Background: an optimization exercise with open tools, aiming at a short achievable clock period and few clock cycles. Do not read the settings as production practice. The RTL was checked by simulation tests, not by an equivalence proof against the original design. The series may have gaps, and a smaller design here may also do less where the tests do not look. Power figures rest on the tool's default switching activity, not on a simulated workload.

$ cat flow/run.sh
#!/bin/bash
# synth_recipe.tcl (not shown) runs the flow's synth.tcl, then flattens the netlist and writes it again
# the make line also repeats each setting of config.mk as NAME=value (left out here)
make -C /OpenROAD-flow-scripts/flow DESIGN_CONFIG=/design/flow/config.mk WORK_HOME=/design/flow/orfs CLKGATE_MAP_FILE= SYNTH_SCRIPT=/design/flow/synth_recipe.tcl finish
$ cat flow/config.mk
export PLATFORM = sky130hd
export DESIGN_NAME = CPU
export DESIGN_NICKNAME = CPU
export VERILOG_FILES = /design/flow/design.v
export SDC_FILE = /design/flow/constraint.sdc
export NUM_CORES = 4
export LEC_CHECK = 0
export CAP_MARGIN = 20
export CORE_MARGIN = 2
export CORE_UTILIZATION = 40
export SLEW_MARGIN = 20
$ cat flow/constraint.sdc
create_clock -name core_clock -period 9.0 [get_ports {clk}]
set_input_delay 1.8000 -clock core_clock [delete_from_list [all_inputs] [get_ports {clk}]]
set_output_delay 1.8000 -clock core_clock [all_outputs]
set_load 0.01 [all_outputs]
$ cat flow/design.v
`timescale 1ns / 1ps
module alu(
    input [31:0] alu_a,
    input [31:0] alu_b,
    input [3:0] alu_op,
    output reg [31:0] alu_out,
    output beq_sig,
    output bgez_sig,
    output bgtz_sig,
    output blez_sig,
    output bltz_sig,
    output bne_sig
);
    parameter A_NOP = 4'd00;
    parameter A_ADD = 4'd01;
    parameter A_SUB = 4'd02;
    parameter A_AND = 4'd03;
    parameter A_OR = 4'd04;
    parameter A_XOR = 4'd05;
    parameter A_NOR = 4'd06;
    parameter A_SLT = 4'd07;
    parameter A_SLTU = 4'd08;
    parameter A_SLL = 4'd09;
    parameter A_SRA = 4'd10;
    parameter A_SRL = 4'd11;
    parameter A_LUI = 4'd12;
    always @(*)
    begin
        case (alu_op)
            A_ADD: alu_out = alu_a + alu_b;
            A_SUB: alu_out = alu_a - alu_b;
            A_AND: alu_out = alu_a & alu_b;
            A_OR: alu_out = alu_a | alu_b;
            A_XOR: alu_out = alu_a ^ alu_b;
            A_NOR: alu_out = ~(alu_a | alu_b);
            A_SLT: alu_out = ($signed(alu_a) < $signed(alu_b)) ? 32'd1 : 32'd0;
            A_SLTU: alu_out = (alu_a < alu_b) ? 32'd1 : 32'd0;
            A_SLL: alu_out = alu_b << alu_a[4:0];
            A_SRA: alu_out = $signed(alu_b) >>> alu_a[4:0];
            A_SRL: alu_out = alu_b >> alu_a[4:0];
            A_LUI: alu_out = {alu_b[15:0], 16'b0};
            default: alu_out = 32'h0;
        endcase
    end
    assign beq_sig = alu_a == alu_b;
    assign bgez_sig = $signed(alu_a) >= 0;
    assign bgtz_sig = $signed(alu_a) > 0;
    assign blez_sig = $signed(alu_a) <= 0;
    assign bltz_sig = $signed(alu_a) < 0;
    assign bne_sig = alu_a != alu_b;
endmodule
`timescale 1ns / 1ps
module control(
    input [5:0] op,
    input [5:0] funct,
    input [4:0] rt,
    output reg branch,
    output reg mem_to_reg,
    output reg [3:0] alu_control,
    output reg mem_write,
    output reg alu_src,
    output reg alu_shift_shamt,
    output reg reg_write,
    output reg jump,
    output reg jump_reg,
    output reg reg_dst,
    output reg [2:0] branch_type,
    output reg [2:0] load_type,
    output reg [1:0] store_type
);
    parameter BRANCH_BEQ = 3'd0;
    parameter BRANCH_BGEZ = 3'd1; 
    parameter BRANCH_BGTZ = 3'd2;
    parameter BRANCH_BLEZ = 3'd3;
    parameter BRANCH_BLTZ = 3'd4;
    parameter BRANCH_BNE = 3'd5;
    parameter LOAD_LB = 3'd0;
    parameter LOAD_LBU = 3'd1;
    parameter LOAD_LH = 3'd2;
    parameter LOAD_LHU = 3'd3;
    parameter LOAD_LW = 3'd4;
    parameter STORE_SB = 2'd0;
    parameter STORE_SH = 2'd1;
    parameter STORE_SW = 2'd2;
    parameter A_NOP = 4'd00;
    parameter A_ADD = 4'd01;
    parameter A_SUB = 4'd02;
    parameter A_AND = 4'd03;
    parameter A_OR = 4'd04;
    parameter A_XOR = 4'd05;
    parameter A_NOR = 4'd06;
    parameter A_SLT = 4'd07;
    parameter A_SLTU = 4'd08;
    parameter A_SLL = 4'd09;
    parameter A_SRA = 4'd10;
    parameter A_SRL = 4'd11;
    parameter A_LUI = 4'd12;
    always @(*)
    begin
        branch = 1'b0;
        mem_to_reg = 1'b0;
        alu_control = 4'd0;
        mem_write = 1'b0;
        alu_src = 1'b0;
        alu_shift_shamt = 1'b0;
        reg_write = 1'b0;
        jump = 1'b0;
        jump_reg = 1'b0;
        reg_dst = 1'b0;
        branch_type = 3'd0;
        load_type = 3'd0;
        store_type = 2'd0;
        case(op)
            6'h0:
            begin
                reg_dst = 1'b1;
                reg_write = 1'b1;
                case(funct)
                    6'h20:  
                        alu_control = A_ADD;
                    6'h21:  
                        alu_control = A_ADD;
                    6'h24:  
                        alu_control = A_AND;
                    6'h27:  
                        alu_control = A_XOR;
                    6'h25:  
                        alu_control = A_OR;
                    6'h0:  
                    begin
                        alu_shift_shamt = 1'b1;
                        alu_control = A_SLL;
                    end
                    6'h4:  
                        alu_control = A_SLL;
                    6'h3:  
                    begin
                        alu_shift_shamt = 1'b1;
                        alu_control = A_SRA;
                    end
                    6'h7:  
                        alu_control = A_SRA;
                    6'h2:  
                    begin
                        alu_shift_shamt = 1'b1;
                        alu_control = A_SRL;
                    end 
                    6'h6:  
                        alu_control = A_SRL;
                    6'h22:  
                        alu_control = A_SUB;
                    6'h23:  
                        alu_control = A_SUB;
                    6'h26:  
                        alu_control = A_XOR;
                    6'h2a:  
                        alu_control = A_SLT;
                    6'h2b:  
                        alu_control = A_SLTU;
                    6'h8:  
                        jump_reg = 1'b1;
						  default:
								alu_control = A_NOP;
                endcase
            end
            6'h8:  
            begin
                alu_src = 1'b1;
                reg_write = 1'b1;
                alu_control = A_ADD;
            end
            6'h9:  
            begin
                alu_src = 1'b1;
                reg_write = 1'b1;
                alu_control = A_ADD;
            end
            6'hc:  
            begin
                alu_src = 1'b1;
                reg_write = 1'b1;
                alu_control = A_AND;
            end
            6'hd:  
            begin
                alu_src = 1'b1;
                reg_write = 1'b1;
                alu_control = A_OR;
            end
            6'he:  
            begin
                alu_src = 1'b1;
                reg_write = 1'b1;
                alu_control = A_XOR;
            end
            6'ha:  
            begin
                alu_src = 1'b1;
                reg_write = 1'b1;
                alu_control = A_SLT;
            end
            6'hb:  
            begin
                alu_src = 1'b1;
                reg_write = 1'b1;
                alu_control = A_SLTU;
            end
            6'h4:  
            begin
                branch = 1'b1;
                branch_type = BRANCH_BEQ;
            end
            6'h1:
            begin
                if (rt == 1)  
                begin
                    branch = 1'b1;
                    branch_type = BRANCH_BGEZ;
                end
                else if (rt == 0)  
                begin
                    branch = 1'b1;
                    branch_type = BRANCH_BLTZ;
                end
            end
            6'h7:  
            begin
                branch = 1'b1;
                branch_type = BRANCH_BGTZ;
            end
            6'h6:  
            begin
                branch = 1'b1;
                branch_type = BRANCH_BLEZ;
            end
            6'h5:  
            begin
                branch = 1'b1;
                branch_type = BRANCH_BNE;
            end
            6'h20:  
            begin
                mem_to_reg = 1'b1;
                reg_write = 1'b1;
                alu_src = 1'b1;
                alu_control = A_ADD;
                load_type = LOAD_LB;
            end
            6'h24:  
            begin
                mem_to_reg = 1'b1;
                reg_write = 1'b1;
                alu_src = 1'b1;
                alu_control = A_ADD;
                load_type = LOAD_LBU;
            end
            6'h21:  
            begin
                mem_to_reg = 1'b1;
                reg_write = 1'b1;
                alu_src = 1'b1;
                alu_control = A_ADD;
                load_type = LOAD_LH;
            end
            6'h25:  
            begin
                mem_to_reg = 1'b1;
                reg_write = 1'b1;
                alu_src = 1'b1;
                alu_control = A_ADD;
                load_type = LOAD_LHU;
            end
            6'h23:  
            begin
                mem_to_reg = 1'b1;
                reg_write = 1'b1;
                alu_src = 1'b1;
                alu_control = A_ADD;
                load_type = LOAD_LW;
            end
            6'h28:  
            begin
                mem_write = 1'b1;
                alu_control = A_ADD;
                alu_src = 1'b1;
                store_type = STORE_SB;
            end
            6'h29:  
            begin
                mem_write = 1'b1;
                alu_control = A_ADD;
                alu_src = 1'b1;
                store_type = STORE_SH;
            end
            6'h2b:  
            begin
                mem_write = 1'b1;
                alu_control = A_ADD;
                alu_src = 1'b1;
                store_type = STORE_SW;
            end
            6'h2:  
            begin
                jump = 1'b1;
            end
				default:
				begin
				end
        endcase
    end
endmodule
`timescale 1ns / 1ps
module forwarding_alu(
    input [4:0] id_ex_rs,
    input [4:0] id_ex_rt,
    input [4:0] ex_mem_rd,
    input [4:0] mem_wb_rd,
    input ex_mem_reg_write,
    input mem_wb_reg_write,
    input [31:0] reg_a_data,
    input [31:0] reg_b_data,
    input [31:0] ex_mem_alu_result,
    input [31:0] mem_wb_data,
    output reg [31:0] alu_src_a,
    output reg [31:0] alu_src_b_reg
);
    wire bypass_a_from_mem;
    wire bypass_a_from_wb;
    wire bypass_b_from_mem;
    wire bypass_b_from_wb;
    wire [1:0] forward_a;
    wire [1:0] forward_b;
    function [1:0] forward_sig;
        input ex_mem_forward_sig;
        input mem_wb_forward_sig;
        begin
            if (ex_mem_forward_sig)
                forward_sig = 2'b10;
            else if (mem_wb_forward_sig)
                forward_sig = 2'b01;
            else forward_sig = 2'b00;
        end
    endfunction
    assign bypass_a_from_mem = (id_ex_rs == ex_mem_rd) && (id_ex_rs != 5'd0) && (ex_mem_reg_write == 1'b1);
    assign bypass_b_from_mem = (id_ex_rt == ex_mem_rd) && (id_ex_rt != 5'd0) && (ex_mem_reg_write == 1'b1);
    assign bypass_a_from_wb = (id_ex_rs == mem_wb_rd) && (id_ex_rs != 5'd0) && (mem_wb_reg_write == 1'b1);
    assign bypass_b_from_wb = (id_ex_rt == mem_wb_rd) && (id_ex_rt != 5'd0) && (mem_wb_reg_write == 1'b1);
    assign forward_a = forward_sig(bypass_a_from_mem, bypass_a_from_wb);
    assign forward_b = forward_sig(bypass_b_from_mem, bypass_b_from_wb);
    always @(*)
        case (forward_a)
            2'b00: alu_src_a = reg_a_data;
            2'b01: alu_src_a = mem_wb_data;
            2'b10: alu_src_a = ex_mem_alu_result;
            default: alu_src_a = reg_a_data;
        endcase
    always @(*)
        case (forward_b)
            2'b00: alu_src_b_reg = reg_b_data;
            2'b01: alu_src_b_reg = mem_wb_data;
            2'b10: alu_src_b_reg = ex_mem_alu_result;
            default: alu_src_b_reg = reg_b_data;
        endcase
endmodule
`timescale 1ns / 1ps
module flush_control(
    input branch_taken,
    input jump_taken,
    output flush_if,
    output flush_id,
    output flush_ex
);
    assign flush_if = (jump_taken || branch_taken) ? 1'b1 : 1'b0;
    assign flush_id = (jump_taken || branch_taken) ? 1'b1 : 1'b0;
    assign flush_ex = (jump_taken || branch_taken) ? 1'b1 : 1'b0;
endmodule
`timescale 1ns / 1ps
module split_word_load(
    input [31:0] original_data,
    input [2:0] load_type,
    input [1:0] addr_low_two_bits,
    output reg [31:0] split_data
);
    parameter LOAD_LB = 3'd0;
    parameter LOAD_LBU = 3'd1;
    parameter LOAD_LH = 3'd2;
    parameter LOAD_LHU = 3'd3;
    parameter LOAD_LW = 3'd4;
    always @(*)
    begin
        case(load_type)
            LOAD_LB:
            begin
                if (addr_low_two_bits == 2'b00)
                    split_data = $signed(original_data[7:0]);
                else if (addr_low_two_bits == 2'b01)
                    split_data = $signed(original_data[15:8]);
                else if (addr_low_two_bits == 2'b10)
                    split_data = $signed(original_data[23:16]);
                else
                    split_data = $signed(original_data[31:24]);
            end    
            LOAD_LBU:
            begin
                if (addr_low_two_bits == 2'b00)
                    split_data = original_data[7:0];
                else if (addr_low_two_bits == 2'b01)
                    split_data = original_data[15:8];
                else if (addr_low_two_bits == 2'b10)
                    split_data = original_data[23:16];
                else
                    split_data = original_data[31:24];
            end
            LOAD_LH:
            begin
                if (addr_low_two_bits == 2'b00)
                    split_data = $signed(original_data[15:0]);
                else     
                    split_data = $signed(original_data[31:16]);
            end
            LOAD_LHU:
            begin
                if (addr_low_two_bits == 2'b00)
                    split_data = original_data[15:0];
                else
                    split_data = original_data[31:15];
            end
            LOAD_LW:
                split_data = original_data;
            default: split_data = 32'b0;
        endcase
    end
endmodule
`timescale 1ns / 1ps
module split_word_store(
    input [31:0] original_data,
    input [31:0] whole_piece_read,   
    input [1:0] store_type,
    input [1:0] addr_low_two_bits,
    output reg [31:0] split_data
);
    parameter STORE_SB = 2'd0;
    parameter STORE_SH = 2'd1;
    parameter STORE_SW = 2'd2;
    always @(*)
    begin
        case(store_type)
            STORE_SB:
            begin
                if (addr_low_two_bits == 2'b00)
                    split_data = {whole_piece_read[31:8], original_data[7:0]};
                else if (addr_low_two_bits == 2'b01)
                    split_data = {whole_piece_read[31:16], original_data[7:0], whole_piece_read[7:0]};
                else if (addr_low_two_bits == 2'b10)
                    split_data = {whole_piece_read[31:24], original_data[7:0], whole_piece_read[15:0]};
                else     
                    split_data = {original_data[7:0], whole_piece_read[23:0]};
            end
            STORE_SH:
            begin
                if (addr_low_two_bits == 2'b00)
                    split_data = {whole_piece_read[31:16], original_data[15:0]};
                else  
                    split_data = {original_data[15:0], whole_piece_read[31:16]};
            end
            STORE_SW:
                split_data = original_data;
            default:
                split_data = original_data;
        endcase
    end
endmodule
`timescale 1ns / 1ps
module reg_file(
	input clk,
	input rst_n,
	input [4:0] rAddr,
	output [31:0] rDout,
	input [4:0] rAddr2,
	output [31:0] rDout2,
	input [4:0] wAddr,
	input [31:0] wIn,
	input wEna
);
	reg [31:0] data [31:0];
	integer i;
	assign rDout = (rAddr)? ((wEna && rAddr == wAddr) ? wIn : data[rAddr]) : 32'b0;
	assign rDout2 = (rAddr2) ? ((wEna && rAddr2 == wAddr) ? wIn : data[rAddr2]) : 32'b0;
	always @(posedge clk or negedge rst_n)
	begin
		if (~rst_n)
		begin
			for (i = 0; i < 32; i = i + 1)
			begin
				data[i] <= 32'h00000000;
			end
		end
		else if (wEna)
		begin
			if (wAddr != 5'd0) data[wAddr] <= wIn;
		end
	end
endmodule
`timescale 1ns / 1ps
module if_stage(
    input clk,
    input rst_n,
    input jump_taken,
    input branch_taken,
    input [31:0] pc_jump,
    input [31:0] pc_branch,
	 input flush_if,
	 input stall,
    output [7:0] imem_addr,
    input [31:0] imem_rdata,
    output reg [31:0] if_id_instruction,
    output reg [31:0] if_id_pc_next
);
    reg [31:0] pc;
    wire [31:0] instruction;
    always @(posedge clk or negedge rst_n)
        if (~rst_n) pc <= 32'b0;
        else
        begin
            if (jump_taken) pc <= pc_jump;
            else if (branch_taken) pc <= pc_branch;
            else if (stall) pc <= pc;
            else pc <= pc + 32'h4;
        end
    assign imem_addr = pc[9:2];
    assign instruction = imem_rdata;
    always @(posedge clk or negedge rst_n)
    begin
        if (~rst_n)
        begin
            if_id_pc_next <= 32'b0;
            if_id_instruction <= 32'b0;
        end
        else if (flush_if)
		  begin
            if_id_pc_next <= 32'b0;
            if_id_instruction <= 32'b0;
		  end
        else if (stall)
        begin
            if_id_pc_next <= if_id_pc_next;
            if_id_instruction <= if_id_instruction;
        end
        else
        begin
            if_id_pc_next <= pc + 32'h4;
            if_id_instruction <= instruction;
        end
    end
endmodule
`timescale 1ns / 1ps
module id_stage(
    input clk,
    input rst_n,
    input [31:0] if_id_instruction,
    input [31:0] if_id_pc_next,
	 input flush_id,
    output reg [4:0] id_ex_rs,
    output reg [4:0] id_ex_rt,
    output reg [4:0] id_ex_rd,
    output reg [31:0] id_ex_imm_sign_extended,
    output reg [4:0] id_ex_shamt,
    output reg [31:0] id_ex_pc_next,
    output reg [3:0] id_ex_ctrl_alu_control,
    output reg id_ex_ctrl_alu_src,
    output reg id_ex_ctrl_alu_shift_shamt,
    output reg id_ex_ctrl_branch,
    output reg id_ex_ctrl_jump,
    output reg id_ex_ctrl_jump_reg,
    output reg [2:0] id_ex_ctrl_load_type,
    output reg [1:0] id_ex_ctrl_store_type,
    output reg [2:0] id_ex_ctrl_branch_type,
    output reg id_ex_ctrl_mem_to_reg,
    output reg id_ex_ctrl_mem_write,
    output reg id_ex_ctrl_reg_dst,
    output reg id_ex_ctrl_reg_write,
    output stall
);
    wire [4:0] rs;
    wire [4:0] rt;
    wire [4:0] rd;
    wire [5:0] op;
    wire [5:0] funct;
    wire [4:0] shamt;
    wire branch;
    wire mem_to_reg;
    wire [3:0] alu_control;
    wire mem_write;
    wire alu_src;
    wire alu_shift_shamt;
    wire reg_write;
    wire jump;
    wire jump_reg;
    wire reg_dst;
    wire [2:0] branch_type;
    wire [2:0] load_type;
    wire [1:0] store_type;
    reg [31:0] imm_sign_extended;
    assign rs = if_id_instruction[25:21];
    assign rt = if_id_instruction[20:16];
    assign rd = if_id_instruction[15:11];
    assign op = if_id_instruction[31:26];
    assign funct = if_id_instruction[5:0];
    assign shamt = if_id_instruction[10:6];
    control CPU_CONTROL(
        op,
        funct,
        rt,
        branch,
        mem_to_reg,
        alu_control,
        mem_write,
        alu_src,
        alu_shift_shamt,
        reg_write,
        jump,
        jump_reg,
        reg_dst,
        branch_type,
        load_type,
        store_type
    );
    always @(*)
        if (if_id_instruction[15] == 1'b1) imm_sign_extended = 32'hffff0000 + if_id_instruction[15:0];
        else imm_sign_extended = 32'h00000000 + if_id_instruction[15:0];
    assign stall = (id_ex_ctrl_mem_to_reg) && (id_ex_rt == rs || id_ex_rt == rt);
    always @(posedge clk or negedge rst_n)
    begin
        if (~rst_n)
        begin
            id_ex_ctrl_alu_control <= 3'b0;
            id_ex_ctrl_reg_dst <= 1'b0;
            id_ex_ctrl_alu_src <= 1'b0;
            id_ex_ctrl_reg_write <= 1'b0;
            id_ex_ctrl_mem_to_reg <= 1'b0;
            id_ex_ctrl_mem_write <= 1'b0;
            id_ex_ctrl_jump <= 1'b0;
            id_ex_ctrl_branch <= 1'b0;
            id_ex_ctrl_jump_reg <= 1'b0;
            id_ex_ctrl_alu_shift_shamt <= 1'b0;
            id_ex_ctrl_store_type <= 2'b0;
            id_ex_ctrl_load_type <= 2'b0;
            id_ex_ctrl_branch_type <= 2'b0;
            id_ex_imm_sign_extended <= 32'b0;
            id_ex_pc_next <= 32'b0;
            id_ex_rd <= 5'b0;
            id_ex_rt <= 5'b0;
            id_ex_rs <= 5'b0;
            id_ex_shamt <= 5'b0;
        end
        else if (flush_id)
        begin
            id_ex_ctrl_alu_control <= 3'b0;
            id_ex_ctrl_reg_dst <= 1'b0;
            id_ex_ctrl_alu_src <= 1'b0;
            id_ex_ctrl_reg_write <= 1'b0;
            id_ex_ctrl_mem_to_reg <= 1'b0;
            id_ex_ctrl_mem_write <= 1'b0;
            id_ex_ctrl_jump <= 1'b0;
            id_ex_ctrl_branch <= 1'b0;
            id_ex_ctrl_jump_reg <= 1'b0;
            id_ex_ctrl_alu_shift_shamt <= 1'b0;
            id_ex_ctrl_store_type <= 2'b0;
            id_ex_ctrl_load_type <= 2'b0;
            id_ex_ctrl_branch_type <= 2'b0;
            id_ex_imm_sign_extended <= 32'b0;
            id_ex_pc_next <= 32'b0;
            id_ex_rd <= 5'b0;
            id_ex_rt <= 5'b0;
            id_ex_rs <= 5'b0;
            id_ex_shamt <= 5'b0;
        end
        else if (stall)
        begin
            id_ex_ctrl_alu_control <= 3'b0;
            id_ex_ctrl_reg_dst <= 1'b0;
            id_ex_ctrl_alu_src <= 1'b0;
            id_ex_ctrl_reg_write <= 1'b0;
            id_ex_ctrl_mem_to_reg <= 1'b0;
            id_ex_ctrl_mem_write <= 1'b0;
            id_ex_ctrl_jump <= 1'b0;
            id_ex_ctrl_branch <= 1'b0;
            id_ex_ctrl_jump_reg <= 1'b0;
            id_ex_ctrl_alu_shift_shamt <= 1'b0;
            id_ex_ctrl_store_type <= 2'b0;
            id_ex_ctrl_load_type <= 2'b0;
            id_ex_ctrl_branch_type <= 2'b0;
            id_ex_imm_sign_extended <= 32'b0;
            id_ex_pc_next <= 32'b0;
            id_ex_rd <= 5'b0;
            id_ex_rt <= 5'b0;
            id_ex_rs <= 5'b0;
            id_ex_shamt <= 5'b0;
        end
        else 
        begin
            id_ex_ctrl_alu_control <= alu_control;
            id_ex_ctrl_reg_dst <= reg_dst;
            id_ex_ctrl_alu_src <= alu_src;
            id_ex_ctrl_reg_write <= reg_write;
            id_ex_ctrl_mem_to_reg <= mem_to_reg;
            id_ex_ctrl_mem_write <= mem_write;
            id_ex_ctrl_jump <= jump;
            id_ex_ctrl_branch <= branch;
            id_ex_ctrl_jump_reg <= jump_reg;
            id_ex_ctrl_alu_shift_shamt <= alu_shift_shamt;
            id_ex_ctrl_store_type <= store_type;
            id_ex_ctrl_load_type <= load_type;
            id_ex_ctrl_branch_type <= branch_type;
            id_ex_imm_sign_extended <= imm_sign_extended;
            id_ex_pc_next <= if_id_pc_next;
            id_ex_rd <= rd;
            id_ex_rt <= rt;
            id_ex_rs <= rs;
            id_ex_shamt <= shamt;
        end
    end
endmodule
`timescale 1ns / 1ps
module ex_stage(
    input clk,
    input rst_n,
    input [4:0] id_ex_rs,
    input [4:0] id_ex_rt,
    input [4:0] id_ex_rd,
    input [31:0] id_ex_imm_sign_extended,
    input [4:0] id_ex_shamt,
    input [31:0] id_ex_reg_a_data,
    input [31:0] id_ex_reg_b_data,
    input [31:0] id_ex_pc_next,
    input [3:0] id_ex_ctrl_alu_control,
    input id_ex_ctrl_alu_src,
    input id_ex_ctrl_alu_shift_shamt,
    input id_ex_ctrl_branch,
    input id_ex_ctrl_jump,
    input id_ex_ctrl_jump_reg,
    input [2:0] id_ex_ctrl_load_type,
    input [1:0] id_ex_ctrl_store_type,
    input [2:0] id_ex_ctrl_branch_type,
    input id_ex_ctrl_mem_to_reg,
    input id_ex_ctrl_mem_write,
    input id_ex_ctrl_reg_dst,
    input id_ex_ctrl_reg_write,
    input [31:0] mem_wb_data,
    input [4:0] mem_wb_rd,
    input mem_wb_ctrl_reg_write,
	 input flush_ex,
    output reg ex_mem_alu_beq_sig,
    output reg ex_mem_alu_bgez_sig,
    output reg ex_mem_alu_bgtz_sig,
    output reg ex_mem_alu_blez_sig,
    output reg ex_mem_alu_bltz_sig,
    output reg ex_mem_alu_bne_sig,
    output reg [31:0] ex_mem_alu_out,
    output reg ex_mem_ctrl_branch,
    output reg [2:0] ex_mem_ctrl_branch_type,
    output reg ex_mem_ctrl_jump,
    output reg ex_mem_ctrl_jump_reg,
    output reg [2:0] ex_mem_ctrl_load_type,
    output reg ex_mem_ctrl_mem_to_reg,
    output reg ex_mem_ctrl_mem_write,
    output reg ex_mem_ctrl_reg_write,
    output reg [1:0] ex_mem_ctrl_store_type,
    output reg [31:0] ex_mem_pc_branch,
    output reg [31:0] ex_mem_pc_jump,
    output reg [4:0] ex_mem_rd,
    output reg [31:0] ex_mem_reg_b_data
);
    wire [31:0] alu_src_a_reg;
    wire [31:0] alu_src_b_reg;
    wire [4:0] write_reg_dst;
	 wire [31:0] alu_src_a;
	 wire [31:0] alu_src_b;
	 wire [31:0] alu_out;
    forwarding_alu CPU_ALU_FORWARDING(
        id_ex_rs,
        id_ex_rt,
        ex_mem_rd,
        mem_wb_rd,
        ex_mem_ctrl_reg_write,
        mem_wb_ctrl_reg_write,
        id_ex_reg_a_data, 
        id_ex_reg_b_data, 
        ex_mem_alu_out, 
        mem_wb_data, 
        alu_src_a_reg,
        alu_src_b_reg
    );
    assign alu_src_a = (id_ex_ctrl_alu_shift_shamt) ? id_ex_shamt : alu_src_a_reg;
    assign alu_src_b = (id_ex_ctrl_alu_src) ? id_ex_imm_sign_extended : alu_src_b_reg;
    alu CPU_ALU(
        alu_src_a, 
        alu_src_b, 
        id_ex_ctrl_alu_control, 
        alu_out, 
        alu_beq_sig,
        alu_bgez_sig,
        alu_bgtz_sig,
        alu_blez_sig,
        alu_bltz_sig,
        alu_bne_sig
    );
    assign write_reg_dst = (id_ex_ctrl_reg_dst) ? id_ex_rd : id_ex_rt; 
    always @(posedge clk or negedge rst_n)
    begin
        if (~rst_n)
        begin
            ex_mem_ctrl_reg_write <= 1'b0;
            ex_mem_ctrl_mem_to_reg <= 1'b0;
            ex_mem_ctrl_mem_write <= 1'b0;
            ex_mem_ctrl_jump <= 1'b0;
            ex_mem_ctrl_jump_reg <= 1'b0;
            ex_mem_ctrl_branch <= 1'b0;
            ex_mem_ctrl_branch_type <= 3'd0;
            ex_mem_ctrl_load_type <= 3'd0;
            ex_mem_ctrl_store_type <= 2'd0;
            ex_mem_alu_out <= 32'b0;
            ex_mem_reg_b_data <= 32'b0;
            ex_mem_pc_branch <= 32'd0;
            ex_mem_pc_jump <= 32'd0;   
            ex_mem_rd <= 5'd0;
            ex_mem_alu_beq_sig <= 1'b0;
            ex_mem_alu_bgez_sig <= 1'b0;
            ex_mem_alu_bgtz_sig <= 1'b0;
            ex_mem_alu_blez_sig <= 1'b0;
            ex_mem_alu_bltz_sig <= 1'b0;
            ex_mem_alu_bne_sig <= 1'b0;
        end 
        else if (flush_ex)
        begin
            ex_mem_ctrl_reg_write <= 1'b0;
            ex_mem_ctrl_mem_to_reg <= 1'b0;
            ex_mem_ctrl_mem_write <= 1'b0;
            ex_mem_ctrl_jump <= 1'b0;
            ex_mem_ctrl_jump_reg <= 1'b0;
            ex_mem_ctrl_branch <= 1'b0;
            ex_mem_ctrl_branch_type <= 3'd0;
            ex_mem_ctrl_load_type <= 3'd0;
            ex_mem_ctrl_store_type <= 2'd0;
            ex_mem_alu_out <= 32'b0;
            ex_mem_reg_b_data <= 32'b0;
            ex_mem_pc_branch <= 32'd0;
            ex_mem_pc_jump <= 32'd0;   
            ex_mem_rd <= 5'd0;
            ex_mem_alu_beq_sig <= 1'b0;
            ex_mem_alu_bgez_sig <= 1'b0;
            ex_mem_alu_bgtz_sig <= 1'b0;
            ex_mem_alu_blez_sig <= 1'b0;
            ex_mem_alu_bltz_sig <= 1'b0;
            ex_mem_alu_bne_sig <= 1'b0;
        end
		  else
        begin
            ex_mem_ctrl_reg_write <= id_ex_ctrl_reg_write;
            ex_mem_ctrl_mem_to_reg <= id_ex_ctrl_mem_to_reg;
            ex_mem_ctrl_mem_write <= id_ex_ctrl_mem_write;
            ex_mem_ctrl_jump <= id_ex_ctrl_jump;
            ex_mem_ctrl_jump_reg <= id_ex_ctrl_jump_reg;
            ex_mem_ctrl_branch <= id_ex_ctrl_branch;
            ex_mem_ctrl_branch_type <= id_ex_ctrl_branch_type;
            ex_mem_ctrl_load_type <= id_ex_ctrl_load_type;
            ex_mem_ctrl_store_type <= id_ex_ctrl_store_type;
            ex_mem_alu_out <= alu_out;
            ex_mem_reg_b_data <= alu_src_b_reg;
            ex_mem_pc_branch <= id_ex_pc_next + (id_ex_imm_sign_extended << 2);
            ex_mem_pc_jump <= 
            (id_ex_ctrl_jump_reg) ? alu_src_a : {id_ex_pc_next[31:28], id_ex_imm_sign_extended[25:0], 2'b00};
            ex_mem_rd <= write_reg_dst;
            ex_mem_alu_beq_sig <= alu_beq_sig;
            ex_mem_alu_bgez_sig <= alu_bgez_sig;
            ex_mem_alu_bgtz_sig <= alu_bgtz_sig;
            ex_mem_alu_blez_sig <= alu_blez_sig;
            ex_mem_alu_bltz_sig <= alu_bltz_sig;
            ex_mem_alu_bne_sig <= alu_bne_sig;
        end
    end
endmodule
`timescale 1ns / 1ps
module mem_stage(
    input clk,
    input rst_n,
    input ex_mem_alu_beq_sig,
    input ex_mem_alu_bgez_sig,
    input ex_mem_alu_bgtz_sig,
    input ex_mem_alu_blez_sig,
    input ex_mem_alu_bltz_sig,
    input ex_mem_alu_bne_sig,
    input [31:0] ex_mem_alu_out,
    input ex_mem_ctrl_branch,
    input [2:0] ex_mem_ctrl_branch_type,
    input ex_mem_ctrl_jump,
    input ex_mem_ctrl_jump_reg,
    input [2:0] ex_mem_ctrl_load_type,
    input ex_mem_ctrl_mem_to_reg,
    input ex_mem_ctrl_mem_write,
    input ex_mem_ctrl_reg_write,
    input [1:0] ex_mem_ctrl_store_type,
    input [31:0] ex_mem_pc_branch,
    input [31:0] ex_mem_pc_jump,
    input [4:0] ex_mem_rd,
    input [31:0] ex_mem_reg_b_data,
    output reg branch_taken,
    output jump_taken,
    output reg [2:0] mem_wb_ctrl_load_type,
    output reg mem_wb_ctrl_reg_write,
	 output reg mem_wb_ctrl_mem_to_reg,
    output reg [31:0] mem_wb_data,
    output reg [4:0] mem_wb_rd,
    output reg [1:0] mem_wb_low_two_bits,
    output [7:0] dmem_addr,
    output [31:0] dmem_wdata,
    output dmem_we,
    input [31:0] dmem_rdata
);
    parameter BRANCH_BEQ = 3'd0;
    parameter BRANCH_BGEZ = 3'd1; 
    parameter BRANCH_BGTZ = 3'd2;
    parameter BRANCH_BLEZ = 3'd3;
    parameter BRANCH_BLTZ = 3'd4;
    parameter BRANCH_BNE = 3'd5;
    wire [31:0] data_mem_read;
    wire [31:0] split_data_write;
    split_word_store split_word_store_module(
        ex_mem_reg_b_data,
        data_mem_read,
        ex_mem_ctrl_store_type,
        ex_mem_alu_out[1:0],
        split_data_write
    );
    assign dmem_addr = ex_mem_alu_out[9:2];
    assign dmem_wdata = split_data_write;
    assign dmem_we = ex_mem_ctrl_mem_write;
    assign data_mem_read = dmem_rdata;
    always @(*)
    begin
        case(ex_mem_ctrl_branch_type)
            BRANCH_BEQ:
                branch_taken = ex_mem_ctrl_branch && ex_mem_alu_beq_sig;
            BRANCH_BGEZ:
                branch_taken = ex_mem_ctrl_branch && ex_mem_alu_bgez_sig;
            BRANCH_BGTZ:
                branch_taken = ex_mem_ctrl_branch && ex_mem_alu_bgtz_sig;
            BRANCH_BLEZ:
                branch_taken = ex_mem_ctrl_branch && ex_mem_alu_blez_sig;
            BRANCH_BLTZ:
                branch_taken = ex_mem_ctrl_branch && ex_mem_alu_bltz_sig;
            BRANCH_BNE:
                branch_taken = ex_mem_ctrl_branch && ex_mem_alu_bne_sig;
            default:
                branch_taken = 1'b0;
		  endcase
    end
    assign jump_taken = ex_mem_ctrl_jump || ex_mem_ctrl_jump_reg;
    always @(posedge clk or negedge rst_n)
    begin
        if (~rst_n)
        begin
            mem_wb_ctrl_reg_write <= 1'b0;
            mem_wb_ctrl_load_type <= 1'b0;
				mem_wb_ctrl_mem_to_reg <= 1'b0;
            mem_wb_low_two_bits <= 2'b00;
            mem_wb_data <= 32'b0;
            mem_wb_rd <= 5'b0;
        end
        else
        begin
            mem_wb_ctrl_reg_write <= ex_mem_ctrl_reg_write;
            mem_wb_ctrl_load_type <= ex_mem_ctrl_load_type;
				mem_wb_ctrl_mem_to_reg <= ex_mem_ctrl_mem_to_reg;
            mem_wb_low_two_bits <= ex_mem_alu_out[1:0];
            mem_wb_data <= (ex_mem_ctrl_mem_to_reg) ? data_mem_read : ex_mem_alu_out;
            mem_wb_rd <= ex_mem_rd;
        end
    end
endmodule
`timescale 1ns / 1ps
module wb_stage(
    input [2:0] mem_wb_ctrl_load_type,
    input mem_wb_ctrl_reg_write,
	 input mem_wb_ctrl_mem_to_reg,
    input [4:0] mem_wb_rd,
    input [31:0] mem_wb_data,
    input [1:0] mem_wb_low_two_bits,
    output final_reg_write,
    output [31:0] final_data_reg_write,
    output [4:0] final_dst_reg_write
);
	 wire [31:0] load_data_splited;
    split_word_load split_word_load_module(
        mem_wb_data,
        mem_wb_ctrl_load_type,
        mem_wb_low_two_bits,
        load_data_splited
    );
    assign final_reg_write = mem_wb_ctrl_reg_write;
	 assign final_dst_reg_write = mem_wb_rd;
	 assign final_data_reg_write = (mem_wb_ctrl_mem_to_reg) ? load_data_splited : mem_wb_data; 
endmodule
`timescale 1ns / 1ps
module CPU(
	 input clk,
	 input rst_n,
	 output [7:0] imem_addr,
	 input [31:0] imem_rdata,
	 output [7:0] dmem_addr,
	 output [31:0] dmem_wdata,
	 output dmem_we,
	 input [31:0] dmem_rdata
);
	 wire jump_taken;
	 wire branch_taken;
	 wire [31:0] if_id_instruction;
	 wire [31:0] if_id_pc_next;
	 wire [4:0] id_ex_rs;
	 wire [4:0] id_ex_rt;
	 wire [4:0] id_ex_rd;
	 wire [31:0] id_ex_imm_sign_extended;
	 wire [4:0] id_ex_shamt;
	 reg [31:0] id_ex_reg_a_data;
	 reg [31:0] id_ex_reg_b_data;
	 wire [31:0] id_ex_pc_next;
	 wire [3:0] id_ex_ctrl_alu_control;
	 wire id_ex_ctrl_alu_src;
	 wire id_ex_ctrl_alu_shift_shamt;
	 wire id_ex_ctrl_branch;
	 wire id_ex_ctrl_jump;
	 wire id_ex_ctrl_jump_reg;
	 wire [2:0] id_ex_ctrl_load_type;
	 wire [1:0] id_ex_ctrl_store_type;
	 wire [2:0] id_ex_ctrl_branch_type;
	 wire id_ex_ctrl_mem_to_reg;
	 wire id_ex_ctrl_mem_write;
	 wire id_ex_ctrl_reg_dst;
	 wire id_ex_ctrl_reg_write;
	 wire ex_mem_alu_beq_sig;
	 wire ex_mem_alu_bgez_sig;
	 wire ex_mem_alu_bgtz_sig;
	 wire ex_mem_alu_blez_sig;
	 wire ex_mem_alu_bltz_sig;
	 wire ex_mem_alu_bne_sig;
	 wire [31:0] ex_mem_alu_out;
	 wire ex_mem_ctrl_branch;
	 wire [2:0] ex_mem_ctrl_branch_type;
	 wire ex_mem_ctrl_jump;
	 wire ex_mem_ctrl_jump_reg;
	 wire [2:0] ex_mem_ctrl_load_type;
	 wire ex_mem_ctrl_mem_to_reg;
	 wire ex_mem_ctrl_mem_write;
	 wire ex_mem_ctrl_reg_write;
	 wire [1:0] ex_mem_ctrl_store_type;
	 wire [31:0] ex_mem_pc_branch;
	 wire [31:0] ex_mem_pc_jump;
	 wire [4:0] ex_mem_rd;
	 wire [31:0] ex_mem_reg_b_data;
	 wire [2:0] mem_wb_ctrl_load_type;
	 wire mem_wb_ctrl_reg_write;
	 wire mem_wb_ctrl_mem_to_reg;
	 wire [31:0] mem_wb_data;
	 wire [4:0] mem_wb_rd;
	 wire [1:0] mem_wb_low_two_bits;
	 wire final_reg_write;
	 wire [31:0] final_data_reg_write;
	 wire [4:0] final_dst_reg_write;
	 wire [31:0] regfile_reg_a_data;
	 wire [31:0] regfile_reg_b_data;
	 wire flush_if;
	 wire flush_id;
	 wire flush_ex;
	 wire stall;
	 if_stage instruction_fetch (
    .clk(clk), 
    .rst_n(rst_n), 
    .jump_taken(jump_taken), 
    .branch_taken(branch_taken), 
    .pc_jump(ex_mem_pc_jump), 
    .pc_branch(ex_mem_pc_branch), 
    .if_id_instruction(if_id_instruction), 
    .if_id_pc_next(if_id_pc_next),
	 .flush_if(flush_if),
	 .stall(stall),
	 .imem_addr(imem_addr),
	 .imem_rdata(imem_rdata)
    );
	 id_stage instruction_decode (
    .clk(clk), 
    .rst_n(rst_n), 
    .if_id_instruction(if_id_instruction), 
    .if_id_pc_next(if_id_pc_next), 
    .id_ex_rs(id_ex_rs), 
    .id_ex_rt(id_ex_rt), 
    .id_ex_rd(id_ex_rd), 
    .id_ex_imm_sign_extended(id_ex_imm_sign_extended), 
    .id_ex_shamt(id_ex_shamt), 
    .id_ex_pc_next(id_ex_pc_next), 
    .id_ex_ctrl_alu_control(id_ex_ctrl_alu_control), 
    .id_ex_ctrl_alu_src(id_ex_ctrl_alu_src), 
    .id_ex_ctrl_alu_shift_shamt(id_ex_ctrl_alu_shift_shamt), 
    .id_ex_ctrl_branch(id_ex_ctrl_branch), 
    .id_ex_ctrl_jump(id_ex_ctrl_jump), 
    .id_ex_ctrl_jump_reg(id_ex_ctrl_jump_reg), 
    .id_ex_ctrl_load_type(id_ex_ctrl_load_type), 
    .id_ex_ctrl_store_type(id_ex_ctrl_store_type), 
    .id_ex_ctrl_branch_type(id_ex_ctrl_branch_type), 
    .id_ex_ctrl_mem_to_reg(id_ex_ctrl_mem_to_reg), 
    .id_ex_ctrl_mem_write(id_ex_ctrl_mem_write), 
    .id_ex_ctrl_reg_dst(id_ex_ctrl_reg_dst), 
    .id_ex_ctrl_reg_write(id_ex_ctrl_reg_write), 
    .stall(stall),
	 .flush_id(flush_id)
    );
	 ex_stage instruction_execute (
    .clk(clk), 
    .rst_n(rst_n), 
    .id_ex_rs(id_ex_rs), 
    .id_ex_rt(id_ex_rt), 
    .id_ex_rd(id_ex_rd), 
    .id_ex_imm_sign_extended(id_ex_imm_sign_extended), 
    .id_ex_shamt(id_ex_shamt), 
    .id_ex_reg_a_data(id_ex_reg_a_data), 
    .id_ex_reg_b_data(id_ex_reg_b_data), 
    .id_ex_pc_next(id_ex_pc_next), 
    .id_ex_ctrl_alu_control(id_ex_ctrl_alu_control), 
    .id_ex_ctrl_alu_src(id_ex_ctrl_alu_src), 
    .id_ex_ctrl_alu_shift_shamt(id_ex_ctrl_alu_shift_shamt), 
    .id_ex_ctrl_branch(id_ex_ctrl_branch), 
    .id_ex_ctrl_jump(id_ex_ctrl_jump), 
    .id_ex_ctrl_jump_reg(id_ex_ctrl_jump_reg), 
    .id_ex_ctrl_load_type(id_ex_ctrl_load_type), 
    .id_ex_ctrl_store_type(id_ex_ctrl_store_type), 
    .id_ex_ctrl_branch_type(id_ex_ctrl_branch_type), 
    .id_ex_ctrl_mem_to_reg(id_ex_ctrl_mem_to_reg), 
    .id_ex_ctrl_mem_write(id_ex_ctrl_mem_write), 
    .id_ex_ctrl_reg_dst(id_ex_ctrl_reg_dst), 
    .id_ex_ctrl_reg_write(id_ex_ctrl_reg_write), 
    .mem_wb_data(final_data_reg_write), 
    .mem_wb_rd(mem_wb_rd), 
    .mem_wb_ctrl_reg_write(mem_wb_ctrl_reg_write), 
    .ex_mem_alu_beq_sig(ex_mem_alu_beq_sig), 
    .ex_mem_alu_bgez_sig(ex_mem_alu_bgez_sig), 
    .ex_mem_alu_bgtz_sig(ex_mem_alu_bgtz_sig), 
    .ex_mem_alu_blez_sig(ex_mem_alu_blez_sig), 
    .ex_mem_alu_bltz_sig(ex_mem_alu_bltz_sig), 
    .ex_mem_alu_bne_sig(ex_mem_alu_bne_sig), 
    .ex_mem_alu_out(ex_mem_alu_out), 
    .ex_mem_ctrl_branch(ex_mem_ctrl_branch), 
    .ex_mem_ctrl_branch_type(ex_mem_ctrl_branch_type), 
    .ex_mem_ctrl_jump(ex_mem_ctrl_jump), 
    .ex_mem_ctrl_jump_reg(ex_mem_ctrl_jump_reg), 
    .ex_mem_ctrl_load_type(ex_mem_ctrl_load_type), 
    .ex_mem_ctrl_mem_to_reg(ex_mem_ctrl_mem_to_reg), 
    .ex_mem_ctrl_mem_write(ex_mem_ctrl_mem_write), 
    .ex_mem_ctrl_reg_write(ex_mem_ctrl_reg_write), 
    .ex_mem_ctrl_store_type(ex_mem_ctrl_store_type), 
    .ex_mem_pc_branch(ex_mem_pc_branch), 
    .ex_mem_pc_jump(ex_mem_pc_jump), 
    .ex_mem_rd(ex_mem_rd), 
    .ex_mem_reg_b_data(ex_mem_reg_b_data),
	 .flush_ex(flush_ex)
    );
	 mem_stage instruction_mem (
    .clk(clk), 
    .rst_n(rst_n), 
    .ex_mem_alu_beq_sig(ex_mem_alu_beq_sig), 
    .ex_mem_alu_bgez_sig(ex_mem_alu_bgez_sig), 
    .ex_mem_alu_bgtz_sig(ex_mem_alu_bgtz_sig), 
    .ex_mem_alu_blez_sig(ex_mem_alu_blez_sig), 
    .ex_mem_alu_bltz_sig(ex_mem_alu_bltz_sig), 
    .ex_mem_alu_bne_sig(ex_mem_alu_bne_sig), 
    .ex_mem_alu_out(ex_mem_alu_out), 
    .ex_mem_ctrl_branch(ex_mem_ctrl_branch), 
    .ex_mem_ctrl_branch_type(ex_mem_ctrl_branch_type), 
    .ex_mem_ctrl_jump(ex_mem_ctrl_jump), 
    .ex_mem_ctrl_jump_reg(ex_mem_ctrl_jump_reg), 
    .ex_mem_ctrl_load_type(ex_mem_ctrl_load_type), 
    .ex_mem_ctrl_mem_to_reg(ex_mem_ctrl_mem_to_reg), 
    .ex_mem_ctrl_mem_write(ex_mem_ctrl_mem_write), 
    .ex_mem_ctrl_reg_write(ex_mem_ctrl_reg_write), 
    .ex_mem_ctrl_store_type(ex_mem_ctrl_store_type), 
    .ex_mem_pc_branch(ex_mem_pc_branch), 
    .ex_mem_pc_jump(ex_mem_pc_jump), 
    .ex_mem_rd(ex_mem_rd), 
    .ex_mem_reg_b_data(ex_mem_reg_b_data), 
    .branch_taken(branch_taken), 
    .jump_taken(jump_taken), 
    .mem_wb_ctrl_load_type(mem_wb_ctrl_load_type), 
    .mem_wb_ctrl_reg_write(mem_wb_ctrl_reg_write), 
    .mem_wb_data(mem_wb_data), 
    .mem_wb_rd(mem_wb_rd), 
    .mem_wb_low_two_bits(mem_wb_low_two_bits),
	 .mem_wb_ctrl_mem_to_reg(mem_wb_ctrl_mem_to_reg),
	 .dmem_addr(dmem_addr),
	 .dmem_wdata(dmem_wdata),
	 .dmem_we(dmem_we),
	 .dmem_rdata(dmem_rdata)
    );
	 wb_stage instruction_write_back (
    .mem_wb_ctrl_load_type(mem_wb_ctrl_load_type), 
    .mem_wb_ctrl_reg_write(mem_wb_ctrl_reg_write), 
    .mem_wb_rd(mem_wb_rd), 
    .mem_wb_data(mem_wb_data), 
    .mem_wb_low_two_bits(mem_wb_low_two_bits), 
    .final_reg_write(final_reg_write), 
    .final_data_reg_write(final_data_reg_write), 
    .final_dst_reg_write(final_dst_reg_write),
	 .mem_wb_ctrl_mem_to_reg(mem_wb_ctrl_mem_to_reg)
    );
	 flush_control flush_control_module (
    .branch_taken(branch_taken), 
    .jump_taken(jump_taken), 
    .flush_if(flush_if), 
    .flush_id(flush_id), 
    .flush_ex(flush_ex)
    );
	 reg_file regfile_stack (
    .clk(clk), 
    .rst_n(rst_n), 
    .rAddr(if_id_instruction[25:21]), 
    .rDout(regfile_reg_a_data), 
    .rAddr2(if_id_instruction[20:16]), 
    .rDout2(regfile_reg_b_data), 
    .wAddr(final_dst_reg_write), 
    .wIn(final_data_reg_write), 
    .wEna(final_reg_write)
    );
	 always @(posedge clk or negedge rst_n)
	 begin
	   if (~rst_n)
		begin
		  id_ex_reg_a_data <= 32'b0;
		  id_ex_reg_b_data <= 32'b0;
		end
		else
		begin
		  id_ex_reg_a_data <= regfile_reg_a_data;
		  id_ex_reg_b_data <= regfile_reg_b_data;
		end
	 end
endmodule
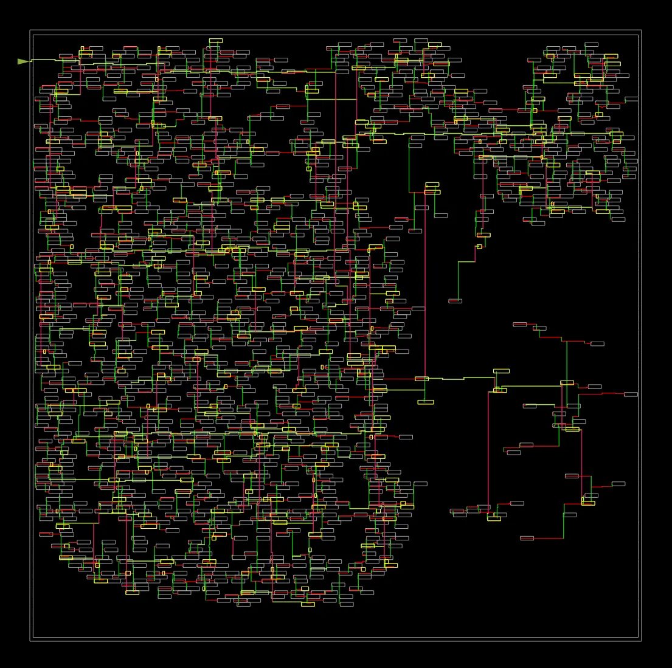
Fig. 1. Clock routing (run 1).
CTS sink cnt: 1308
FF+latch count: 1308
clock latency (worst-skew pair): 860 ps
clkbuf count: 205
Clock Power: 6.50 mW

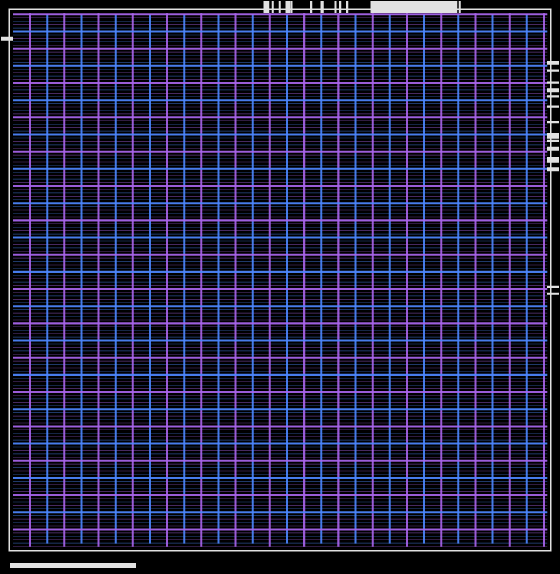
Fig. 2. Power grid (run 1).
The bar under the picture is 100 um long. Pins as bars on the die edge.
Key: purple = VSS; blue = VDD
31 straps on met5. 115 signal pins sit on the boundary. The core has 155 rows. 31 straps on met4. 156 met1 rails follow the rows.
Max rail drop VDD: 0.177 mV
Die X: 428 um
DIE HEIGHT: 428 um

==> out/results.tsv, run 1 <==
metric	value	unit
htree_levels	4	
clkTransAtPathRegs	60	ps
syn-num-nets	8203	
die-area	0.183	mm^2
worstPathRequired	9670	ps
fin_area	0.0810	mm^2
combinationalPowerShare	13.1	%
layout.nonclk_buf_share	3.65	%
hold_depth	1	
synth_fa_ha_area_share	2.00	%
power_density	183	mW/mm^2
fin_crit_sh	84.8	%
synth_simple_gate_area_share	14.4	%
finalSetupTns	0	ps
drv_slew	0	
fmax	0.131	GHz
grtUsageMet3	15.6	%
drc	0	
setup_viol	0	
nMultiInputCombCells	5828	
endpoint	instruction_execute.ex_mem_alu_out[31]	
cpPeakStageDelay	920	ps
use_met1	50.9	%
min_from	instruction_decode.id_ex_ctrl_store_type[1]	
pre_cts_ws	1580	ps
cp_cell_sequence	xor2_1, nor4_4, and2_4, mux2i_1, a211oi_2, ha_1, o21ba_2, o21ai_0, a221o_1, and2_1, nand4b_1, o32ai_1, o211ai_1, and2_1, o221ai_1, mux2_2, a31o_1	
crit_path_top_delay_cell	nor4_4	
antenna_found_initial	32	
drt-initial-drc-count	13200	
worst_setup_path_end_kind	flip-flop	
hold_violations	0	
ys.warnings.count	18	
p_leak	34.1	nW
antenna_cells	14	
tightest_slew	1340	ps
start_util	40.3	%
largest_cell_class	multi-input combinational cells	
cp.arrival	8300	ps
maxUsedRoutingLayer	met5	
worstHoldEndpoint	instruction_execute.ex_mem_ctrl_store_type[1]	
clock_area_share	6.38	%
max_slew_margin	11.0	%
wl_met2	159	mm
hold_buffers	0	
p_total	14.8	mW
clockBufferDepth	3	
pg_comb	1.94	mW
overflow	0	
path_depth	17	
grt_setup_unrepaired	no	
cp_max_fo	48	
grt_max_degree	177	
synth.avg_cell_area	8.95	um^2
synth_compound_area_share	28.5	%
non_clock_inverter_count	131	
synth_top_cell_by_area	dfrtp_1	
syn_area	0.0718	mm^2
synthTopCellsByCount	dfrtp_1 (1308), nand2_1 (1282), o21ai_0 (1142)	
yosysSeqAreaShare	45.6	%
p_int	10.4	mW
status	timing/DRC/antenna clean	
synth_top_family_by_area	compound AO/OA/AOI/OAI gates	
largestPowerGroup	clock	
busiest_layer	met2	
p_clk_share	43.8	%
seq_share	40.4	%
area_delta_synth_final	12.7	%
cts_tree	done	
final_antenna_net_count	0	
layout.nets	7929	
fillers	17300	
multi_input_area	0.0367	mm^2
place_congestion	1.06	
yosysMostFrequentCell	dfrtp_1	
crit_top_cell	and2_1	
mostFrequentLayoutCells	dfrtp_1 (1307), nand2_1 (1257), o21ai_0 (1141)	
r2r_slack	1360	ps
crit_start	instruction_mem.mem_wb_rd[3]	
largest_reg_flops	992	
drive_gt1_share	9.89	%
yosys-mux-area-fraction	3.83	%
coreArea	0.178	mm^2
synthTopCellsByArea	dfrtp_1 (46%), o21ai_0 (8.0%), nand2_1 (6.7%)	
p_seq_share	43.1	%
hold_class	flip-flop to flip-flop	
worst_slack	1360	ps
Testbench counts for the RTL of run 1, summed over its fixed seeds: cycles 128,965.
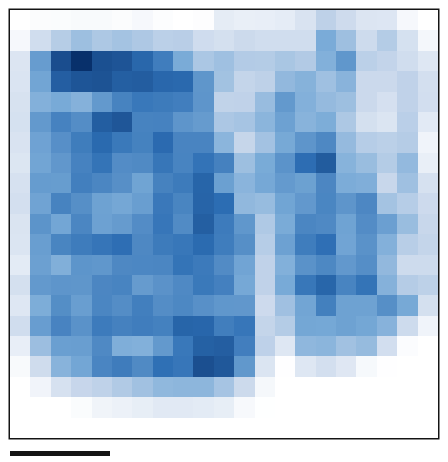
Fig. 3. Wiring heat map (run 1).
The bar under the picture is 100 um long. 21 x 21 tiles, from white (low) to dark blue (high), scaled to the fullest tile. Values are wire area over tile area, all layers added.
13% of the tiles are nearly empty. 45% of the tiles are over half the peak. The emptiest ninth of the die: bottom right. The fullest tile reaches 0.96. The mean over all tiles is 0.39. The densest ninth of the die: middle.
final wirelength: 389 mm
GRT Total Usage: 41.5%
wire length per cell: 38.0 um

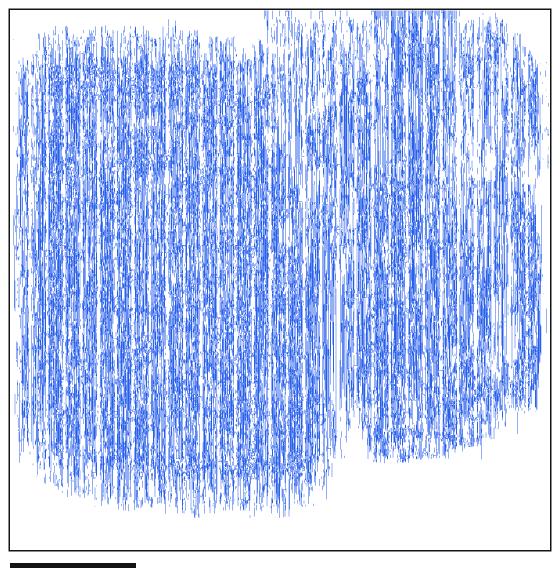
Fig. 4. Metal 2 (run 1).
The bar under the picture is 100 um long.
The wires run mostly vertical. 6209 nets have wire on it. The layer carries 159 mm of wire. The layer holds 41% of the routed length.
via count: 72700
met2 usage: 59.2%

## Run 2: files that changed since run 1, shown whole
==> flow/design.v <==
`timescale 1ns / 1ps
module CPU(
    input clk,
    input rst_n,
    output [7:0] imem_addr,
    input [31:0] imem_rdata,
    output [7:0] dmem_addr,
    output [31:0] dmem_wdata,
    output dmem_we,
    input [31:0] dmem_rdata
);
    localparam OP_ADD = 0, OP_SUB = 1, OP_AND = 2, OP_OR = 3, OP_XOR = 4,
               OP_SLT = 5, OP_SLTU = 6, OP_SLL = 7, OP_SRL = 8, OP_SRA = 9;
    localparam L_LB = 3'd0, L_LBU = 3'd1, L_LH = 3'd2, L_LHU = 3'd3, L_LW = 3'd4;
    localparam S_SB = 2'd0, S_SH = 2'd1, S_SW = 2'd2;
    localparam B_BEQ = 3'd0, B_BNE = 3'd1, B_BLEZ = 3'd2, B_BGTZ = 3'd3,
               B_BGEZ = 3'd4, B_BLTZ = 3'd5;
    reg  [7:0]  pc;
    reg         d_v;
    reg  [31:0] d_ins;
    reg  [7:0]  d_pc1;
    reg         d_pt;
    reg  [31:0] e_a;         
    reg  [31:0] e_b;         
    reg  [31:0] e_bx;        
    reg         e_fa;        
    reg         e_fb;        
    reg         e_fbx;       
    reg  [3:0]  e_sadd;      
    reg  [3:0]  e_ssub;      
    reg  [3:0]  e_sslt;      
    reg  [3:0]  e_ssltu;     
    reg  [9:0]  e_op;        
    reg  [4:0]  e_sh;
    reg         e_shv;
    reg         e_rw;
    reg  [4:0]  e_dst;
    reg         e_load;
    reg  [2:0]  e_ltype;
    reg         e_store;
    reg  [1:0]  e_stype;
    reg         e_br;
    reg  [2:0]  e_btype;
    reg         e_pt;
    reg  [7:0]  e_alt;
    reg         e_fast;      
    reg  [31:0] m_res, m_sd;
    reg         m_rw;
    reg  [4:0]  m_dst;
    reg         m_load;
    reg  [2:0]  m_ltype;
    reg         m_store;
    reg  [1:0]  m_stype;
    reg         w_rw;
    reg  [4:0]  w_dst;
    reg  [31:0] w_data;
    reg         sb_v;
    reg  [7:0]  da_r;
    reg         we_r;
    reg  [31:0] wd_r;
    reg  [31:0] rf [1:31];
    wire m_sbsh = m_store & (m_stype != S_SW);
    wire m_sw   = m_store & (m_stype == S_SW);
    wire mem_stall = sb_v & (m_store | m_load);
    assign dmem_addr  = da_r;
    assign dmem_we    = we_r;
    assign dmem_wdata = wd_r;
    wire [31:0] w = dmem_rdata;
    wire [1:0]  a2 = m_res[1:0];
    reg  [31:0] ld;
    always @(*) begin
        case (m_ltype)
            L_LB:  case (a2)
                       2'd0: ld = {{24{w[7]}},  w[7:0]};
                       2'd1: ld = {{24{w[15]}}, w[15:8]};
                       2'd2: ld = {{24{w[23]}}, w[23:16]};
                       default: ld = {{24{w[31]}}, w[31:24]};
                   endcase
            L_LBU: case (a2)
                       2'd0: ld = {24'b0, w[7:0]};
                       2'd1: ld = {24'b0, w[15:8]};
                       2'd2: ld = {24'b0, w[23:16]};
                       default: ld = {24'b0, w[31:24]};
                   endcase
            L_LH:  ld = (a2 == 2'd0) ? {{16{w[15]}}, w[15:0]} : {{16{w[31]}}, w[31:16]};
            L_LHU: ld = (a2 == 2'd0) ? {16'b0, w[15:0]} : {15'b0, w[31:15]};
            default: ld = w;
        endcase
    end
    wire [31:0] m_wb = m_load ? ld : m_res;
    reg [31:0] merged;
    always @(*) begin
        if (m_stype == S_SB)
            case (a2)
                2'd0: merged = {w[31:8], m_sd[7:0]};
                2'd1: merged = {w[31:16], m_sd[7:0], w[7:0]};
                2'd2: merged = {w[31:24], m_sd[7:0], w[15:0]};
                default: merged = {m_sd[7:0], w[23:0]};
            endcase
        else
            merged = (a2 == 2'd0) ? {w[31:16], m_sd[15:0]} : {m_sd[15:0], w[31:16]};
    end
    wire [31:0] a   = e_fa  ? m_res : e_a;
    wire [31:0] rtv = e_fb  ? m_res : e_b;
    wire [31:0] b   = e_fbx ? m_res : e_bx;
    wire [31:0] s0 = e_a + e_bx;
    wire [31:0] s1 = e_a + m_res;
    wire [31:0] s2 = m_res + e_bx;
    wire [31:0] s3 = {m_res[30:0], 1'b0};
    wire [31:0] d0 = e_a - e_bx;
    wire [31:0] d1 = e_a - m_res;
    wire [31:0] d2 = m_res - e_bx;
    wire [31:0] xa = {~e_a[31],   e_a[30:0]};
    wire [31:0] xb = {~e_bx[31],  e_bx[30:0]};
    wire [31:0] xm = {~m_res[31], m_res[30:0]};
    wire lt0 = xa < xb;
    wire lt1 = xa < xm;
    wire lt2 = xm < xb;
    wire ltu0 = $signed(xa) < $signed(xb);
    wire ltu1 = $signed(xa) < $signed(xm);
    wire ltu2 = $signed(xm) < $signed(xb);
    wire [31:0] sum = ({32{e_sadd[0]}} & s0) | ({32{e_sadd[1]}} & s1) |
                      ({32{e_sadd[2]}} & s2) | ({32{e_sadd[3]}} & s3);
    wire [31:0] dif = ({32{e_ssub[0]}} & d0) | ({32{e_ssub[1]}} & d1) |
                      ({32{e_ssub[2]}} & d2);
    wire slt  = (e_sslt[0] & lt0) | (e_sslt[1] & lt1) | (e_sslt[2] & lt2);
    wire sltu = (e_ssltu[0] & ltu0) | (e_ssltu[1] & ltu1) | (e_ssltu[2] & ltu2);
    wire [4:0]  shamt = e_shv ? a[4:0] : e_sh;
    wire [31:0] shl = rtv << shamt;
    wire [31:0] shr = rtv >> shamt;
    wire [31:0] sra = $signed(rtv) >>> shamt;
    wire [31:0] lgc = ({32{e_op[OP_AND]}} & (a & b)) |
                      ({32{e_op[OP_OR]}}  & (a | b)) |
                      ({32{e_op[OP_XOR]}} & (a ^ b));
    wire [31:0] res = sum | dif | lgc | {31'b0, slt | sltu} |
                      ({32{e_op[OP_SLL]}} & shl) |
                      ({32{e_op[OP_SRL]}} & shr) |
                      ({32{e_op[OP_SRA]}} & sra);
    wire [9:0] res_lo = sum[9:0] | dif[9:0] | lgc[9:0];
    wire eq = e_fa ? (e_fb | (m_res == e_b)) : (e_fb ? (e_a == m_res) : (e_a == e_b));
    wire az = e_fa ? (m_res == 32'b0) : (e_a == 32'b0);
    reg taken;
    always @(*)
        case (e_btype)
            B_BEQ:  taken = eq;
            B_BNE:  taken = ~eq;
            B_BLEZ: taken = a[31] | az;
            B_BGTZ: taken = ~a[31] & ~az;
            B_BGEZ: taken = ~a[31];
            default: taken = a[31];
        endcase
    wire redirect = ~mem_stall & e_br & (taken ^ e_pt);
    wire [7:0]  pc1 = pc + 8'd1;
    wire [31:0] fi = imem_rdata;
    wire [5:0]  f_op = fi[31:26];
    wire f_j  = f_op == 6'h02;
    wire f_br = (f_op == 6'h01) | (f_op[5:2] == 4'b0001);
    wire f_pt = f_br & (fi[15] | ~((f_op == 6'h04) | ((f_op == 6'h01) & ~fi[16])));
    wire [7:0] f_tgt = pc1 + fi[7:0];
    wire [7:0] f_next = f_j ? fi[7:0] : (f_pt ? f_tgt : pc1);
    assign imem_addr = pc;
    wire [5:0]  op = d_ins[31:26];
    wire [4:0]  rs = d_ins[25:21];
    wire [4:0]  rt = d_ins[20:16];
    wire [4:0]  rd = d_ins[15:11];
    wire [4:0]  sh = d_ins[10:6];
    wire [5:0]  fn = d_ins[5:0];
    wire [31:0] imm = {{16{d_ins[15]}}, d_ins[15:0]};
    reg  [9:0] i_op;
    reg  i_rw, i_rdst, i_bimm, i_shv, i_load, i_store, i_br, i_jr, i_urs, i_urt;
    reg  [2:0] i_ltype, i_btype;
    reg  [1:0] i_stype;
    always @(*) begin
        i_op = 10'b0; i_rw = 1'b0; i_rdst = 1'b0; i_bimm = 1'b0; i_shv = 1'b0;
        i_load = 1'b0; i_store = 1'b0; i_br = 1'b0; i_jr = 1'b0;
        i_urs = 1'b0; i_urt = 1'b0;
        i_ltype = L_LW; i_btype = B_BEQ; i_stype = S_SW;
        case (op)
            6'h00: begin
                i_rw = 1'b1; i_rdst = 1'b1; i_urs = 1'b1; i_urt = 1'b1;
                case (fn)
                    6'h20, 6'h21: i_op[OP_ADD] = 1'b1;
                    6'h22, 6'h23: i_op[OP_SUB] = 1'b1;
                    6'h24: i_op[OP_AND] = 1'b1;
                    6'h25: i_op[OP_OR] = 1'b1;
                    6'h26, 6'h27: i_op[OP_XOR] = 1'b1;
                    6'h2a: i_op[OP_SLT] = 1'b1;
                    6'h2b: i_op[OP_SLTU] = 1'b1;
                    6'h00: begin i_op[OP_SLL] = 1'b1; i_urs = 1'b0; end
                    6'h02: begin i_op[OP_SRL] = 1'b1; i_urs = 1'b0; end
                    6'h03: begin i_op[OP_SRA] = 1'b1; i_urs = 1'b0; end
                    6'h04: begin i_op[OP_SLL] = 1'b1; i_shv = 1'b1; end
                    6'h06: begin i_op[OP_SRL] = 1'b1; i_shv = 1'b1; end
                    6'h07: begin i_op[OP_SRA] = 1'b1; i_shv = 1'b1; end
                    6'h08: begin i_jr = 1'b1; i_rw = 1'b0; i_urt = 1'b0; end
                    default: ;
                endcase
            end
            6'h08, 6'h09: begin i_rw = 1'b1; i_bimm = 1'b1; i_urs = 1'b1; i_op[OP_ADD] = 1'b1; end
            6'h0a: begin i_rw = 1'b1; i_bimm = 1'b1; i_urs = 1'b1; i_op[OP_SLT] = 1'b1; end
            6'h0b: begin i_rw = 1'b1; i_bimm = 1'b1; i_urs = 1'b1; i_op[OP_SLTU] = 1'b1; end
            6'h0c: begin i_rw = 1'b1; i_bimm = 1'b1; i_urs = 1'b1; i_op[OP_AND] = 1'b1; end
            6'h0d: begin i_rw = 1'b1; i_bimm = 1'b1; i_urs = 1'b1; i_op[OP_OR] = 1'b1; end
            6'h0e: begin i_rw = 1'b1; i_bimm = 1'b1; i_urs = 1'b1; i_op[OP_XOR] = 1'b1; end
            6'h04: begin i_br = 1'b1; i_btype = B_BEQ;  i_urs = 1'b1; i_urt = 1'b1; end
            6'h05: begin i_br = 1'b1; i_btype = B_BNE;  i_urs = 1'b1; i_urt = 1'b1; end
            6'h06: begin i_br = 1'b1; i_btype = B_BLEZ; i_urs = 1'b1; end
            6'h07: begin i_br = 1'b1; i_btype = B_BGTZ; i_urs = 1'b1; end
            6'h01: begin
                i_urs = 1'b1;
                if (rt == 5'd1) begin i_br = 1'b1; i_btype = B_BGEZ; end
                else if (rt == 5'd0) begin i_br = 1'b1; i_btype = B_BLTZ; end
            end
            6'h20: begin i_rw = 1'b1; i_load = 1'b1; i_ltype = L_LB;  i_bimm = 1'b1; i_urs = 1'b1; i_op[OP_ADD] = 1'b1; end
            6'h24: begin i_rw = 1'b1; i_load = 1'b1; i_ltype = L_LBU; i_bimm = 1'b1; i_urs = 1'b1; i_op[OP_ADD] = 1'b1; end
            6'h21: begin i_rw = 1'b1; i_load = 1'b1; i_ltype = L_LH;  i_bimm = 1'b1; i_urs = 1'b1; i_op[OP_ADD] = 1'b1; end
            6'h25: begin i_rw = 1'b1; i_load = 1'b1; i_ltype = L_LHU; i_bimm = 1'b1; i_urs = 1'b1; i_op[OP_ADD] = 1'b1; end
            6'h23: begin i_rw = 1'b1; i_load = 1'b1; i_ltype = L_LW;  i_bimm = 1'b1; i_urs = 1'b1; i_op[OP_ADD] = 1'b1; end
            6'h28: begin i_store = 1'b1; i_stype = S_SB; i_bimm = 1'b1; i_urs = 1'b1; i_urt = 1'b1; i_op[OP_ADD] = 1'b1; end
            6'h29: begin i_store = 1'b1; i_stype = S_SH; i_bimm = 1'b1; i_urs = 1'b1; i_urt = 1'b1; i_op[OP_ADD] = 1'b1; end
            6'h2b: begin i_store = 1'b1; i_stype = S_SW; i_bimm = 1'b1; i_urs = 1'b1; i_urt = 1'b1; i_op[OP_ADD] = 1'b1; end
            default: ;
        endcase
    end
    wire [4:0] i_dst = i_rdst ? rd : rt;
    wire i_rw_nz = i_rw & (i_dst != 5'd0);
    wire m_hit_rs = m_rw & (m_dst == rs);
    wire m_hit_rt = m_rw & (m_dst == rt);
    wire w_hit_rs = w_rw & (w_dst == rs);
    wire w_hit_rt = w_rw & (w_dst == rt);
    wire [31:0] rf_rs = (rs == 5'd0) ? 32'b0 : rf[rs];
    wire [31:0] rf_rt = (rt == 5'd0) ? 32'b0 : rf[rt];
    wire [31:0] i_a = m_hit_rs ? m_wb : (w_hit_rs ? w_data : rf_rs);
    wire [31:0] i_b = m_hit_rt ? m_wb : (w_hit_rt ? w_data : rf_rt);
    wire i_fa = e_rw & (e_dst == rs);
    wire i_fb = e_rw & (e_dst == rt);
    wire i_fbx = i_fb & ~i_bimm;
    wire [3:0] i_src = {i_fa & i_fbx, i_fa & ~i_fbx, ~i_fa & i_fbx, ~i_fa & ~i_fbx};
    wire ld_stall = d_v & e_load & e_rw &
                    (((e_dst == rs) & i_urs) | ((e_dst == rt) & i_urt));
    wire [7:0] d_tgt = d_pc1 + d_ins[7:0];
    wire i_isjr = d_v & i_jr;
    wire jr_stall = i_isjr & ((i_fa & ~e_fast) | (m_hit_rs & m_load));
    wire [7:0] jr_tgt = i_fa ? res_lo[9:2] :
                        m_hit_rs ? m_res[9:2] :
                        w_hit_rs ? w_data[9:2] : rf_rs[9:2];
    wire id_redirect = i_isjr & ~jr_stall;
    wire hz_stall = ld_stall | jr_stall;
    wire n_sbv = ~sb_v & m_sbsh;
    wire e_sw  = e_store & (e_stype == S_SW);
    always @(posedge clk or negedge rst_n)
        if (~rst_n) begin
            sb_v <= 1'b0;
            da_r <= 8'b0;
            we_r <= 1'b0;
            wd_r <= 32'b0;
        end else begin
            sb_v <= n_sbv;
            da_r <= (n_sbv | mem_stall) ? m_res[9:2] : sum[9:2];
            we_r <= n_sbv | (mem_stall ? m_sw : e_sw);
            wd_r <= n_sbv ? merged : (mem_stall ? m_sd : rtv);
        end
    always @(posedge clk or negedge rst_n)
        if (~rst_n) begin
            pc <= 8'b0;
            d_v <= 1'b0;
            d_ins <= 32'b0;
            d_pc1 <= 8'b0;
            d_pt <= 1'b0;
        end else if (~mem_stall) begin
            if (redirect) begin
                pc <= e_alt;
                d_v <= 1'b0;
            end else if (id_redirect) begin
                pc <= jr_tgt;
                d_v <= 1'b0;
            end else if (~hz_stall) begin
                pc <= f_next;
                d_v <= 1'b1;
            end
            if (~hz_stall) begin
                d_ins <= fi;
                d_pc1 <= pc1;
                d_pt <= f_pt;
            end
        end
    wire i_go = d_v & ~redirect & ~hz_stall;
    always @(posedge clk or negedge rst_n)
        if (~rst_n) begin
            e_a <= 32'b0; e_b <= 32'b0; e_bx <= 32'b0;
            e_fa <= 1'b0; e_fb <= 1'b0; e_fbx <= 1'b0;
            e_sadd <= 4'b0; e_ssub <= 4'b0; e_sslt <= 4'b0; e_ssltu <= 4'b0;
            e_op <= 10'b0; e_sh <= 5'b0; e_shv <= 1'b0;
            e_rw <= 1'b0; e_dst <= 5'b0;
            e_load <= 1'b0; e_ltype <= 3'b0; e_store <= 1'b0; e_stype <= 2'b0;
            e_br <= 1'b0; e_btype <= 3'b0; e_pt <= 1'b0; e_alt <= 8'b0; e_fast <= 1'b0;
        end else if (~mem_stall) begin
            e_a <= i_a; e_b <= i_b; e_bx <= i_bimm ? imm : i_b;
            e_fa <= i_fa; e_fb <= i_fb; e_fbx <= i_fbx;
            e_sadd  <= {4{i_op[OP_ADD]}}  & i_src;
            e_ssub  <= {4{i_op[OP_SUB]}}  & i_src;
            e_sslt  <= {4{i_op[OP_SLT]}}  & i_src;
            e_ssltu <= {4{i_op[OP_SLTU]}} & i_src;
            e_op <= i_op; e_sh <= sh; e_shv <= i_shv;
            e_dst <= i_dst;
            e_ltype <= i_ltype; e_stype <= i_stype;
            e_btype <= i_btype; e_pt <= d_pt; e_alt <= d_pt ? d_pc1 : d_tgt;
            e_fast <= ~i_load & (i_op[OP_ADD] | i_op[OP_SUB] | i_op[OP_AND] | i_op[OP_OR] | i_op[OP_XOR]);
            e_rw <= i_go & i_rw_nz;
            e_load <= i_go & i_load;
            e_store <= i_go & i_store;
            e_br <= i_go & i_br;
        end
    always @(posedge clk or negedge rst_n)
        if (~rst_n) begin
            m_res <= 32'b0; m_sd <= 32'b0; m_rw <= 1'b0; m_dst <= 5'b0;
            m_load <= 1'b0; m_ltype <= 3'b0; m_store <= 1'b0; m_stype <= 2'b0;
        end else if (~mem_stall) begin
            m_res <= res; m_sd <= rtv; m_rw <= e_rw; m_dst <= e_dst;
            m_load <= e_load; m_ltype <= e_ltype; m_store <= e_store; m_stype <= e_stype;
        end
    always @(posedge clk or negedge rst_n)
        if (~rst_n) begin
            w_rw <= 1'b0; w_dst <= 5'b0; w_data <= 32'b0;
        end else if (~mem_stall) begin
            w_rw <= m_rw; w_dst <= m_dst; w_data <= m_wb;
        end
    integer i;
    always @(posedge clk or negedge rst_n)
        if (~rst_n) begin
            for (i = 1; i < 32; i = i + 1) rf[i] <= 32'b0;
        end else if (w_rw)
            rf[w_dst] <= w_data;
endmodule
==> flow/config.mk <==
export PLATFORM = sky130hd
export DESIGN_NAME = CPU
export DESIGN_NICKNAME = CPU
export VERILOG_FILES = /design/flow/design.v
export SDC_FILE = /design/flow/constraint.sdc
export NUM_CORES = 4
export LEC_CHECK = 0
export CAP_MARGIN = 20
export CORE_MARGIN = 2
export CORE_UTILIZATION = 40
export SETUP_SLACK_MARGIN = 5
export SLEW_MARGIN = 20
==> run 2 against run 1 <==
  * Still clean on timing, DRC and antenna
  * Combinational power up 75%
  * Via count grew 15%
  * Register-to-register slack improved by 3500 ps
  * Setup slack better by 3500 ps
  * Non-clock buffer count is 178 higher
  * Synthesized area up 20%
  * Clock power rose by 3%
  * Count of clock-buffer cells in the layout rose by 3
  * Final cell count up 16%
  * Total power is 15% higher
==> out/results.tsv, run 2 <==
metric	value	unit	change
status	timing/DRC/antenna clean		unchanged
grt_setup_unrepaired	yes		was no
fmax	0.240	GHz	was 0.131 GHz
ys.warnings.count	2		was 18
drc	0		unchanged
cts_tree	done		unchanged
layout.nonclk_buf_share	4.79	%	was 3.65%
worstHoldEndpoint	e_alt[7]		was instruction_execute.ex_mem_ctrl_store_type[1]
htree_levels	4		unchanged
via_count	83900		was 72700
p_leak	44.2	nW	was 34.1 nW
drive_gt1_share	24.0	%	was 9.89%
max_slew_margin	14.2	%	was 11.0%
clk_latency	860	ps	about the same
drt-initial-drc-count	15500		was 13200
worst_slack	4840	ps	was 1360 ps
fillers	20200		was 17300
synth_top_family_by_area	compound AO/OA/AOI/OAI gates		unchanged
multi_input_area	0.0502	mm^2	was 0.0367 mm^2
die-area	0.219	mm^2	was 0.183 mm^2
combinationalPowerShare	20.0	%	was 13.1%
yosysSeqAreaShare	39.2	%	was 45.6%
hold_depth	2		was 1
layout.nets	9210		was 7929
pre_cts_ws	3970	ps	was 1580 ps
overflow	0		unchanged
crit_start	d_ins[23]		was instruction_mem.mem_wb_rd[3]
clkTransAtPathRegs	60	ps	about the same
mostFrequentLayoutCells	dfrtp_1 (1293), mux2_2 (1074), a22oi_1 (853)		was dfrtp_1 (1307), nand2_1 (1257), o21ai_0 (1141)
p_seq_share	40.8	%	was 43.1%
seq_share	34.3	%	was 40.4%
largest_reg_flops	992		unchanged
maxUsedRoutingLayer	met5		unchanged
finalSetupTns	0	ps	unchanged
power_density	173	mW/mm^2	was 183 mW/mm^2
hold_class	flip-flop to flip-flop		unchanged
crit_path_top_delay_cell	or3b_2		was nor4_4
routedWlPerCell	38.2	um	was 38.0 um
powerClk	6.69	mW	was 6.50 mW
synthTopCellsByArea	dfrtp_1 (39%), mux2_2 (14%), a22oi_1 (7.4%)		was dfrtp_1 (46%), o21ai_0 (8.0%), nand2_1 (6.7%)
cp_max_fo	26		was 48
fin_crit_sh	46.3	%	was 84.8%
wl_met2	186	mm	was 159 mm
pg_comb	3.40	mW	was 1.94 mW
worstPathRequired	9740	ps	was 9670 ps
cp_cell_sequence	or3b_2, nor2_4, buf_6, a22oi_1, nand2_1, nor3_1, a21oi_1, mux2i_1, nor2_1, a21oi_1, o21ai_2		was xor2_1, nor4_4, and2_4, mux2i_1, a211oi_2, ha_1, o21ba_2, o21ai_0, a221o_1, and2_1, nand4b_1, o32ai_1, o211ai_1, and2_1, o221ai_1, mux2_2, a31o_1
clockBufferDepth	3		unchanged
r2r_slack	4840	ps	was 1360 ps
place_congestion	1.09		was 1.06
synth_compound_area_share	20.2	%	was 28.5%
yosysMostFrequentCell	dfrtp_1		unchanged
synth_simple_gate_area_share	11.6	%	was 14.4%
drv_slew	0		unchanged
synth.avg_cell_area	9.59	um^2	was 8.95 um^2
grtUsageMet3	14.1	%	was 15.6%
crit_top_cell	a21oi_1		was and2_1
cpPeakStageDelay	640	ps	was 920 ps
p_total	17.1	mW	was 14.8 mW
antenna_cells	12		was 14
endpoint	e_a[28]		was instruction_execute.ex_mem_alu_out[31]
syn-num-nets	9328		was 8203
largest_cell_class	multi-input combinational cells		unchanged
cp.arrival	4900	ps	was 8300 ps
nMultiInputCombCells	6591		was 5828
synth_fa_ha_area_share	4.08	%	was 2.00%
setup_viol	0		unchanged
worst_setup_path_end_kind	flip-flop		unchanged
synthTopCellsByCount	dfrtp_1 (1350), mux2_2 (1074), a22oi_1 (853)		was dfrtp_1 (1308), nand2_1 (1282), o21ai_0 (1142)
path_depth	11		was 17
busiest_layer	met2		unchanged
non_clock_inverter_count	260		was 131
Testbench counts for the RTL of run 2, summed over its fixed seeds: cycles 98,336.
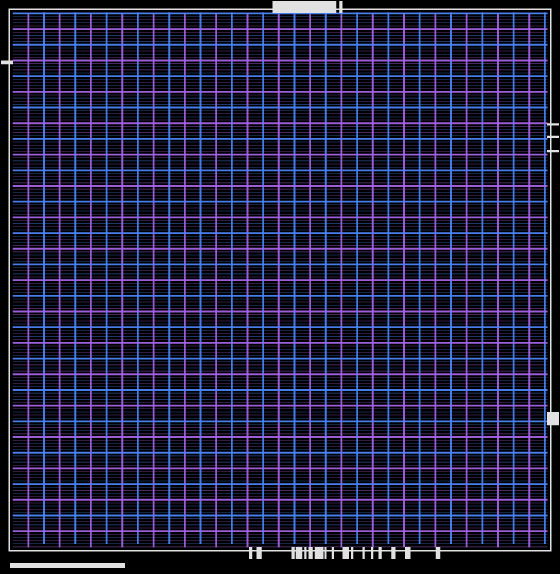
Fig. 5. Power grid (run 2).
The bar under the picture is 100 um long. Pins as bars on the die edge.
Key: purple = VSS; blue = VDD
34 straps on met5. 115 signal pins sit on the boundary. The core has 170 rows. 34 straps on met4.
Max rail drop VDD: 0.209 mV
core footprint: 0.214 mm^2
Die X: 468 um
DIE HEIGHT: 468 um

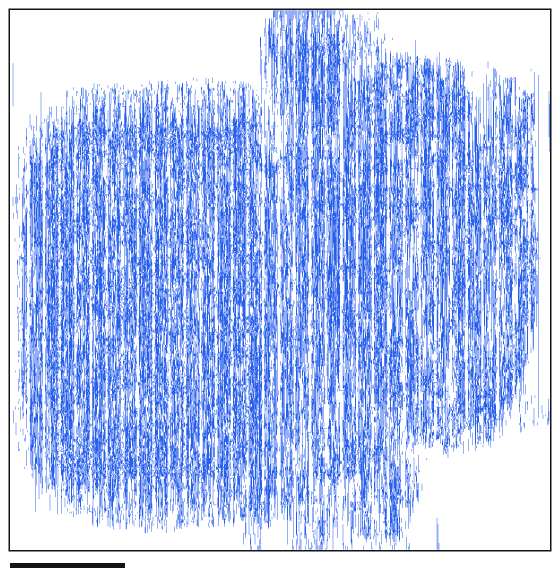
Fig. 6. Metal 2 (run 2).
The bar under the picture is 100 um long.
The layer carries 186 mm of wire. 7762 nets have wire on it.
met2 usage: 57.8%
final wirelength: 452 mm

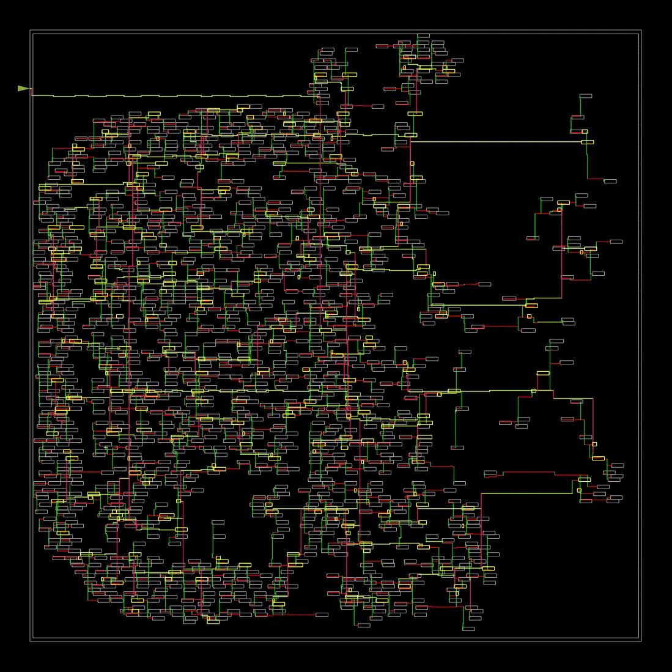
Fig. 7. Clock routing (run 2).
clkbuf count: 208
CTS sink cnt: 1350
cts bufs inserted: 152
FF+latch count: 1350

==> run 3: changes to the inputs <==
--- a/flow/design.v
+++ b/flow/design.v
@@ -31,8 +31,9 @@
     reg  [3:0]  e_sslt;      
     reg  [3:0]  e_ssltu;     
     reg  [9:0]  e_op;        
-    reg  [4:0]  e_sh;
-    reg         e_shv;
+    reg  [3:0]  e_slo;       
+    reg  [7:0]  e_shi;       
+    reg         e_samr;      
     reg         e_rw;
     reg  [4:0]  e_dst;
     reg         e_load;
@@ -125,17 +126,38 @@
                       ({32{e_ssub[2]}} & d2);
     wire slt  = (e_sslt[0] & lt0) | (e_sslt[1] & lt1) | (e_sslt[2] & lt2);
     wire sltu = (e_ssltu[0] & ltu0) | (e_ssltu[1] & ltu1) | (e_ssltu[2] & ltu2);
-    wire [4:0]  shamt = e_shv ? a[4:0] : e_sh;
-    wire [31:0] shl = rtv << shamt;
-    wire [31:0] shr = rtv >> shamt;
-    wire [31:0] sra = $signed(rtv) >>> shamt;
+    wire [3:0] slo = e_samr ? (4'b1 << m_res[1:0]) : e_slo;
+    wire [7:0] shi = e_samr ? (8'b1 << m_res[4:2]) : e_shi;
+    wire [7:0] shl_sel = shi & {8{e_op[OP_SLL]}};
+    wire [7:0] shr_sel = shi & {8{e_op[OP_SRL] | e_op[OP_SRA]}};
+    wire fill = e_op[OP_SRA] & rtv[31];
+    reg [31:0] tl, tr, shl, shr;
+    integer k, j;
+    always @(*) begin
+        for (k = 0; k < 32; k = k + 1) begin
+            tl[k] = (slo[0] & rtv[k]) |
+                    (slo[1] & ((k >= 1) ? rtv[(k >= 1) ? k - 1 : 0] : 1'b0)) |
+                    (slo[2] & ((k >= 2) ? rtv[(k >= 2) ? k - 2 : 0] : 1'b0)) |
+                    (slo[3] & ((k >= 3) ? rtv[(k >= 3) ? k - 3 : 0] : 1'b0));
+            tr[k] = (slo[0] & rtv[k]) |
+                    (slo[1] & ((k + 1 < 32) ? rtv[(k + 1 < 32) ? k + 1 : 0] : fill)) |
+                    (slo[2] & ((k + 2 < 32) ? rtv[(k + 2 < 32) ? k + 2 : 0] : fill)) |
+                    (slo[3] & ((k + 3 < 32) ? rtv[(k + 3 < 32) ? k + 3 : 0] : fill));
+        end
+        for (k = 0; k < 32; k = k + 1) begin
+            shl[k] = 1'b0;
+            shr[k] = 1'b0;
+            for (j = 0; j < 8; j = j + 1) begin
+                if (k >= 4 * j) shl[k] = shl[k] | (shl_sel[j] & tl[(k >= 4 * j) ? k - 4 * j : 0]);
+                shr[k] = shr[k] | (shr_sel[j] & ((k + 4 * j < 32) ? tr[(k + 4 * j < 32) ? k + 4 * j : 0] : fill));
+            end
+        end
+    end
     wire [31:0] lgc = ({32{e_op[OP_AND]}} & (a & b)) |
                       ({32{e_op[OP_OR]}}  & (a | b)) |
                       ({32{e_op[OP_XOR]}} & (a ^ b));
     wire [31:0] res = sum | dif | lgc | {31'b0, slt | sltu} |
-                      ({32{e_op[OP_SLL]}} & shl) |
-                      ({32{e_op[OP_SRL]}} & shr) |
-                      ({32{e_op[OP_SRA]}} & sra);
+                      shl | shr;
     wire [9:0] res_lo = sum[9:0] | dif[9:0] | lgc[9:0];
     wire eq = e_fa ? (e_fb | (m_res == e_b)) : (e_fb ? (e_a == m_res) : (e_a == e_b));
     wire az = e_fa ? (m_res == 32'b0) : (e_a == 32'b0);
@@ -236,6 +258,7 @@
     wire i_fb = e_rw & (e_dst == rt);
     wire i_fbx = i_fb & ~i_bimm;
     wire [3:0] i_src = {i_fa & i_fbx, i_fa & ~i_fbx, ~i_fa & i_fbx, ~i_fa & ~i_fbx};
+    wire [4:0] i_amt = i_shv ? i_a[4:0] : sh;
     wire ld_stall = d_v & e_load & e_rw &
                     (((e_dst == rs) & i_urs) | ((e_dst == rt) & i_urt));
     wire [7:0] d_tgt = d_pc1 + d_ins[7:0];
@@ -290,7 +313,7 @@
             e_a <= 32'b0; e_b <= 32'b0; e_bx <= 32'b0;
             e_fa <= 1'b0; e_fb <= 1'b0; e_fbx <= 1'b0;
             e_sadd <= 4'b0; e_ssub <= 4'b0; e_sslt <= 4'b0; e_ssltu <= 4'b0;
-            e_op <= 10'b0; e_sh <= 5'b0; e_shv <= 1'b0;
+            e_op <= 10'b0; e_slo <= 4'b0; e_shi <= 8'b0; e_samr <= 1'b0;
             e_rw <= 1'b0; e_dst <= 5'b0;
             e_load <= 1'b0; e_ltype <= 3'b0; e_store <= 1'b0; e_stype <= 2'b0;
             e_br <= 1'b0; e_btype <= 3'b0; e_pt <= 1'b0; e_alt <= 8'b0; e_fast <= 1'b0;
@@ -301,7 +324,7 @@
             e_ssub  <= {4{i_op[OP_SUB]}}  & i_src;
             e_sslt  <= {4{i_op[OP_SLT]}}  & i_src;
             e_ssltu <= {4{i_op[OP_SLTU]}} & i_src;
-            e_op <= i_op; e_sh <= sh; e_shv <= i_shv;
+            e_op <= i_op; e_slo <= 4'b1 << i_amt[1:0]; e_shi <= 8'b1 << i_amt[4:2]; e_samr <= i_shv & i_fa;
             e_dst <= i_dst;
             e_ltype <= i_ltype; e_stype <= i_stype;
             e_btype <= i_btype; e_pt <= d_pt; e_alt <= d_pt ? d_pc1 : d_tgt;
==> flow/flow/run.sh (new file) <==
#!/bin/bash
# Own flow: the standard layout (standard.sh: the standard synthesis,
# floorplan, placement, CTS and routing, all unchanged) with one difference:
# repair_timing aims for a larger setup margin (SETUP_SLACK_MARGIN), so it
# keeps sizing and buffering the critical paths after the 9 ns clock is met.
# The make output goes to layout.log; ORFS keeps each step's log under orfs/logs.
set -euo pipefail
sed 's/"\${@:-finish}"/SETUP_SLACK_MARGIN=8 "${@:-finish}"/' standard.sh > standard_margin.sh
grep -q 'SETUP_SLACK_MARGIN=8 ' standard_margin.sh
bash standard_margin.sh finish > layout.log 2>&1
test -s out/final.def
==> flow/standard.sh (new file) <==
#!/bin/bash
# synth_recipe.tcl (not shown) runs the flow's synth.tcl, then flattens the netlist and writes it again
# the make line also repeats each setting of config.mk as NAME=value (left out here)
make -C /OpenROAD-flow-scripts/flow DESIGN_CONFIG=/design/flow/config.mk WORK_HOME=/design/flow/orfs CLKGATE_MAP_FILE= SYNTH_SCRIPT=/design/flow/synth_recipe.tcl "${@:-finish}"
--- a/flow/config.mk
+++ b/flow/config.mk
@@ -8,5 +8,4 @@
 export CAP_MARGIN = 20
 export CORE_MARGIN = 2
 export CORE_UTILIZATION = 40
-export SETUP_SLACK_MARGIN = 5
 export SLEW_MARGIN = 20
removed: flow/run.sh
==> run 3 against run 2 <==
  * The flow now stops in 5_1_grt
  * Synthesized area is 0.67% lower
  * Synthesized cell count is 0.28% lower
==> out/results.tsv, run 3 <==
metric	value	unit	change
synth_simple_gate_area_share	13.1	%	was 11.6%
cts_resized	2746		was 211
synth_compound_area_share	20.1	%	was 20.2%
yosysMostFrequentCell	dfrtp_1		unchanged
grt_max_degree	64		
dpl_cell_area	0.0940	mm^2	was 0.0907 mm^2
busiest_layer	met2		
synthXorXnorAreaFrac	2.54	%	was 2.59%
cts-root-buf	clkbuf_16		unchanged
io_pins	115		unchanged
track_usage	61.2	%	
overflow	1		
ys_seq_elements	1357		was 1350
syn-num-nets	9303		was 9328
place_congestion	1.07		was 1.09
post-dp-hpwl	292	mm	was 284 mm
die_w	467	um	was 468 um
synth_fa_ha_area_share	4.11	%	was 4.08%
port_buffers	114		unchanged
dieHeight	467	um	was 468 um
synthFlopType	dfrtp_1		unchanged
syn-instance-count	8961		was 8986
yosysSeqAreaShare	39.7	%	was 39.2%
synthTopCellsByArea	dfrtp_1 (40%), mux2_2 (14%), a22oi_1 (7.2%)		was dfrtp_1 (39%), mux2_2 (14%), a22oi_1 (7.4%)
met2_usage	74.3	%	
rows	169		was 170
yosys-mux-area-fraction	15.9	%	was 17.6%
status	aborted with a tool error		was timing/DRC/antenna clean
htree_levels	4		unchanged
dp.cells	11400		about the same
synth_top_family_by_area	compound AO/OA/AOI/OAI gates		unchanged
yosysUniqueCellTypes	101		was 94
failed_stage	5_1_grt		
synth-edff-count	0		unchanged
start_util	40.3	%	was 40.2%
hold_buffers	0		unchanged
cts_setup_buffers	977		was 75
use_met1	59.6	%	
cts_sinks	1357		was 1350
cts_inserted_buffers	153		was 152
grtUsageMet3	50.9	%	
clockBufferDepth	3		unchanged
synthTopCellsByCount	dfrtp_1 (1357), mux2_2 (1070), nand2_1 (852)		was dfrtp_1 (1350), mux2_2 (1074), a22oi_1 (853)
pre_cts_ws	3980	ps	was 3970 ps
yosysTopAreaCellShare	39.7	%	was 39.2%
synth.avg_cell_area	9.55	um^2	was 9.59 um^2
synth_top_cell_by_area	dfrtp_1		unchanged
stop_error	[ERROR GRT-0232] Routing congestion too high. Check the congestion heatmap in the GUI.		
syn_area	0.0856	mm^2	was 0.0861 mm^2
async_flop_share	100	%	unchanged
ys.warnings.count	2		unchanged
Testbench counts for the RTL of run 3, summed over its fixed seeds: cycles 98,336.
==> run 4: changes to the inputs <==
--- a/flow/design.v
+++ b/flow/design.v
@@ -18,8 +18,11 @@
     reg  [7:0]  pc;
     reg         d_v;
     reg  [31:0] d_ins;
+    reg  [7:0]  d_pc;
     reg  [7:0]  d_pc1;
     reg         d_pt;
+    reg         d_jp;        
+    reg  [7:0]  d_jt;        
     reg  [31:0] e_a;         
     reg  [31:0] e_b;         
     reg  [31:0] e_bx;        
@@ -27,7 +30,9 @@
     reg         e_fb;        
     reg         e_fbx;       
     reg  [3:0]  e_sadd;      
-    reg  [3:0]  e_ssub;      
+    reg  [31:0] e_bxs;       
+    reg         e_ci;        
+    reg         e_s1s;       
     reg  [3:0]  e_sslt;      
     reg  [3:0]  e_ssltu;     
     reg  [9:0]  e_op;        
@@ -43,6 +48,10 @@
     reg         e_br;
     reg  [2:0]  e_btype;
     reg         e_pt;
+    reg         e_back;      
+    reg         e_jrp;       
+    reg  [7:0]  e_jt;        
+    reg  [7:0]  e_pc;
     reg  [7:0]  e_alt;
     reg         e_fast;      
     reg  [31:0] m_res, m_sd;
@@ -60,6 +69,15 @@
     reg         we_r;
     reg  [31:0] wd_r;
     reg  [31:0] rf [1:31];
+    reg  [3:0]  lp_v, lp_lv;
+    reg  [7:0]  lp_tag [0:3];
+    reg  [3:0]  lp_cnt [0:3];
+    reg  [3:0]  lp_lim [0:3];
+    reg  [1:0]  lp_ptr;
+    reg  [1:0]  bt_v;
+    reg  [7:0]  bt_tag [0:1];
+    reg  [7:0]  bt_tgt [0:1];
+    reg         bt_ptr;
     wire m_sbsh = m_store & (m_stype != S_SW);
     wire m_sw   = m_store & (m_stype == S_SW);
     wire mem_stall = sb_v & (m_store | m_load);
@@ -104,13 +122,13 @@
     wire [31:0] a   = e_fa  ? m_res : e_a;
     wire [31:0] rtv = e_fb  ? m_res : e_b;
     wire [31:0] b   = e_fbx ? m_res : e_bx;
-    wire [31:0] s0 = e_a + e_bx;
+    wire [32:0] t0 = {e_a, 1'b1} + {e_bxs, e_ci};
+    wire [32:0] t2 = {m_res, 1'b1} + {e_bxs, e_ci};
+    wire [31:0] s0 = t0[32:1];
     wire [31:0] s1 = e_a + m_res;
-    wire [31:0] s2 = m_res + e_bx;
-    wire [31:0] s3 = {m_res[30:0], 1'b0};
-    wire [31:0] d0 = e_a - e_bx;
     wire [31:0] d1 = e_a - m_res;
-    wire [31:0] d2 = m_res - e_bx;
+    wire [31:0] s2 = t2[32:1];
+    wire [31:0] s3 = {m_res[30:0], 1'b0};
     wire [31:0] xa = {~e_a[31],   e_a[30:0]};
     wire [31:0] xb = {~e_bx[31],  e_bx[30:0]};
     wire [31:0] xm = {~m_res[31], m_res[30:0]};
@@ -121,9 +139,8 @@
     wire ltu1 = $signed(xa) < $signed(xm);
     wire ltu2 = $signed(xm) < $signed(xb);
     wire [31:0] sum = ({32{e_sadd[0]}} & s0) | ({32{e_sadd[1]}} & s1) |
+                      ({32{e_s1s}} & d1) |
                       ({32{e_sadd[2]}} & s2) | ({32{e_sadd[3]}} & s3);
-    wire [31:0] dif = ({32{e_ssub[0]}} & d0) | ({32{e_ssub[1]}} & d1) |
-                      ({32{e_ssub[2]}} & d2);
     wire slt  = (e_sslt[0] & lt0) | (e_sslt[1] & lt1) | (e_sslt[2] & lt2);
     wire sltu = (e_ssltu[0] & ltu0) | (e_ssltu[1] & ltu1) | (e_ssltu[2] & ltu2);
     wire [3:0] slo = e_samr ? (4'b1 << m_res[1:0]) : e_slo;
@@ -156,9 +173,9 @@
     wire [31:0] lgc = ({32{e_op[OP_AND]}} & (a & b)) |
                       ({32{e_op[OP_OR]}}  & (a | b)) |
                       ({32{e_op[OP_XOR]}} & (a ^ b));
-    wire [31:0] res = sum | dif | lgc | {31'b0, slt | sltu} |
+    wire [31:0] res = sum | lgc | {31'b0, slt | sltu} |
                       shl | shr;
-    wire [9:0] res_lo = sum[9:0] | dif[9:0] | lgc[9:0];
+    wire [9:0] res_lo = e_a[9:0] + e_bx[9:0];
     wire eq = e_fa ? (e_fb | (m_res == e_b)) : (e_fb ? (e_a == m_res) : (e_a == e_b));
     wire az = e_fa ? (m_res == 32'b0) : (e_a == 32'b0);
     reg taken;
@@ -171,15 +188,31 @@
             B_BGEZ: taken = ~a[31];
             default: taken = a[31];
         endcase
-    wire redirect = ~mem_stall & e_br & (taken ^ e_pt);
+    wire [7:0] jr_ex = e_fa ? m_res[9:2] : e_a[9:2];
+    wire jr_bad = e_jrp & (jr_ex != e_jt);
+    wire redirect = ~mem_stall & ((e_br & (taken ^ e_pt)) | jr_bad);
+    wire [7:0] r_tgt = e_jrp ? jr_ex : e_alt;
     wire [7:0]  pc1 = pc + 8'd1;
     wire [31:0] fi = imem_rdata;
     wire [5:0]  f_op = fi[31:26];
     wire f_j  = f_op == 6'h02;
     wire f_br = (f_op == 6'h01) | (f_op[5:2] == 4'b0001);
-    wire f_pt = f_br & (fi[15] | ~((f_op == 6'h04) | ((f_op == 6'h01) & ~fi[16])));
+    wire f_jr = (f_op == 6'h00) & (fi[5:0] == 6'h08);
+    reg lp_exit;
+    integer q;
+    always @(*) begin
+        lp_exit = 1'b0;
+        for (q = 0; q < 4; q = q + 1)
+            if (lp_v[q] & lp_lv[q] & (lp_tag[q] == pc) & (lp_cnt[q] == lp_lim[q])) lp_exit = 1'b1;
+    end
+    wire bt_hit0 = bt_v[0] & (bt_tag[0] == pc);
+    wire bt_hit1 = bt_v[1] & (bt_tag[1] == pc);
+    wire bt_hit = bt_hit0 | bt_hit1;
+    wire [7:0] bt_t = bt_hit0 ? bt_tgt[0] : bt_tgt[1];
+    wire f_jp = f_jr & bt_hit;
+    wire f_pt = f_br & (fi[15] ? ~lp_exit : ~((f_op == 6'h04) | ((f_op == 6'h01) & ~fi[16])));
     wire [7:0] f_tgt = pc1 + fi[7:0];
-    wire [7:0] f_next = f_j ? fi[7:0] : (f_pt ? f_tgt : pc1);
+    wire [7:0] f_next = f_j ? fi[7:0] : (f_jp ? bt_t : (f_pt ? f_tgt : pc1));
     assign imem_addr = pc;
     wire [5:0]  op = d_ins[31:26];
     wire [4:0]  rs = d_ins[25:21];
@@ -263,11 +296,12 @@
                     (((e_dst == rs) & i_urs) | ((e_dst == rt) & i_urt));
     wire [7:0] d_tgt = d_pc1 + d_ins[7:0];
     wire i_isjr = d_v & i_jr;
-    wire jr_stall = i_isjr & ((i_fa & ~e_fast) | (m_hit_rs & m_load));
+    wire jr_stall = i_isjr & ~d_jp & ((i_fa & ~e_fast) | (m_hit_rs & m_load));
     wire [7:0] jr_tgt = i_fa ? res_lo[9:2] :
                         m_hit_rs ? m_res[9:2] :
                         w_hit_rs ? w_data[9:2] : rf_rs[9:2];
-    wire id_redirect = i_isjr & ~jr_stall;
+    wire jr_ok = i_isjr & ~d_jp & ~jr_stall;
+    wire id_redirect = jr_ok;
     wire hz_stall = ld_stall | jr_stall;
     wire n_sbv = ~sb_v & m_sbsh;
     wire e_sw  = e_store & (e_stype == S_SW);
@@ -288,11 +322,14 @@
             pc <= 8'b0;
             d_v <= 1'b0;
             d_ins <= 32'b0;
+            d_pc <= 8'b0;
             d_pc1 <= 8'b0;
             d_pt <= 1'b0;
+            d_jp <= 1'b0;
+            d_jt <= 8'b0;
         end else if (~mem_stall) begin
             if (redirect) begin
-                pc <= e_alt;
+                pc <= r_tgt;
                 d_v <= 1'b0;
             end else if (id_redirect) begin
                 pc <= jr_tgt;
@@ -303,8 +340,11 @@
             end
             if (~hz_stall) begin
                 d_ins <= fi;
+                d_pc <= pc;
                 d_pc1 <= pc1;
                 d_pt <= f_pt;
+                d_jp <= f_jp;
+                d_jt <= bt_t;
             end
         end
     wire i_go = d_v & ~redirect & ~hz_stall;
@@ -312,23 +352,27 @@
         if (~rst_n) begin
             e_a <= 32'b0; e_b <= 32'b0; e_bx <= 32'b0;
             e_fa <= 1'b0; e_fb <= 1'b0; e_fbx <= 1'b0;
-            e_sadd <= 4'b0; e_ssub <= 4'b0; e_sslt <= 4'b0; e_ssltu <= 4'b0;
+            e_sadd <= 4'b0; e_bxs <= 32'b0; e_ci <= 1'b0; e_s1s <= 1'b0; e_sslt <= 4'b0; e_ssltu <= 4'b0;
             e_op <= 10'b0; e_slo <= 4'b0; e_shi <= 8'b0; e_samr <= 1'b0;
             e_rw <= 1'b0; e_dst <= 5'b0;
             e_load <= 1'b0; e_ltype <= 3'b0; e_store <= 1'b0; e_stype <= 2'b0;
-            e_br <= 1'b0; e_btype <= 3'b0; e_pt <= 1'b0; e_alt <= 8'b0; e_fast <= 1'b0;
+            e_br <= 1'b0; e_btype <= 3'b0; e_pt <= 1'b0; e_back <= 1'b0; e_pc <= 8'b0; e_alt <= 8'b0; e_fast <= 1'b0; e_jrp <= 1'b0; e_jt <= 8'b0;
         end else if (~mem_stall) begin
             e_a <= i_a; e_b <= i_b; e_bx <= i_bimm ? imm : i_b;
             e_fa <= i_fa; e_fb <= i_fb; e_fbx <= i_fbx;
-            e_sadd  <= {4{i_op[OP_ADD]}}  & i_src;
-            e_ssub  <= {4{i_op[OP_SUB]}}  & i_src;
+            e_sadd  <= ({4{i_op[OP_ADD]}} & i_src) | ({4{i_op[OP_SUB]}} & i_src & 4'b0101);
+            e_s1s <= i_op[OP_SUB] & i_src[1];
+            e_bxs <= {32{i_op[OP_SUB]}} ^ (i_bimm ? imm : i_b);
+            e_ci <= i_op[OP_SUB];
             e_sslt  <= {4{i_op[OP_SLT]}}  & i_src;
             e_ssltu <= {4{i_op[OP_SLTU]}} & i_src;
             e_op <= i_op; e_slo <= 4'b1 << i_amt[1:0]; e_shi <= 8'b1 << i_amt[4:2]; e_samr <= i_shv & i_fa;
             e_dst <= i_dst;
             e_ltype <= i_ltype; e_stype <= i_stype;
-            e_btype <= i_btype; e_pt <= d_pt; e_alt <= d_pt ? d_pc1 : d_tgt;
-            e_fast <= ~i_load & (i_op[OP_ADD] | i_op[OP_SUB] | i_op[OP_AND] | i_op[OP_OR] | i_op[OP_XOR]);
+            e_btype <= i_btype; e_pt <= d_pt; e_back <= d_ins[15]; e_pc <= d_pc; e_alt <= d_pt ? d_pc1 : d_tgt;
+            e_fast <= ~i_load & i_op[OP_ADD] & i_src[0];
+            e_jrp <= i_go & i_jr & d_jp;
+            e_jt <= d_jt;
             e_rw <= i_go & i_rw_nz;
             e_load <= i_go & i_load;
             e_store <= i_go & i_store;
@@ -348,6 +392,65 @@
         end else if (~mem_stall) begin
             w_rw <= m_rw; w_dst <= m_dst; w_data <= m_wb;
         end
+    wire lp_upd = ~mem_stall & e_br & e_back;
+    reg [3:0] lp_eh;
+    integer q2;
+    always @(*)
+        for (q2 = 0; q2 < 4; q2 = q2 + 1) lp_eh[q2] = lp_v[q2] & (lp_tag[q2] == e_pc);
+    integer n;
+    always @(posedge clk or negedge rst_n)
+        if (~rst_n) begin
+            lp_v <= 4'b0; lp_lv <= 4'b0; lp_ptr <= 2'b0;
+            for (n = 0; n < 4; n = n + 1) begin
+                lp_tag[n] <= 8'b0; lp_cnt[n] <= 4'b0; lp_lim[n] <= 4'b0;
+            end
+        end else if (lp_upd) begin
+            if (lp_eh == 4'b0) begin
+                lp_v[lp_ptr] <= 1'b1;
+                lp_tag[lp_ptr] <= e_pc;
+                lp_cnt[lp_ptr] <= taken ? 4'd1 : 4'd0;
+                lp_lim[lp_ptr] <= 4'd0;
+                lp_lv[lp_ptr] <= ~taken;
+                lp_ptr <= lp_ptr + 2'd1;
+            end else
+                for (n = 0; n < 4; n = n + 1)
+                    if (lp_eh[n]) begin
+                        if (taken) begin
+                            if (lp_cnt[n] == 4'd15) lp_lv[n] <= 1'b0;
+                            else lp_cnt[n] <= lp_cnt[n] + 4'd1;
+                        end else begin
+                            lp_lim[n] <= lp_cnt[n];
+                            lp_lv[n] <= lp_cnt[n] != 4'd15;
+                            lp_cnt[n] <= 4'd0;
+                        end
+                    end
+        end
+    wire bt_fix = ~mem_stall & jr_bad;
+    wire bt_new = bt_fix | (~mem_stall & ~redirect & jr_ok);
+    reg        bt_upd;
+    reg  [7:0] bt_pc, bt_nt;
+    always @(posedge clk or negedge rst_n)
+        if (~rst_n) begin
+            bt_upd <= 1'b0; bt_pc <= 8'b0; bt_nt <= 8'b0;
+        end else begin
+            bt_upd <= bt_new;
+            bt_pc <= bt_fix ? e_pc : d_pc;
+            bt_nt <= bt_fix ? jr_ex : jr_tgt;
+        end
+    wire bt_eh0 = bt_v[0] & (bt_tag[0] == bt_pc);
+    wire bt_eh1 = bt_v[1] & (bt_tag[1] == bt_pc);
+    wire bt_w = bt_eh0 ? 1'b0 : (bt_eh1 ? 1'b1 : bt_ptr);
+    always @(posedge clk or negedge rst_n)
+        if (~rst_n) begin
+            bt_v <= 2'b0; bt_ptr <= 1'b0;
+            bt_tag[0] <= 8'b0; bt_tag[1] <= 8'b0;
+            bt_tgt[0] <= 8'b0; bt_tgt[1] <= 8'b0;
+        end else if (bt_upd) begin
+            bt_v[bt_w] <= 1'b1;
+            bt_tag[bt_w] <= bt_pc;
+            bt_tgt[bt_w] <= bt_nt;
+            if (~bt_eh0 & ~bt_eh1) bt_ptr <= ~bt_ptr;
+        end
     integer i;
     always @(posedge clk or negedge rst_n)
         if (~rst_n) begin
--- a/flow/flow/run.sh
+++ b/flow/flow/run.sh
@@ -5,7 +5,7 @@
 # keeps sizing and buffering the critical paths after the 9 ns clock is met.
 # The make output goes to layout.log; ORFS keeps each step's log under orfs/logs.
 set -euo pipefail
-sed 's/"\${@:-finish}"/SETUP_SLACK_MARGIN=8 "${@:-finish}"/' standard.sh > standard_margin.sh
-grep -q 'SETUP_SLACK_MARGIN=8 ' standard_margin.sh
+sed 's/"\${@:-finish}"/SETUP_SLACK_MARGIN=7 "${@:-finish}"/' standard.sh > standard_margin.sh
+grep -q 'SETUP_SLACK_MARGIN=7 ' standard_margin.sh
 bash standard_margin.sh finish > layout.log 2>&1
 test -s out/final.def
--- a/flow/config.mk
+++ b/flow/config.mk
@@ -7,5 +7,5 @@
 export LEC_CHECK = 0
 export CAP_MARGIN = 20
 export CORE_MARGIN = 2
-export CORE_UTILIZATION = 40
+export CORE_UTILIZATION = 35
 export SLEW_MARGIN = 20
==> run 4 against run 3 <==
  * The run again fails in 5_1_grt
  * Synthesized area is 9.7% higher
  * Synthesized cell count is 4.8% higher
==> out/results.tsv, run 4 <==
metric	value	unit	change
use_met1	47.9	%	
pre_cts_ws	3940	ps	was 3980 ps
overflow	1		
status	aborted with a tool error		unchanged
die_w	522	um	was 467 um
synth_compound_area_share	18.8	%	was 20.1%
dieHeight	522	um	was 467 um
port_buffers	114		unchanged
post-dp-hpwl	312	mm	was 292 mm
cts_sinks	1549		was 1357
async_flop_share	100	%	unchanged
yosysMostFrequentCell	dfrtp_1		unchanged
ys_seq_elements	1549		was 1357
rows	190		was 169
failed_stage	5_1_grt		unchanged
grtUsageMet3	31.7	%	
busiest_layer	met2		
track_usage	45.8	%	
yosysSeqAreaShare	41.3	%	was 39.7%
yosysTopAreaCellShare	41.3	%	was 39.7%
start_util	35.1	%	was 40.3%
dpl_cell_area	0.101	mm^2	was 0.0940 mm^2
synthFlopType	dfrtp_1		unchanged
synthTopCellsByArea	dfrtp_1 (41%), mux2_2 (14%), a22oi_1 (6.4%)		was dfrtp_1 (40%), mux2_2 (14%), a22oi_1 (7.2%)
htree_levels	4		unchanged
synth-edff-count	0		unchanged
synth_simple_gate_area_share	12.4	%	was 13.1%
synth_top_family_by_area	compound AO/OA/AOI/OAI gates		unchanged
syn-instance-count	9388		was 8961
synth.avg_cell_area	10.0	um^2	was 9.55 um^2
place_congestion	1.01		was 1.07
cts_resized	2679		was 2746
hold_buffers	0		unchanged
cts_inserted_buffers	182		was 153
yosys-mux-area-fraction	16.1	%	was 15.9%
dp.cells	12600		was 11400
io_pins	115		unchanged
stop_error	[ERROR GRT-0232] Routing congestion too high. Check the congestion heatmap in the GUI.		unchanged
synth_top_cell_by_area	dfrtp_1		unchanged
yosysUniqueCellTypes	117		was 101
synth_fa_ha_area_share	3.89	%	was 4.11%
ys.warnings.count	7		was 2
syn_area	0.0938	mm^2	was 0.0856 mm^2
synthXorXnorAreaFrac	2.91	%	was 2.54%
cts-root-buf	clkbuf_16		unchanged
grt_max_degree	139		
syn-num-nets	9742		was 9303
synthTopCellsByCount	dfrtp_1 (1549), mux2_2 (1154), nand2_1 (839)		was dfrtp_1 (1357), mux2_2 (1070), nand2_1 (852)
met2_usage	58.3	%	
cts_setup_buffers	1015		was 977
clockBufferDepth	4		was 3
Testbench counts for the RTL of run 4, summed over its fixed seeds: cycles 93,936.
==> run 5: changes to the inputs <==
--- a/flow/design.v
+++ b/flow/design.v
@@ -21,6 +21,8 @@
     reg  [7:0]  d_pc;
     reg  [7:0]  d_pc1;
     reg         d_pt;
+    reg  [31:1] d_rs_oh;     
+    reg  [31:1] d_rt_oh;
     reg         d_jp;        
     reg  [7:0]  d_jt;        
     reg  [31:0] e_a;         
@@ -214,6 +216,8 @@
     wire [7:0] f_tgt = pc1 + fi[7:0];
     wire [7:0] f_next = f_j ? fi[7:0] : (f_jp ? bt_t : (f_pt ? f_tgt : pc1));
     assign imem_addr = pc;
+    wire [31:0] f_rs_oh = 32'b1 << fi[25:21];
+    wire [31:0] f_rt_oh = 32'b1 << fi[20:16];
     wire [5:0]  op = d_ins[31:26];
     wire [4:0]  rs = d_ins[25:21];
     wire [4:0]  rt = d_ins[20:16];
@@ -283,8 +287,16 @@
     wire m_hit_rt = m_rw & (m_dst == rt);
     wire w_hit_rs = w_rw & (w_dst == rs);
     wire w_hit_rt = w_rw & (w_dst == rt);
-    wire [31:0] rf_rs = (rs == 5'd0) ? 32'b0 : rf[rs];
-    wire [31:0] rf_rt = (rt == 5'd0) ? 32'b0 : rf[rt];
+    reg  [31:0] rf_rs, rf_rt;
+    integer r;
+    always @(*) begin
+        rf_rs = 32'b0;
+        rf_rt = 32'b0;
+        for (r = 1; r < 32; r = r + 1) begin
+            rf_rs = rf_rs | ({32{d_rs_oh[r]}} & rf[r]);
+            rf_rt = rf_rt | ({32{d_rt_oh[r]}} & rf[r]);
+        end
+    end
     wire [31:0] i_a = m_hit_rs ? m_wb : (w_hit_rs ? w_data : rf_rs);
     wire [31:0] i_b = m_hit_rt ? m_wb : (w_hit_rt ? w_data : rf_rt);
     wire i_fa = e_rw & (e_dst == rs);
@@ -322,6 +334,8 @@
             pc <= 8'b0;
             d_v <= 1'b0;
             d_ins <= 32'b0;
+            d_rs_oh <= 31'b0;
+            d_rt_oh <= 31'b0;
             d_pc <= 8'b0;
             d_pc1 <= 8'b0;
             d_pt <= 1'b0;
@@ -340,6 +354,8 @@
             end
             if (~hz_stall) begin
                 d_ins <= fi;
+                d_rs_oh <= f_rs_oh[31:1];
+                d_rt_oh <= f_rt_oh[31:1];
                 d_pc <= pc;
                 d_pc1 <= pc1;
                 d_pt <= f_pt;
==> flow/run.sh (new file) <==
#!/bin/bash
# synth_recipe.tcl (not shown) runs the flow's synth.tcl, then flattens the netlist and writes it again
# the make line also repeats each setting of config.mk as NAME=value (left out here)
make -C /OpenROAD-flow-scripts/flow DESIGN_CONFIG=/design/flow/config.mk WORK_HOME=/design/flow/orfs CLKGATE_MAP_FILE= SYNTH_SCRIPT=/design/flow/synth_recipe.tcl finish
--- a/flow/config.mk
+++ b/flow/config.mk
@@ -7,5 +7,6 @@
 export LEC_CHECK = 0
 export CAP_MARGIN = 20
 export CORE_MARGIN = 2
-export CORE_UTILIZATION = 35
+export CORE_UTILIZATION = 40
+export SETUP_SLACK_MARGIN = 5
 export SLEW_MARGIN = 20
removed: flow/flow/run.sh
removed: flow/standard.sh
==> run 5 against run 4 <==
  * Now clean on timing, DRC and antenna
  * Synthesized area down 1.1%
  * Synthesized cell count shrank 3.6%
==> out/results.tsv, run 5 <==
metric	value	unit	change
status	timing/DRC/antenna clean		was aborted with a tool error
crit_path_top_delay_cell	clkdlybuf4s50_1		
largestPowerGroup	registers		
multi_input_area	0.0502	mm^2	
layout.nonclk_buf_share	3.62	%	
port_buffers	114		unchanged
post-dp-hpwl	271	mm	was 312 mm
met2_usage	51.5	%	
fmax	0.252	GHz	
io_pins	115		unchanged
cts_resized	159		was 2679
synth.avg_cell_area	10.3	um^2	was 10.0 um^2
overflow	0		
p_clk_share	35.3	%	
cts_tree	done		
cts_inserted_buffers	177		was 182
path_depth	12		
start_util	40.3	%	was 35.1%
nMultiInputCombCells	6456		
layout.nets	9269		
p_sw	7.71	mW	
combinationalPowerShare	23.5	%	
antenna_cells	11		
worstHoldEndpoint	e_jt[0]		
clock_buffers	262		
drive_gt1_share	23.8	%	
synth_simple_gate_area_share	10.0	%	was 12.4%
mostFrequentLayoutCells	dfrtp_1 (1504), mux2_2 (1146), nand2_1 (673)		
area_delta_synth_final	13.6	%	
dp.cells	11700		was 12600
vdd_drop_max	0.173	mV	
non_clock_inverter_count	229		
crit_top_cell	nor2_1		
p_int	14.8	mW	
finalSetupTns	0	ps	
synthFlopType	dfrtp_1		unchanged
synthTopCellsByArea	dfrtp_1 (43%), mux2_2 (14%), ha_1 (3.8%)		was dfrtp_1 (41%), mux2_2 (14%), a22oi_1 (6.4%)
busiest_layer	met2		
endpoint	e_shi[0]		
yosysUniqueCellTypes	91		was 117
grt_setup_unrepaired	yes		
synth_compound_area_share	19.9	%	was 18.8%
yosys-mux-area-fraction	15.6	%	was 16.1%
fin_area	0.105	mm^2	
cp_cell_sequence	clkdlybuf4s50_1, mux4_2, nor2_1, a31oi_1, o221ai_4, o21ai_1, a21boi_0, nor2_1, a21oi_1, nand2_1, inv_1, a32o_1		
hold_depth	2		
dieHeight	486	um	was 522 um
synth-edff-count	0		unchanged
syn-instance-count	9049		was 9388
fillers	21500		
worst_slack	5030	ps	
die-area	0.236	mm^2	
cpPeakStageDelay	540	ps	
coreArea	0.230	mm^2	
worstPathRequired	9770	ps	
use_met1	45.0	%	
die_w	486	um	was 522 um
hold_buffers	0		unchanged
seq_share	38.4	%	
fin_crit_sh	44.1	%	
cts-root-buf	clkbuf_16		unchanged
place_congestion	1.04		was 1.01
crit_start	dmem_rdata[26]		
async_flop_share	100	%	unchanged
drt-initial-drc-count	14100		
largest_reg_flops	992		
cp_max_fo	6		
p_total	22.5	mW	
grt_max_degree	172		
power_density	213	mW/mm^2	
dpl_cell_area	0.0974	mm^2	was 0.101 mm^2
synthXorXnorAreaFrac	2.93	%	was 2.91%
yosysSeqAreaShare	43.4	%	was 41.3%
wl_met2	180	mm	
grtUsageMet3	13.8	%	
hold_class	flip-flop to flip-flop		
clockBufferDepth	3		was 4
setup_viol	0		
synthTopCellsByCount	dfrtp_1 (1611), mux2_2 (1146), nand2_1 (686)		was dfrtp_1 (1549), mux2_2 (1154), nand2_1 (839)
htree_levels	4		unchanged
final_antenna_net_count	0		
cp.arrival	4740	ps	
clock_area_share	5.94	%	
drv_slew	0		
worst_setup_path_end_kind	flip-flop		
worstSetupPathType	input port to flip-flop		
yosysMostFrequentCell	dfrtp_1		unchanged
rows	176		was 190
p_leak	47.6	nW	
Testbench counts for the RTL of run 5, summed over its fixed seeds: cycles 93,936.
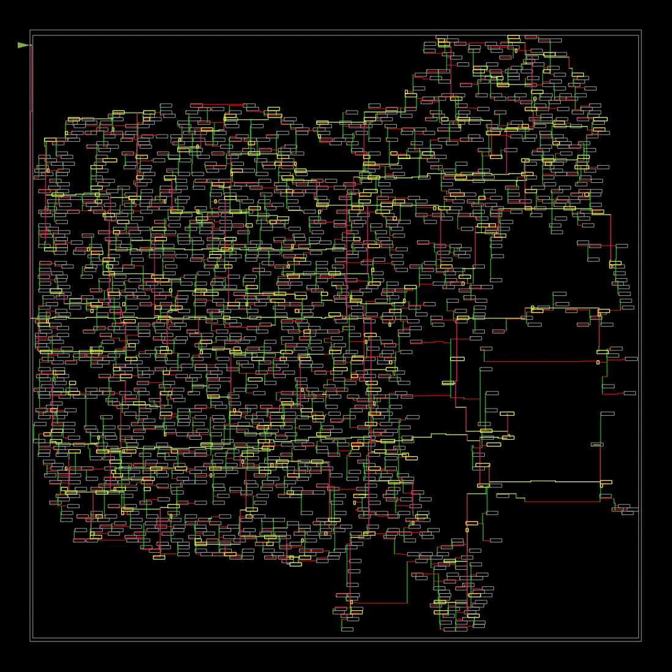
Fig. 8. Clock routing (run 5).
FF+latch count: 1611
CTS sink cnt: 1611
Final Skew: 61.3 ps
Clock Power: 7.93 mW

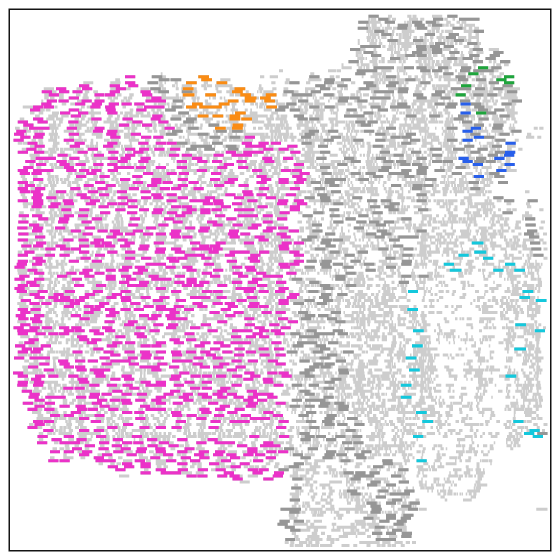
Fig. 9. Sequential cells coloured by netlist name (run 5).
Other sequential cells in the stronger grey, the rest of the logic in the fainter grey.
Key: green = bt_pc [flops 8, where top right]; blue = bt_tgt [flops 16, where top right]; orange = d_rt_oh [flops 31, where top middle]; magenta = rf [flops 992]; cyan = m_res [flops 32]
Another 532 sequential cells are not coloured.
sequential cell power: 9.27 mW
area occupied by registers: 0.0405 mm^2

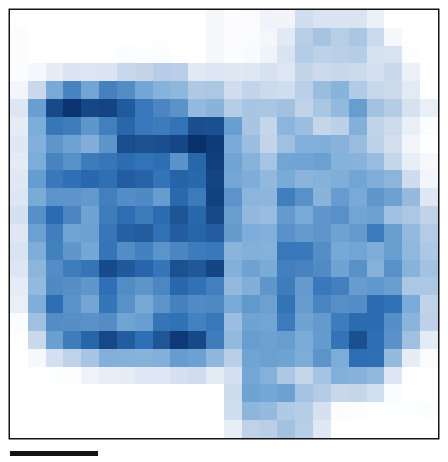
Fig. 10. Wiring heat map (run 5).
The bar under the picture is 100 um long. 24 x 24 tiles, from white (low) to dark blue (high), scaled to the fullest tile. Values are wire area over tile area, all layers added.
The densest ninth of the die: middle. 41% of the tiles are over half the peak. 18% of the tiles are nearly empty. The fullest tile reaches 0.88.
GRT Total Usage: 36.2%
final wirelength: 444 mm
wire length per cell: 36.7 um
via count: 85100

[afterwards: timing with drivers on the ports]
The results above use ideal ports. As a check the final layouts listed here were re-extracted and re-timed, cells and wires unchanged. Step 1 assumes that a clkbuf_16 drives the clock port and a buf_2 every other input. Step 2 moves the port delays by t, midway between the first and last clock arrival at a register: inputs arrive t later, outputs are due t later. That takes back most of the time a late clock gives input paths. Slacks: ideal ports / drivers / drivers and shift; pairs: ideal ports / drivers.
| run | shift t [ns] | setup WS [ns] | worst register clock-pin slew, ns |
|---|---|---|---|
| run 1 | 0.919 | 1.365 / 1.365 / 1.365 | 0.07 / 0.07 |
| run 2 | 0.921 | 4.836 / 4.836 / 4.129 | 0.07 / 0.07 |
| run 5 | 0.941 | 5.027 / 4.960 / 4.158 | 0.08 / 0.08 |
After both steps setup and hold are still met in every run listed. For run 5, which loses most, drivers alone change the setup slack by -0.067 ns; drivers and shift together by -0.869 ns.
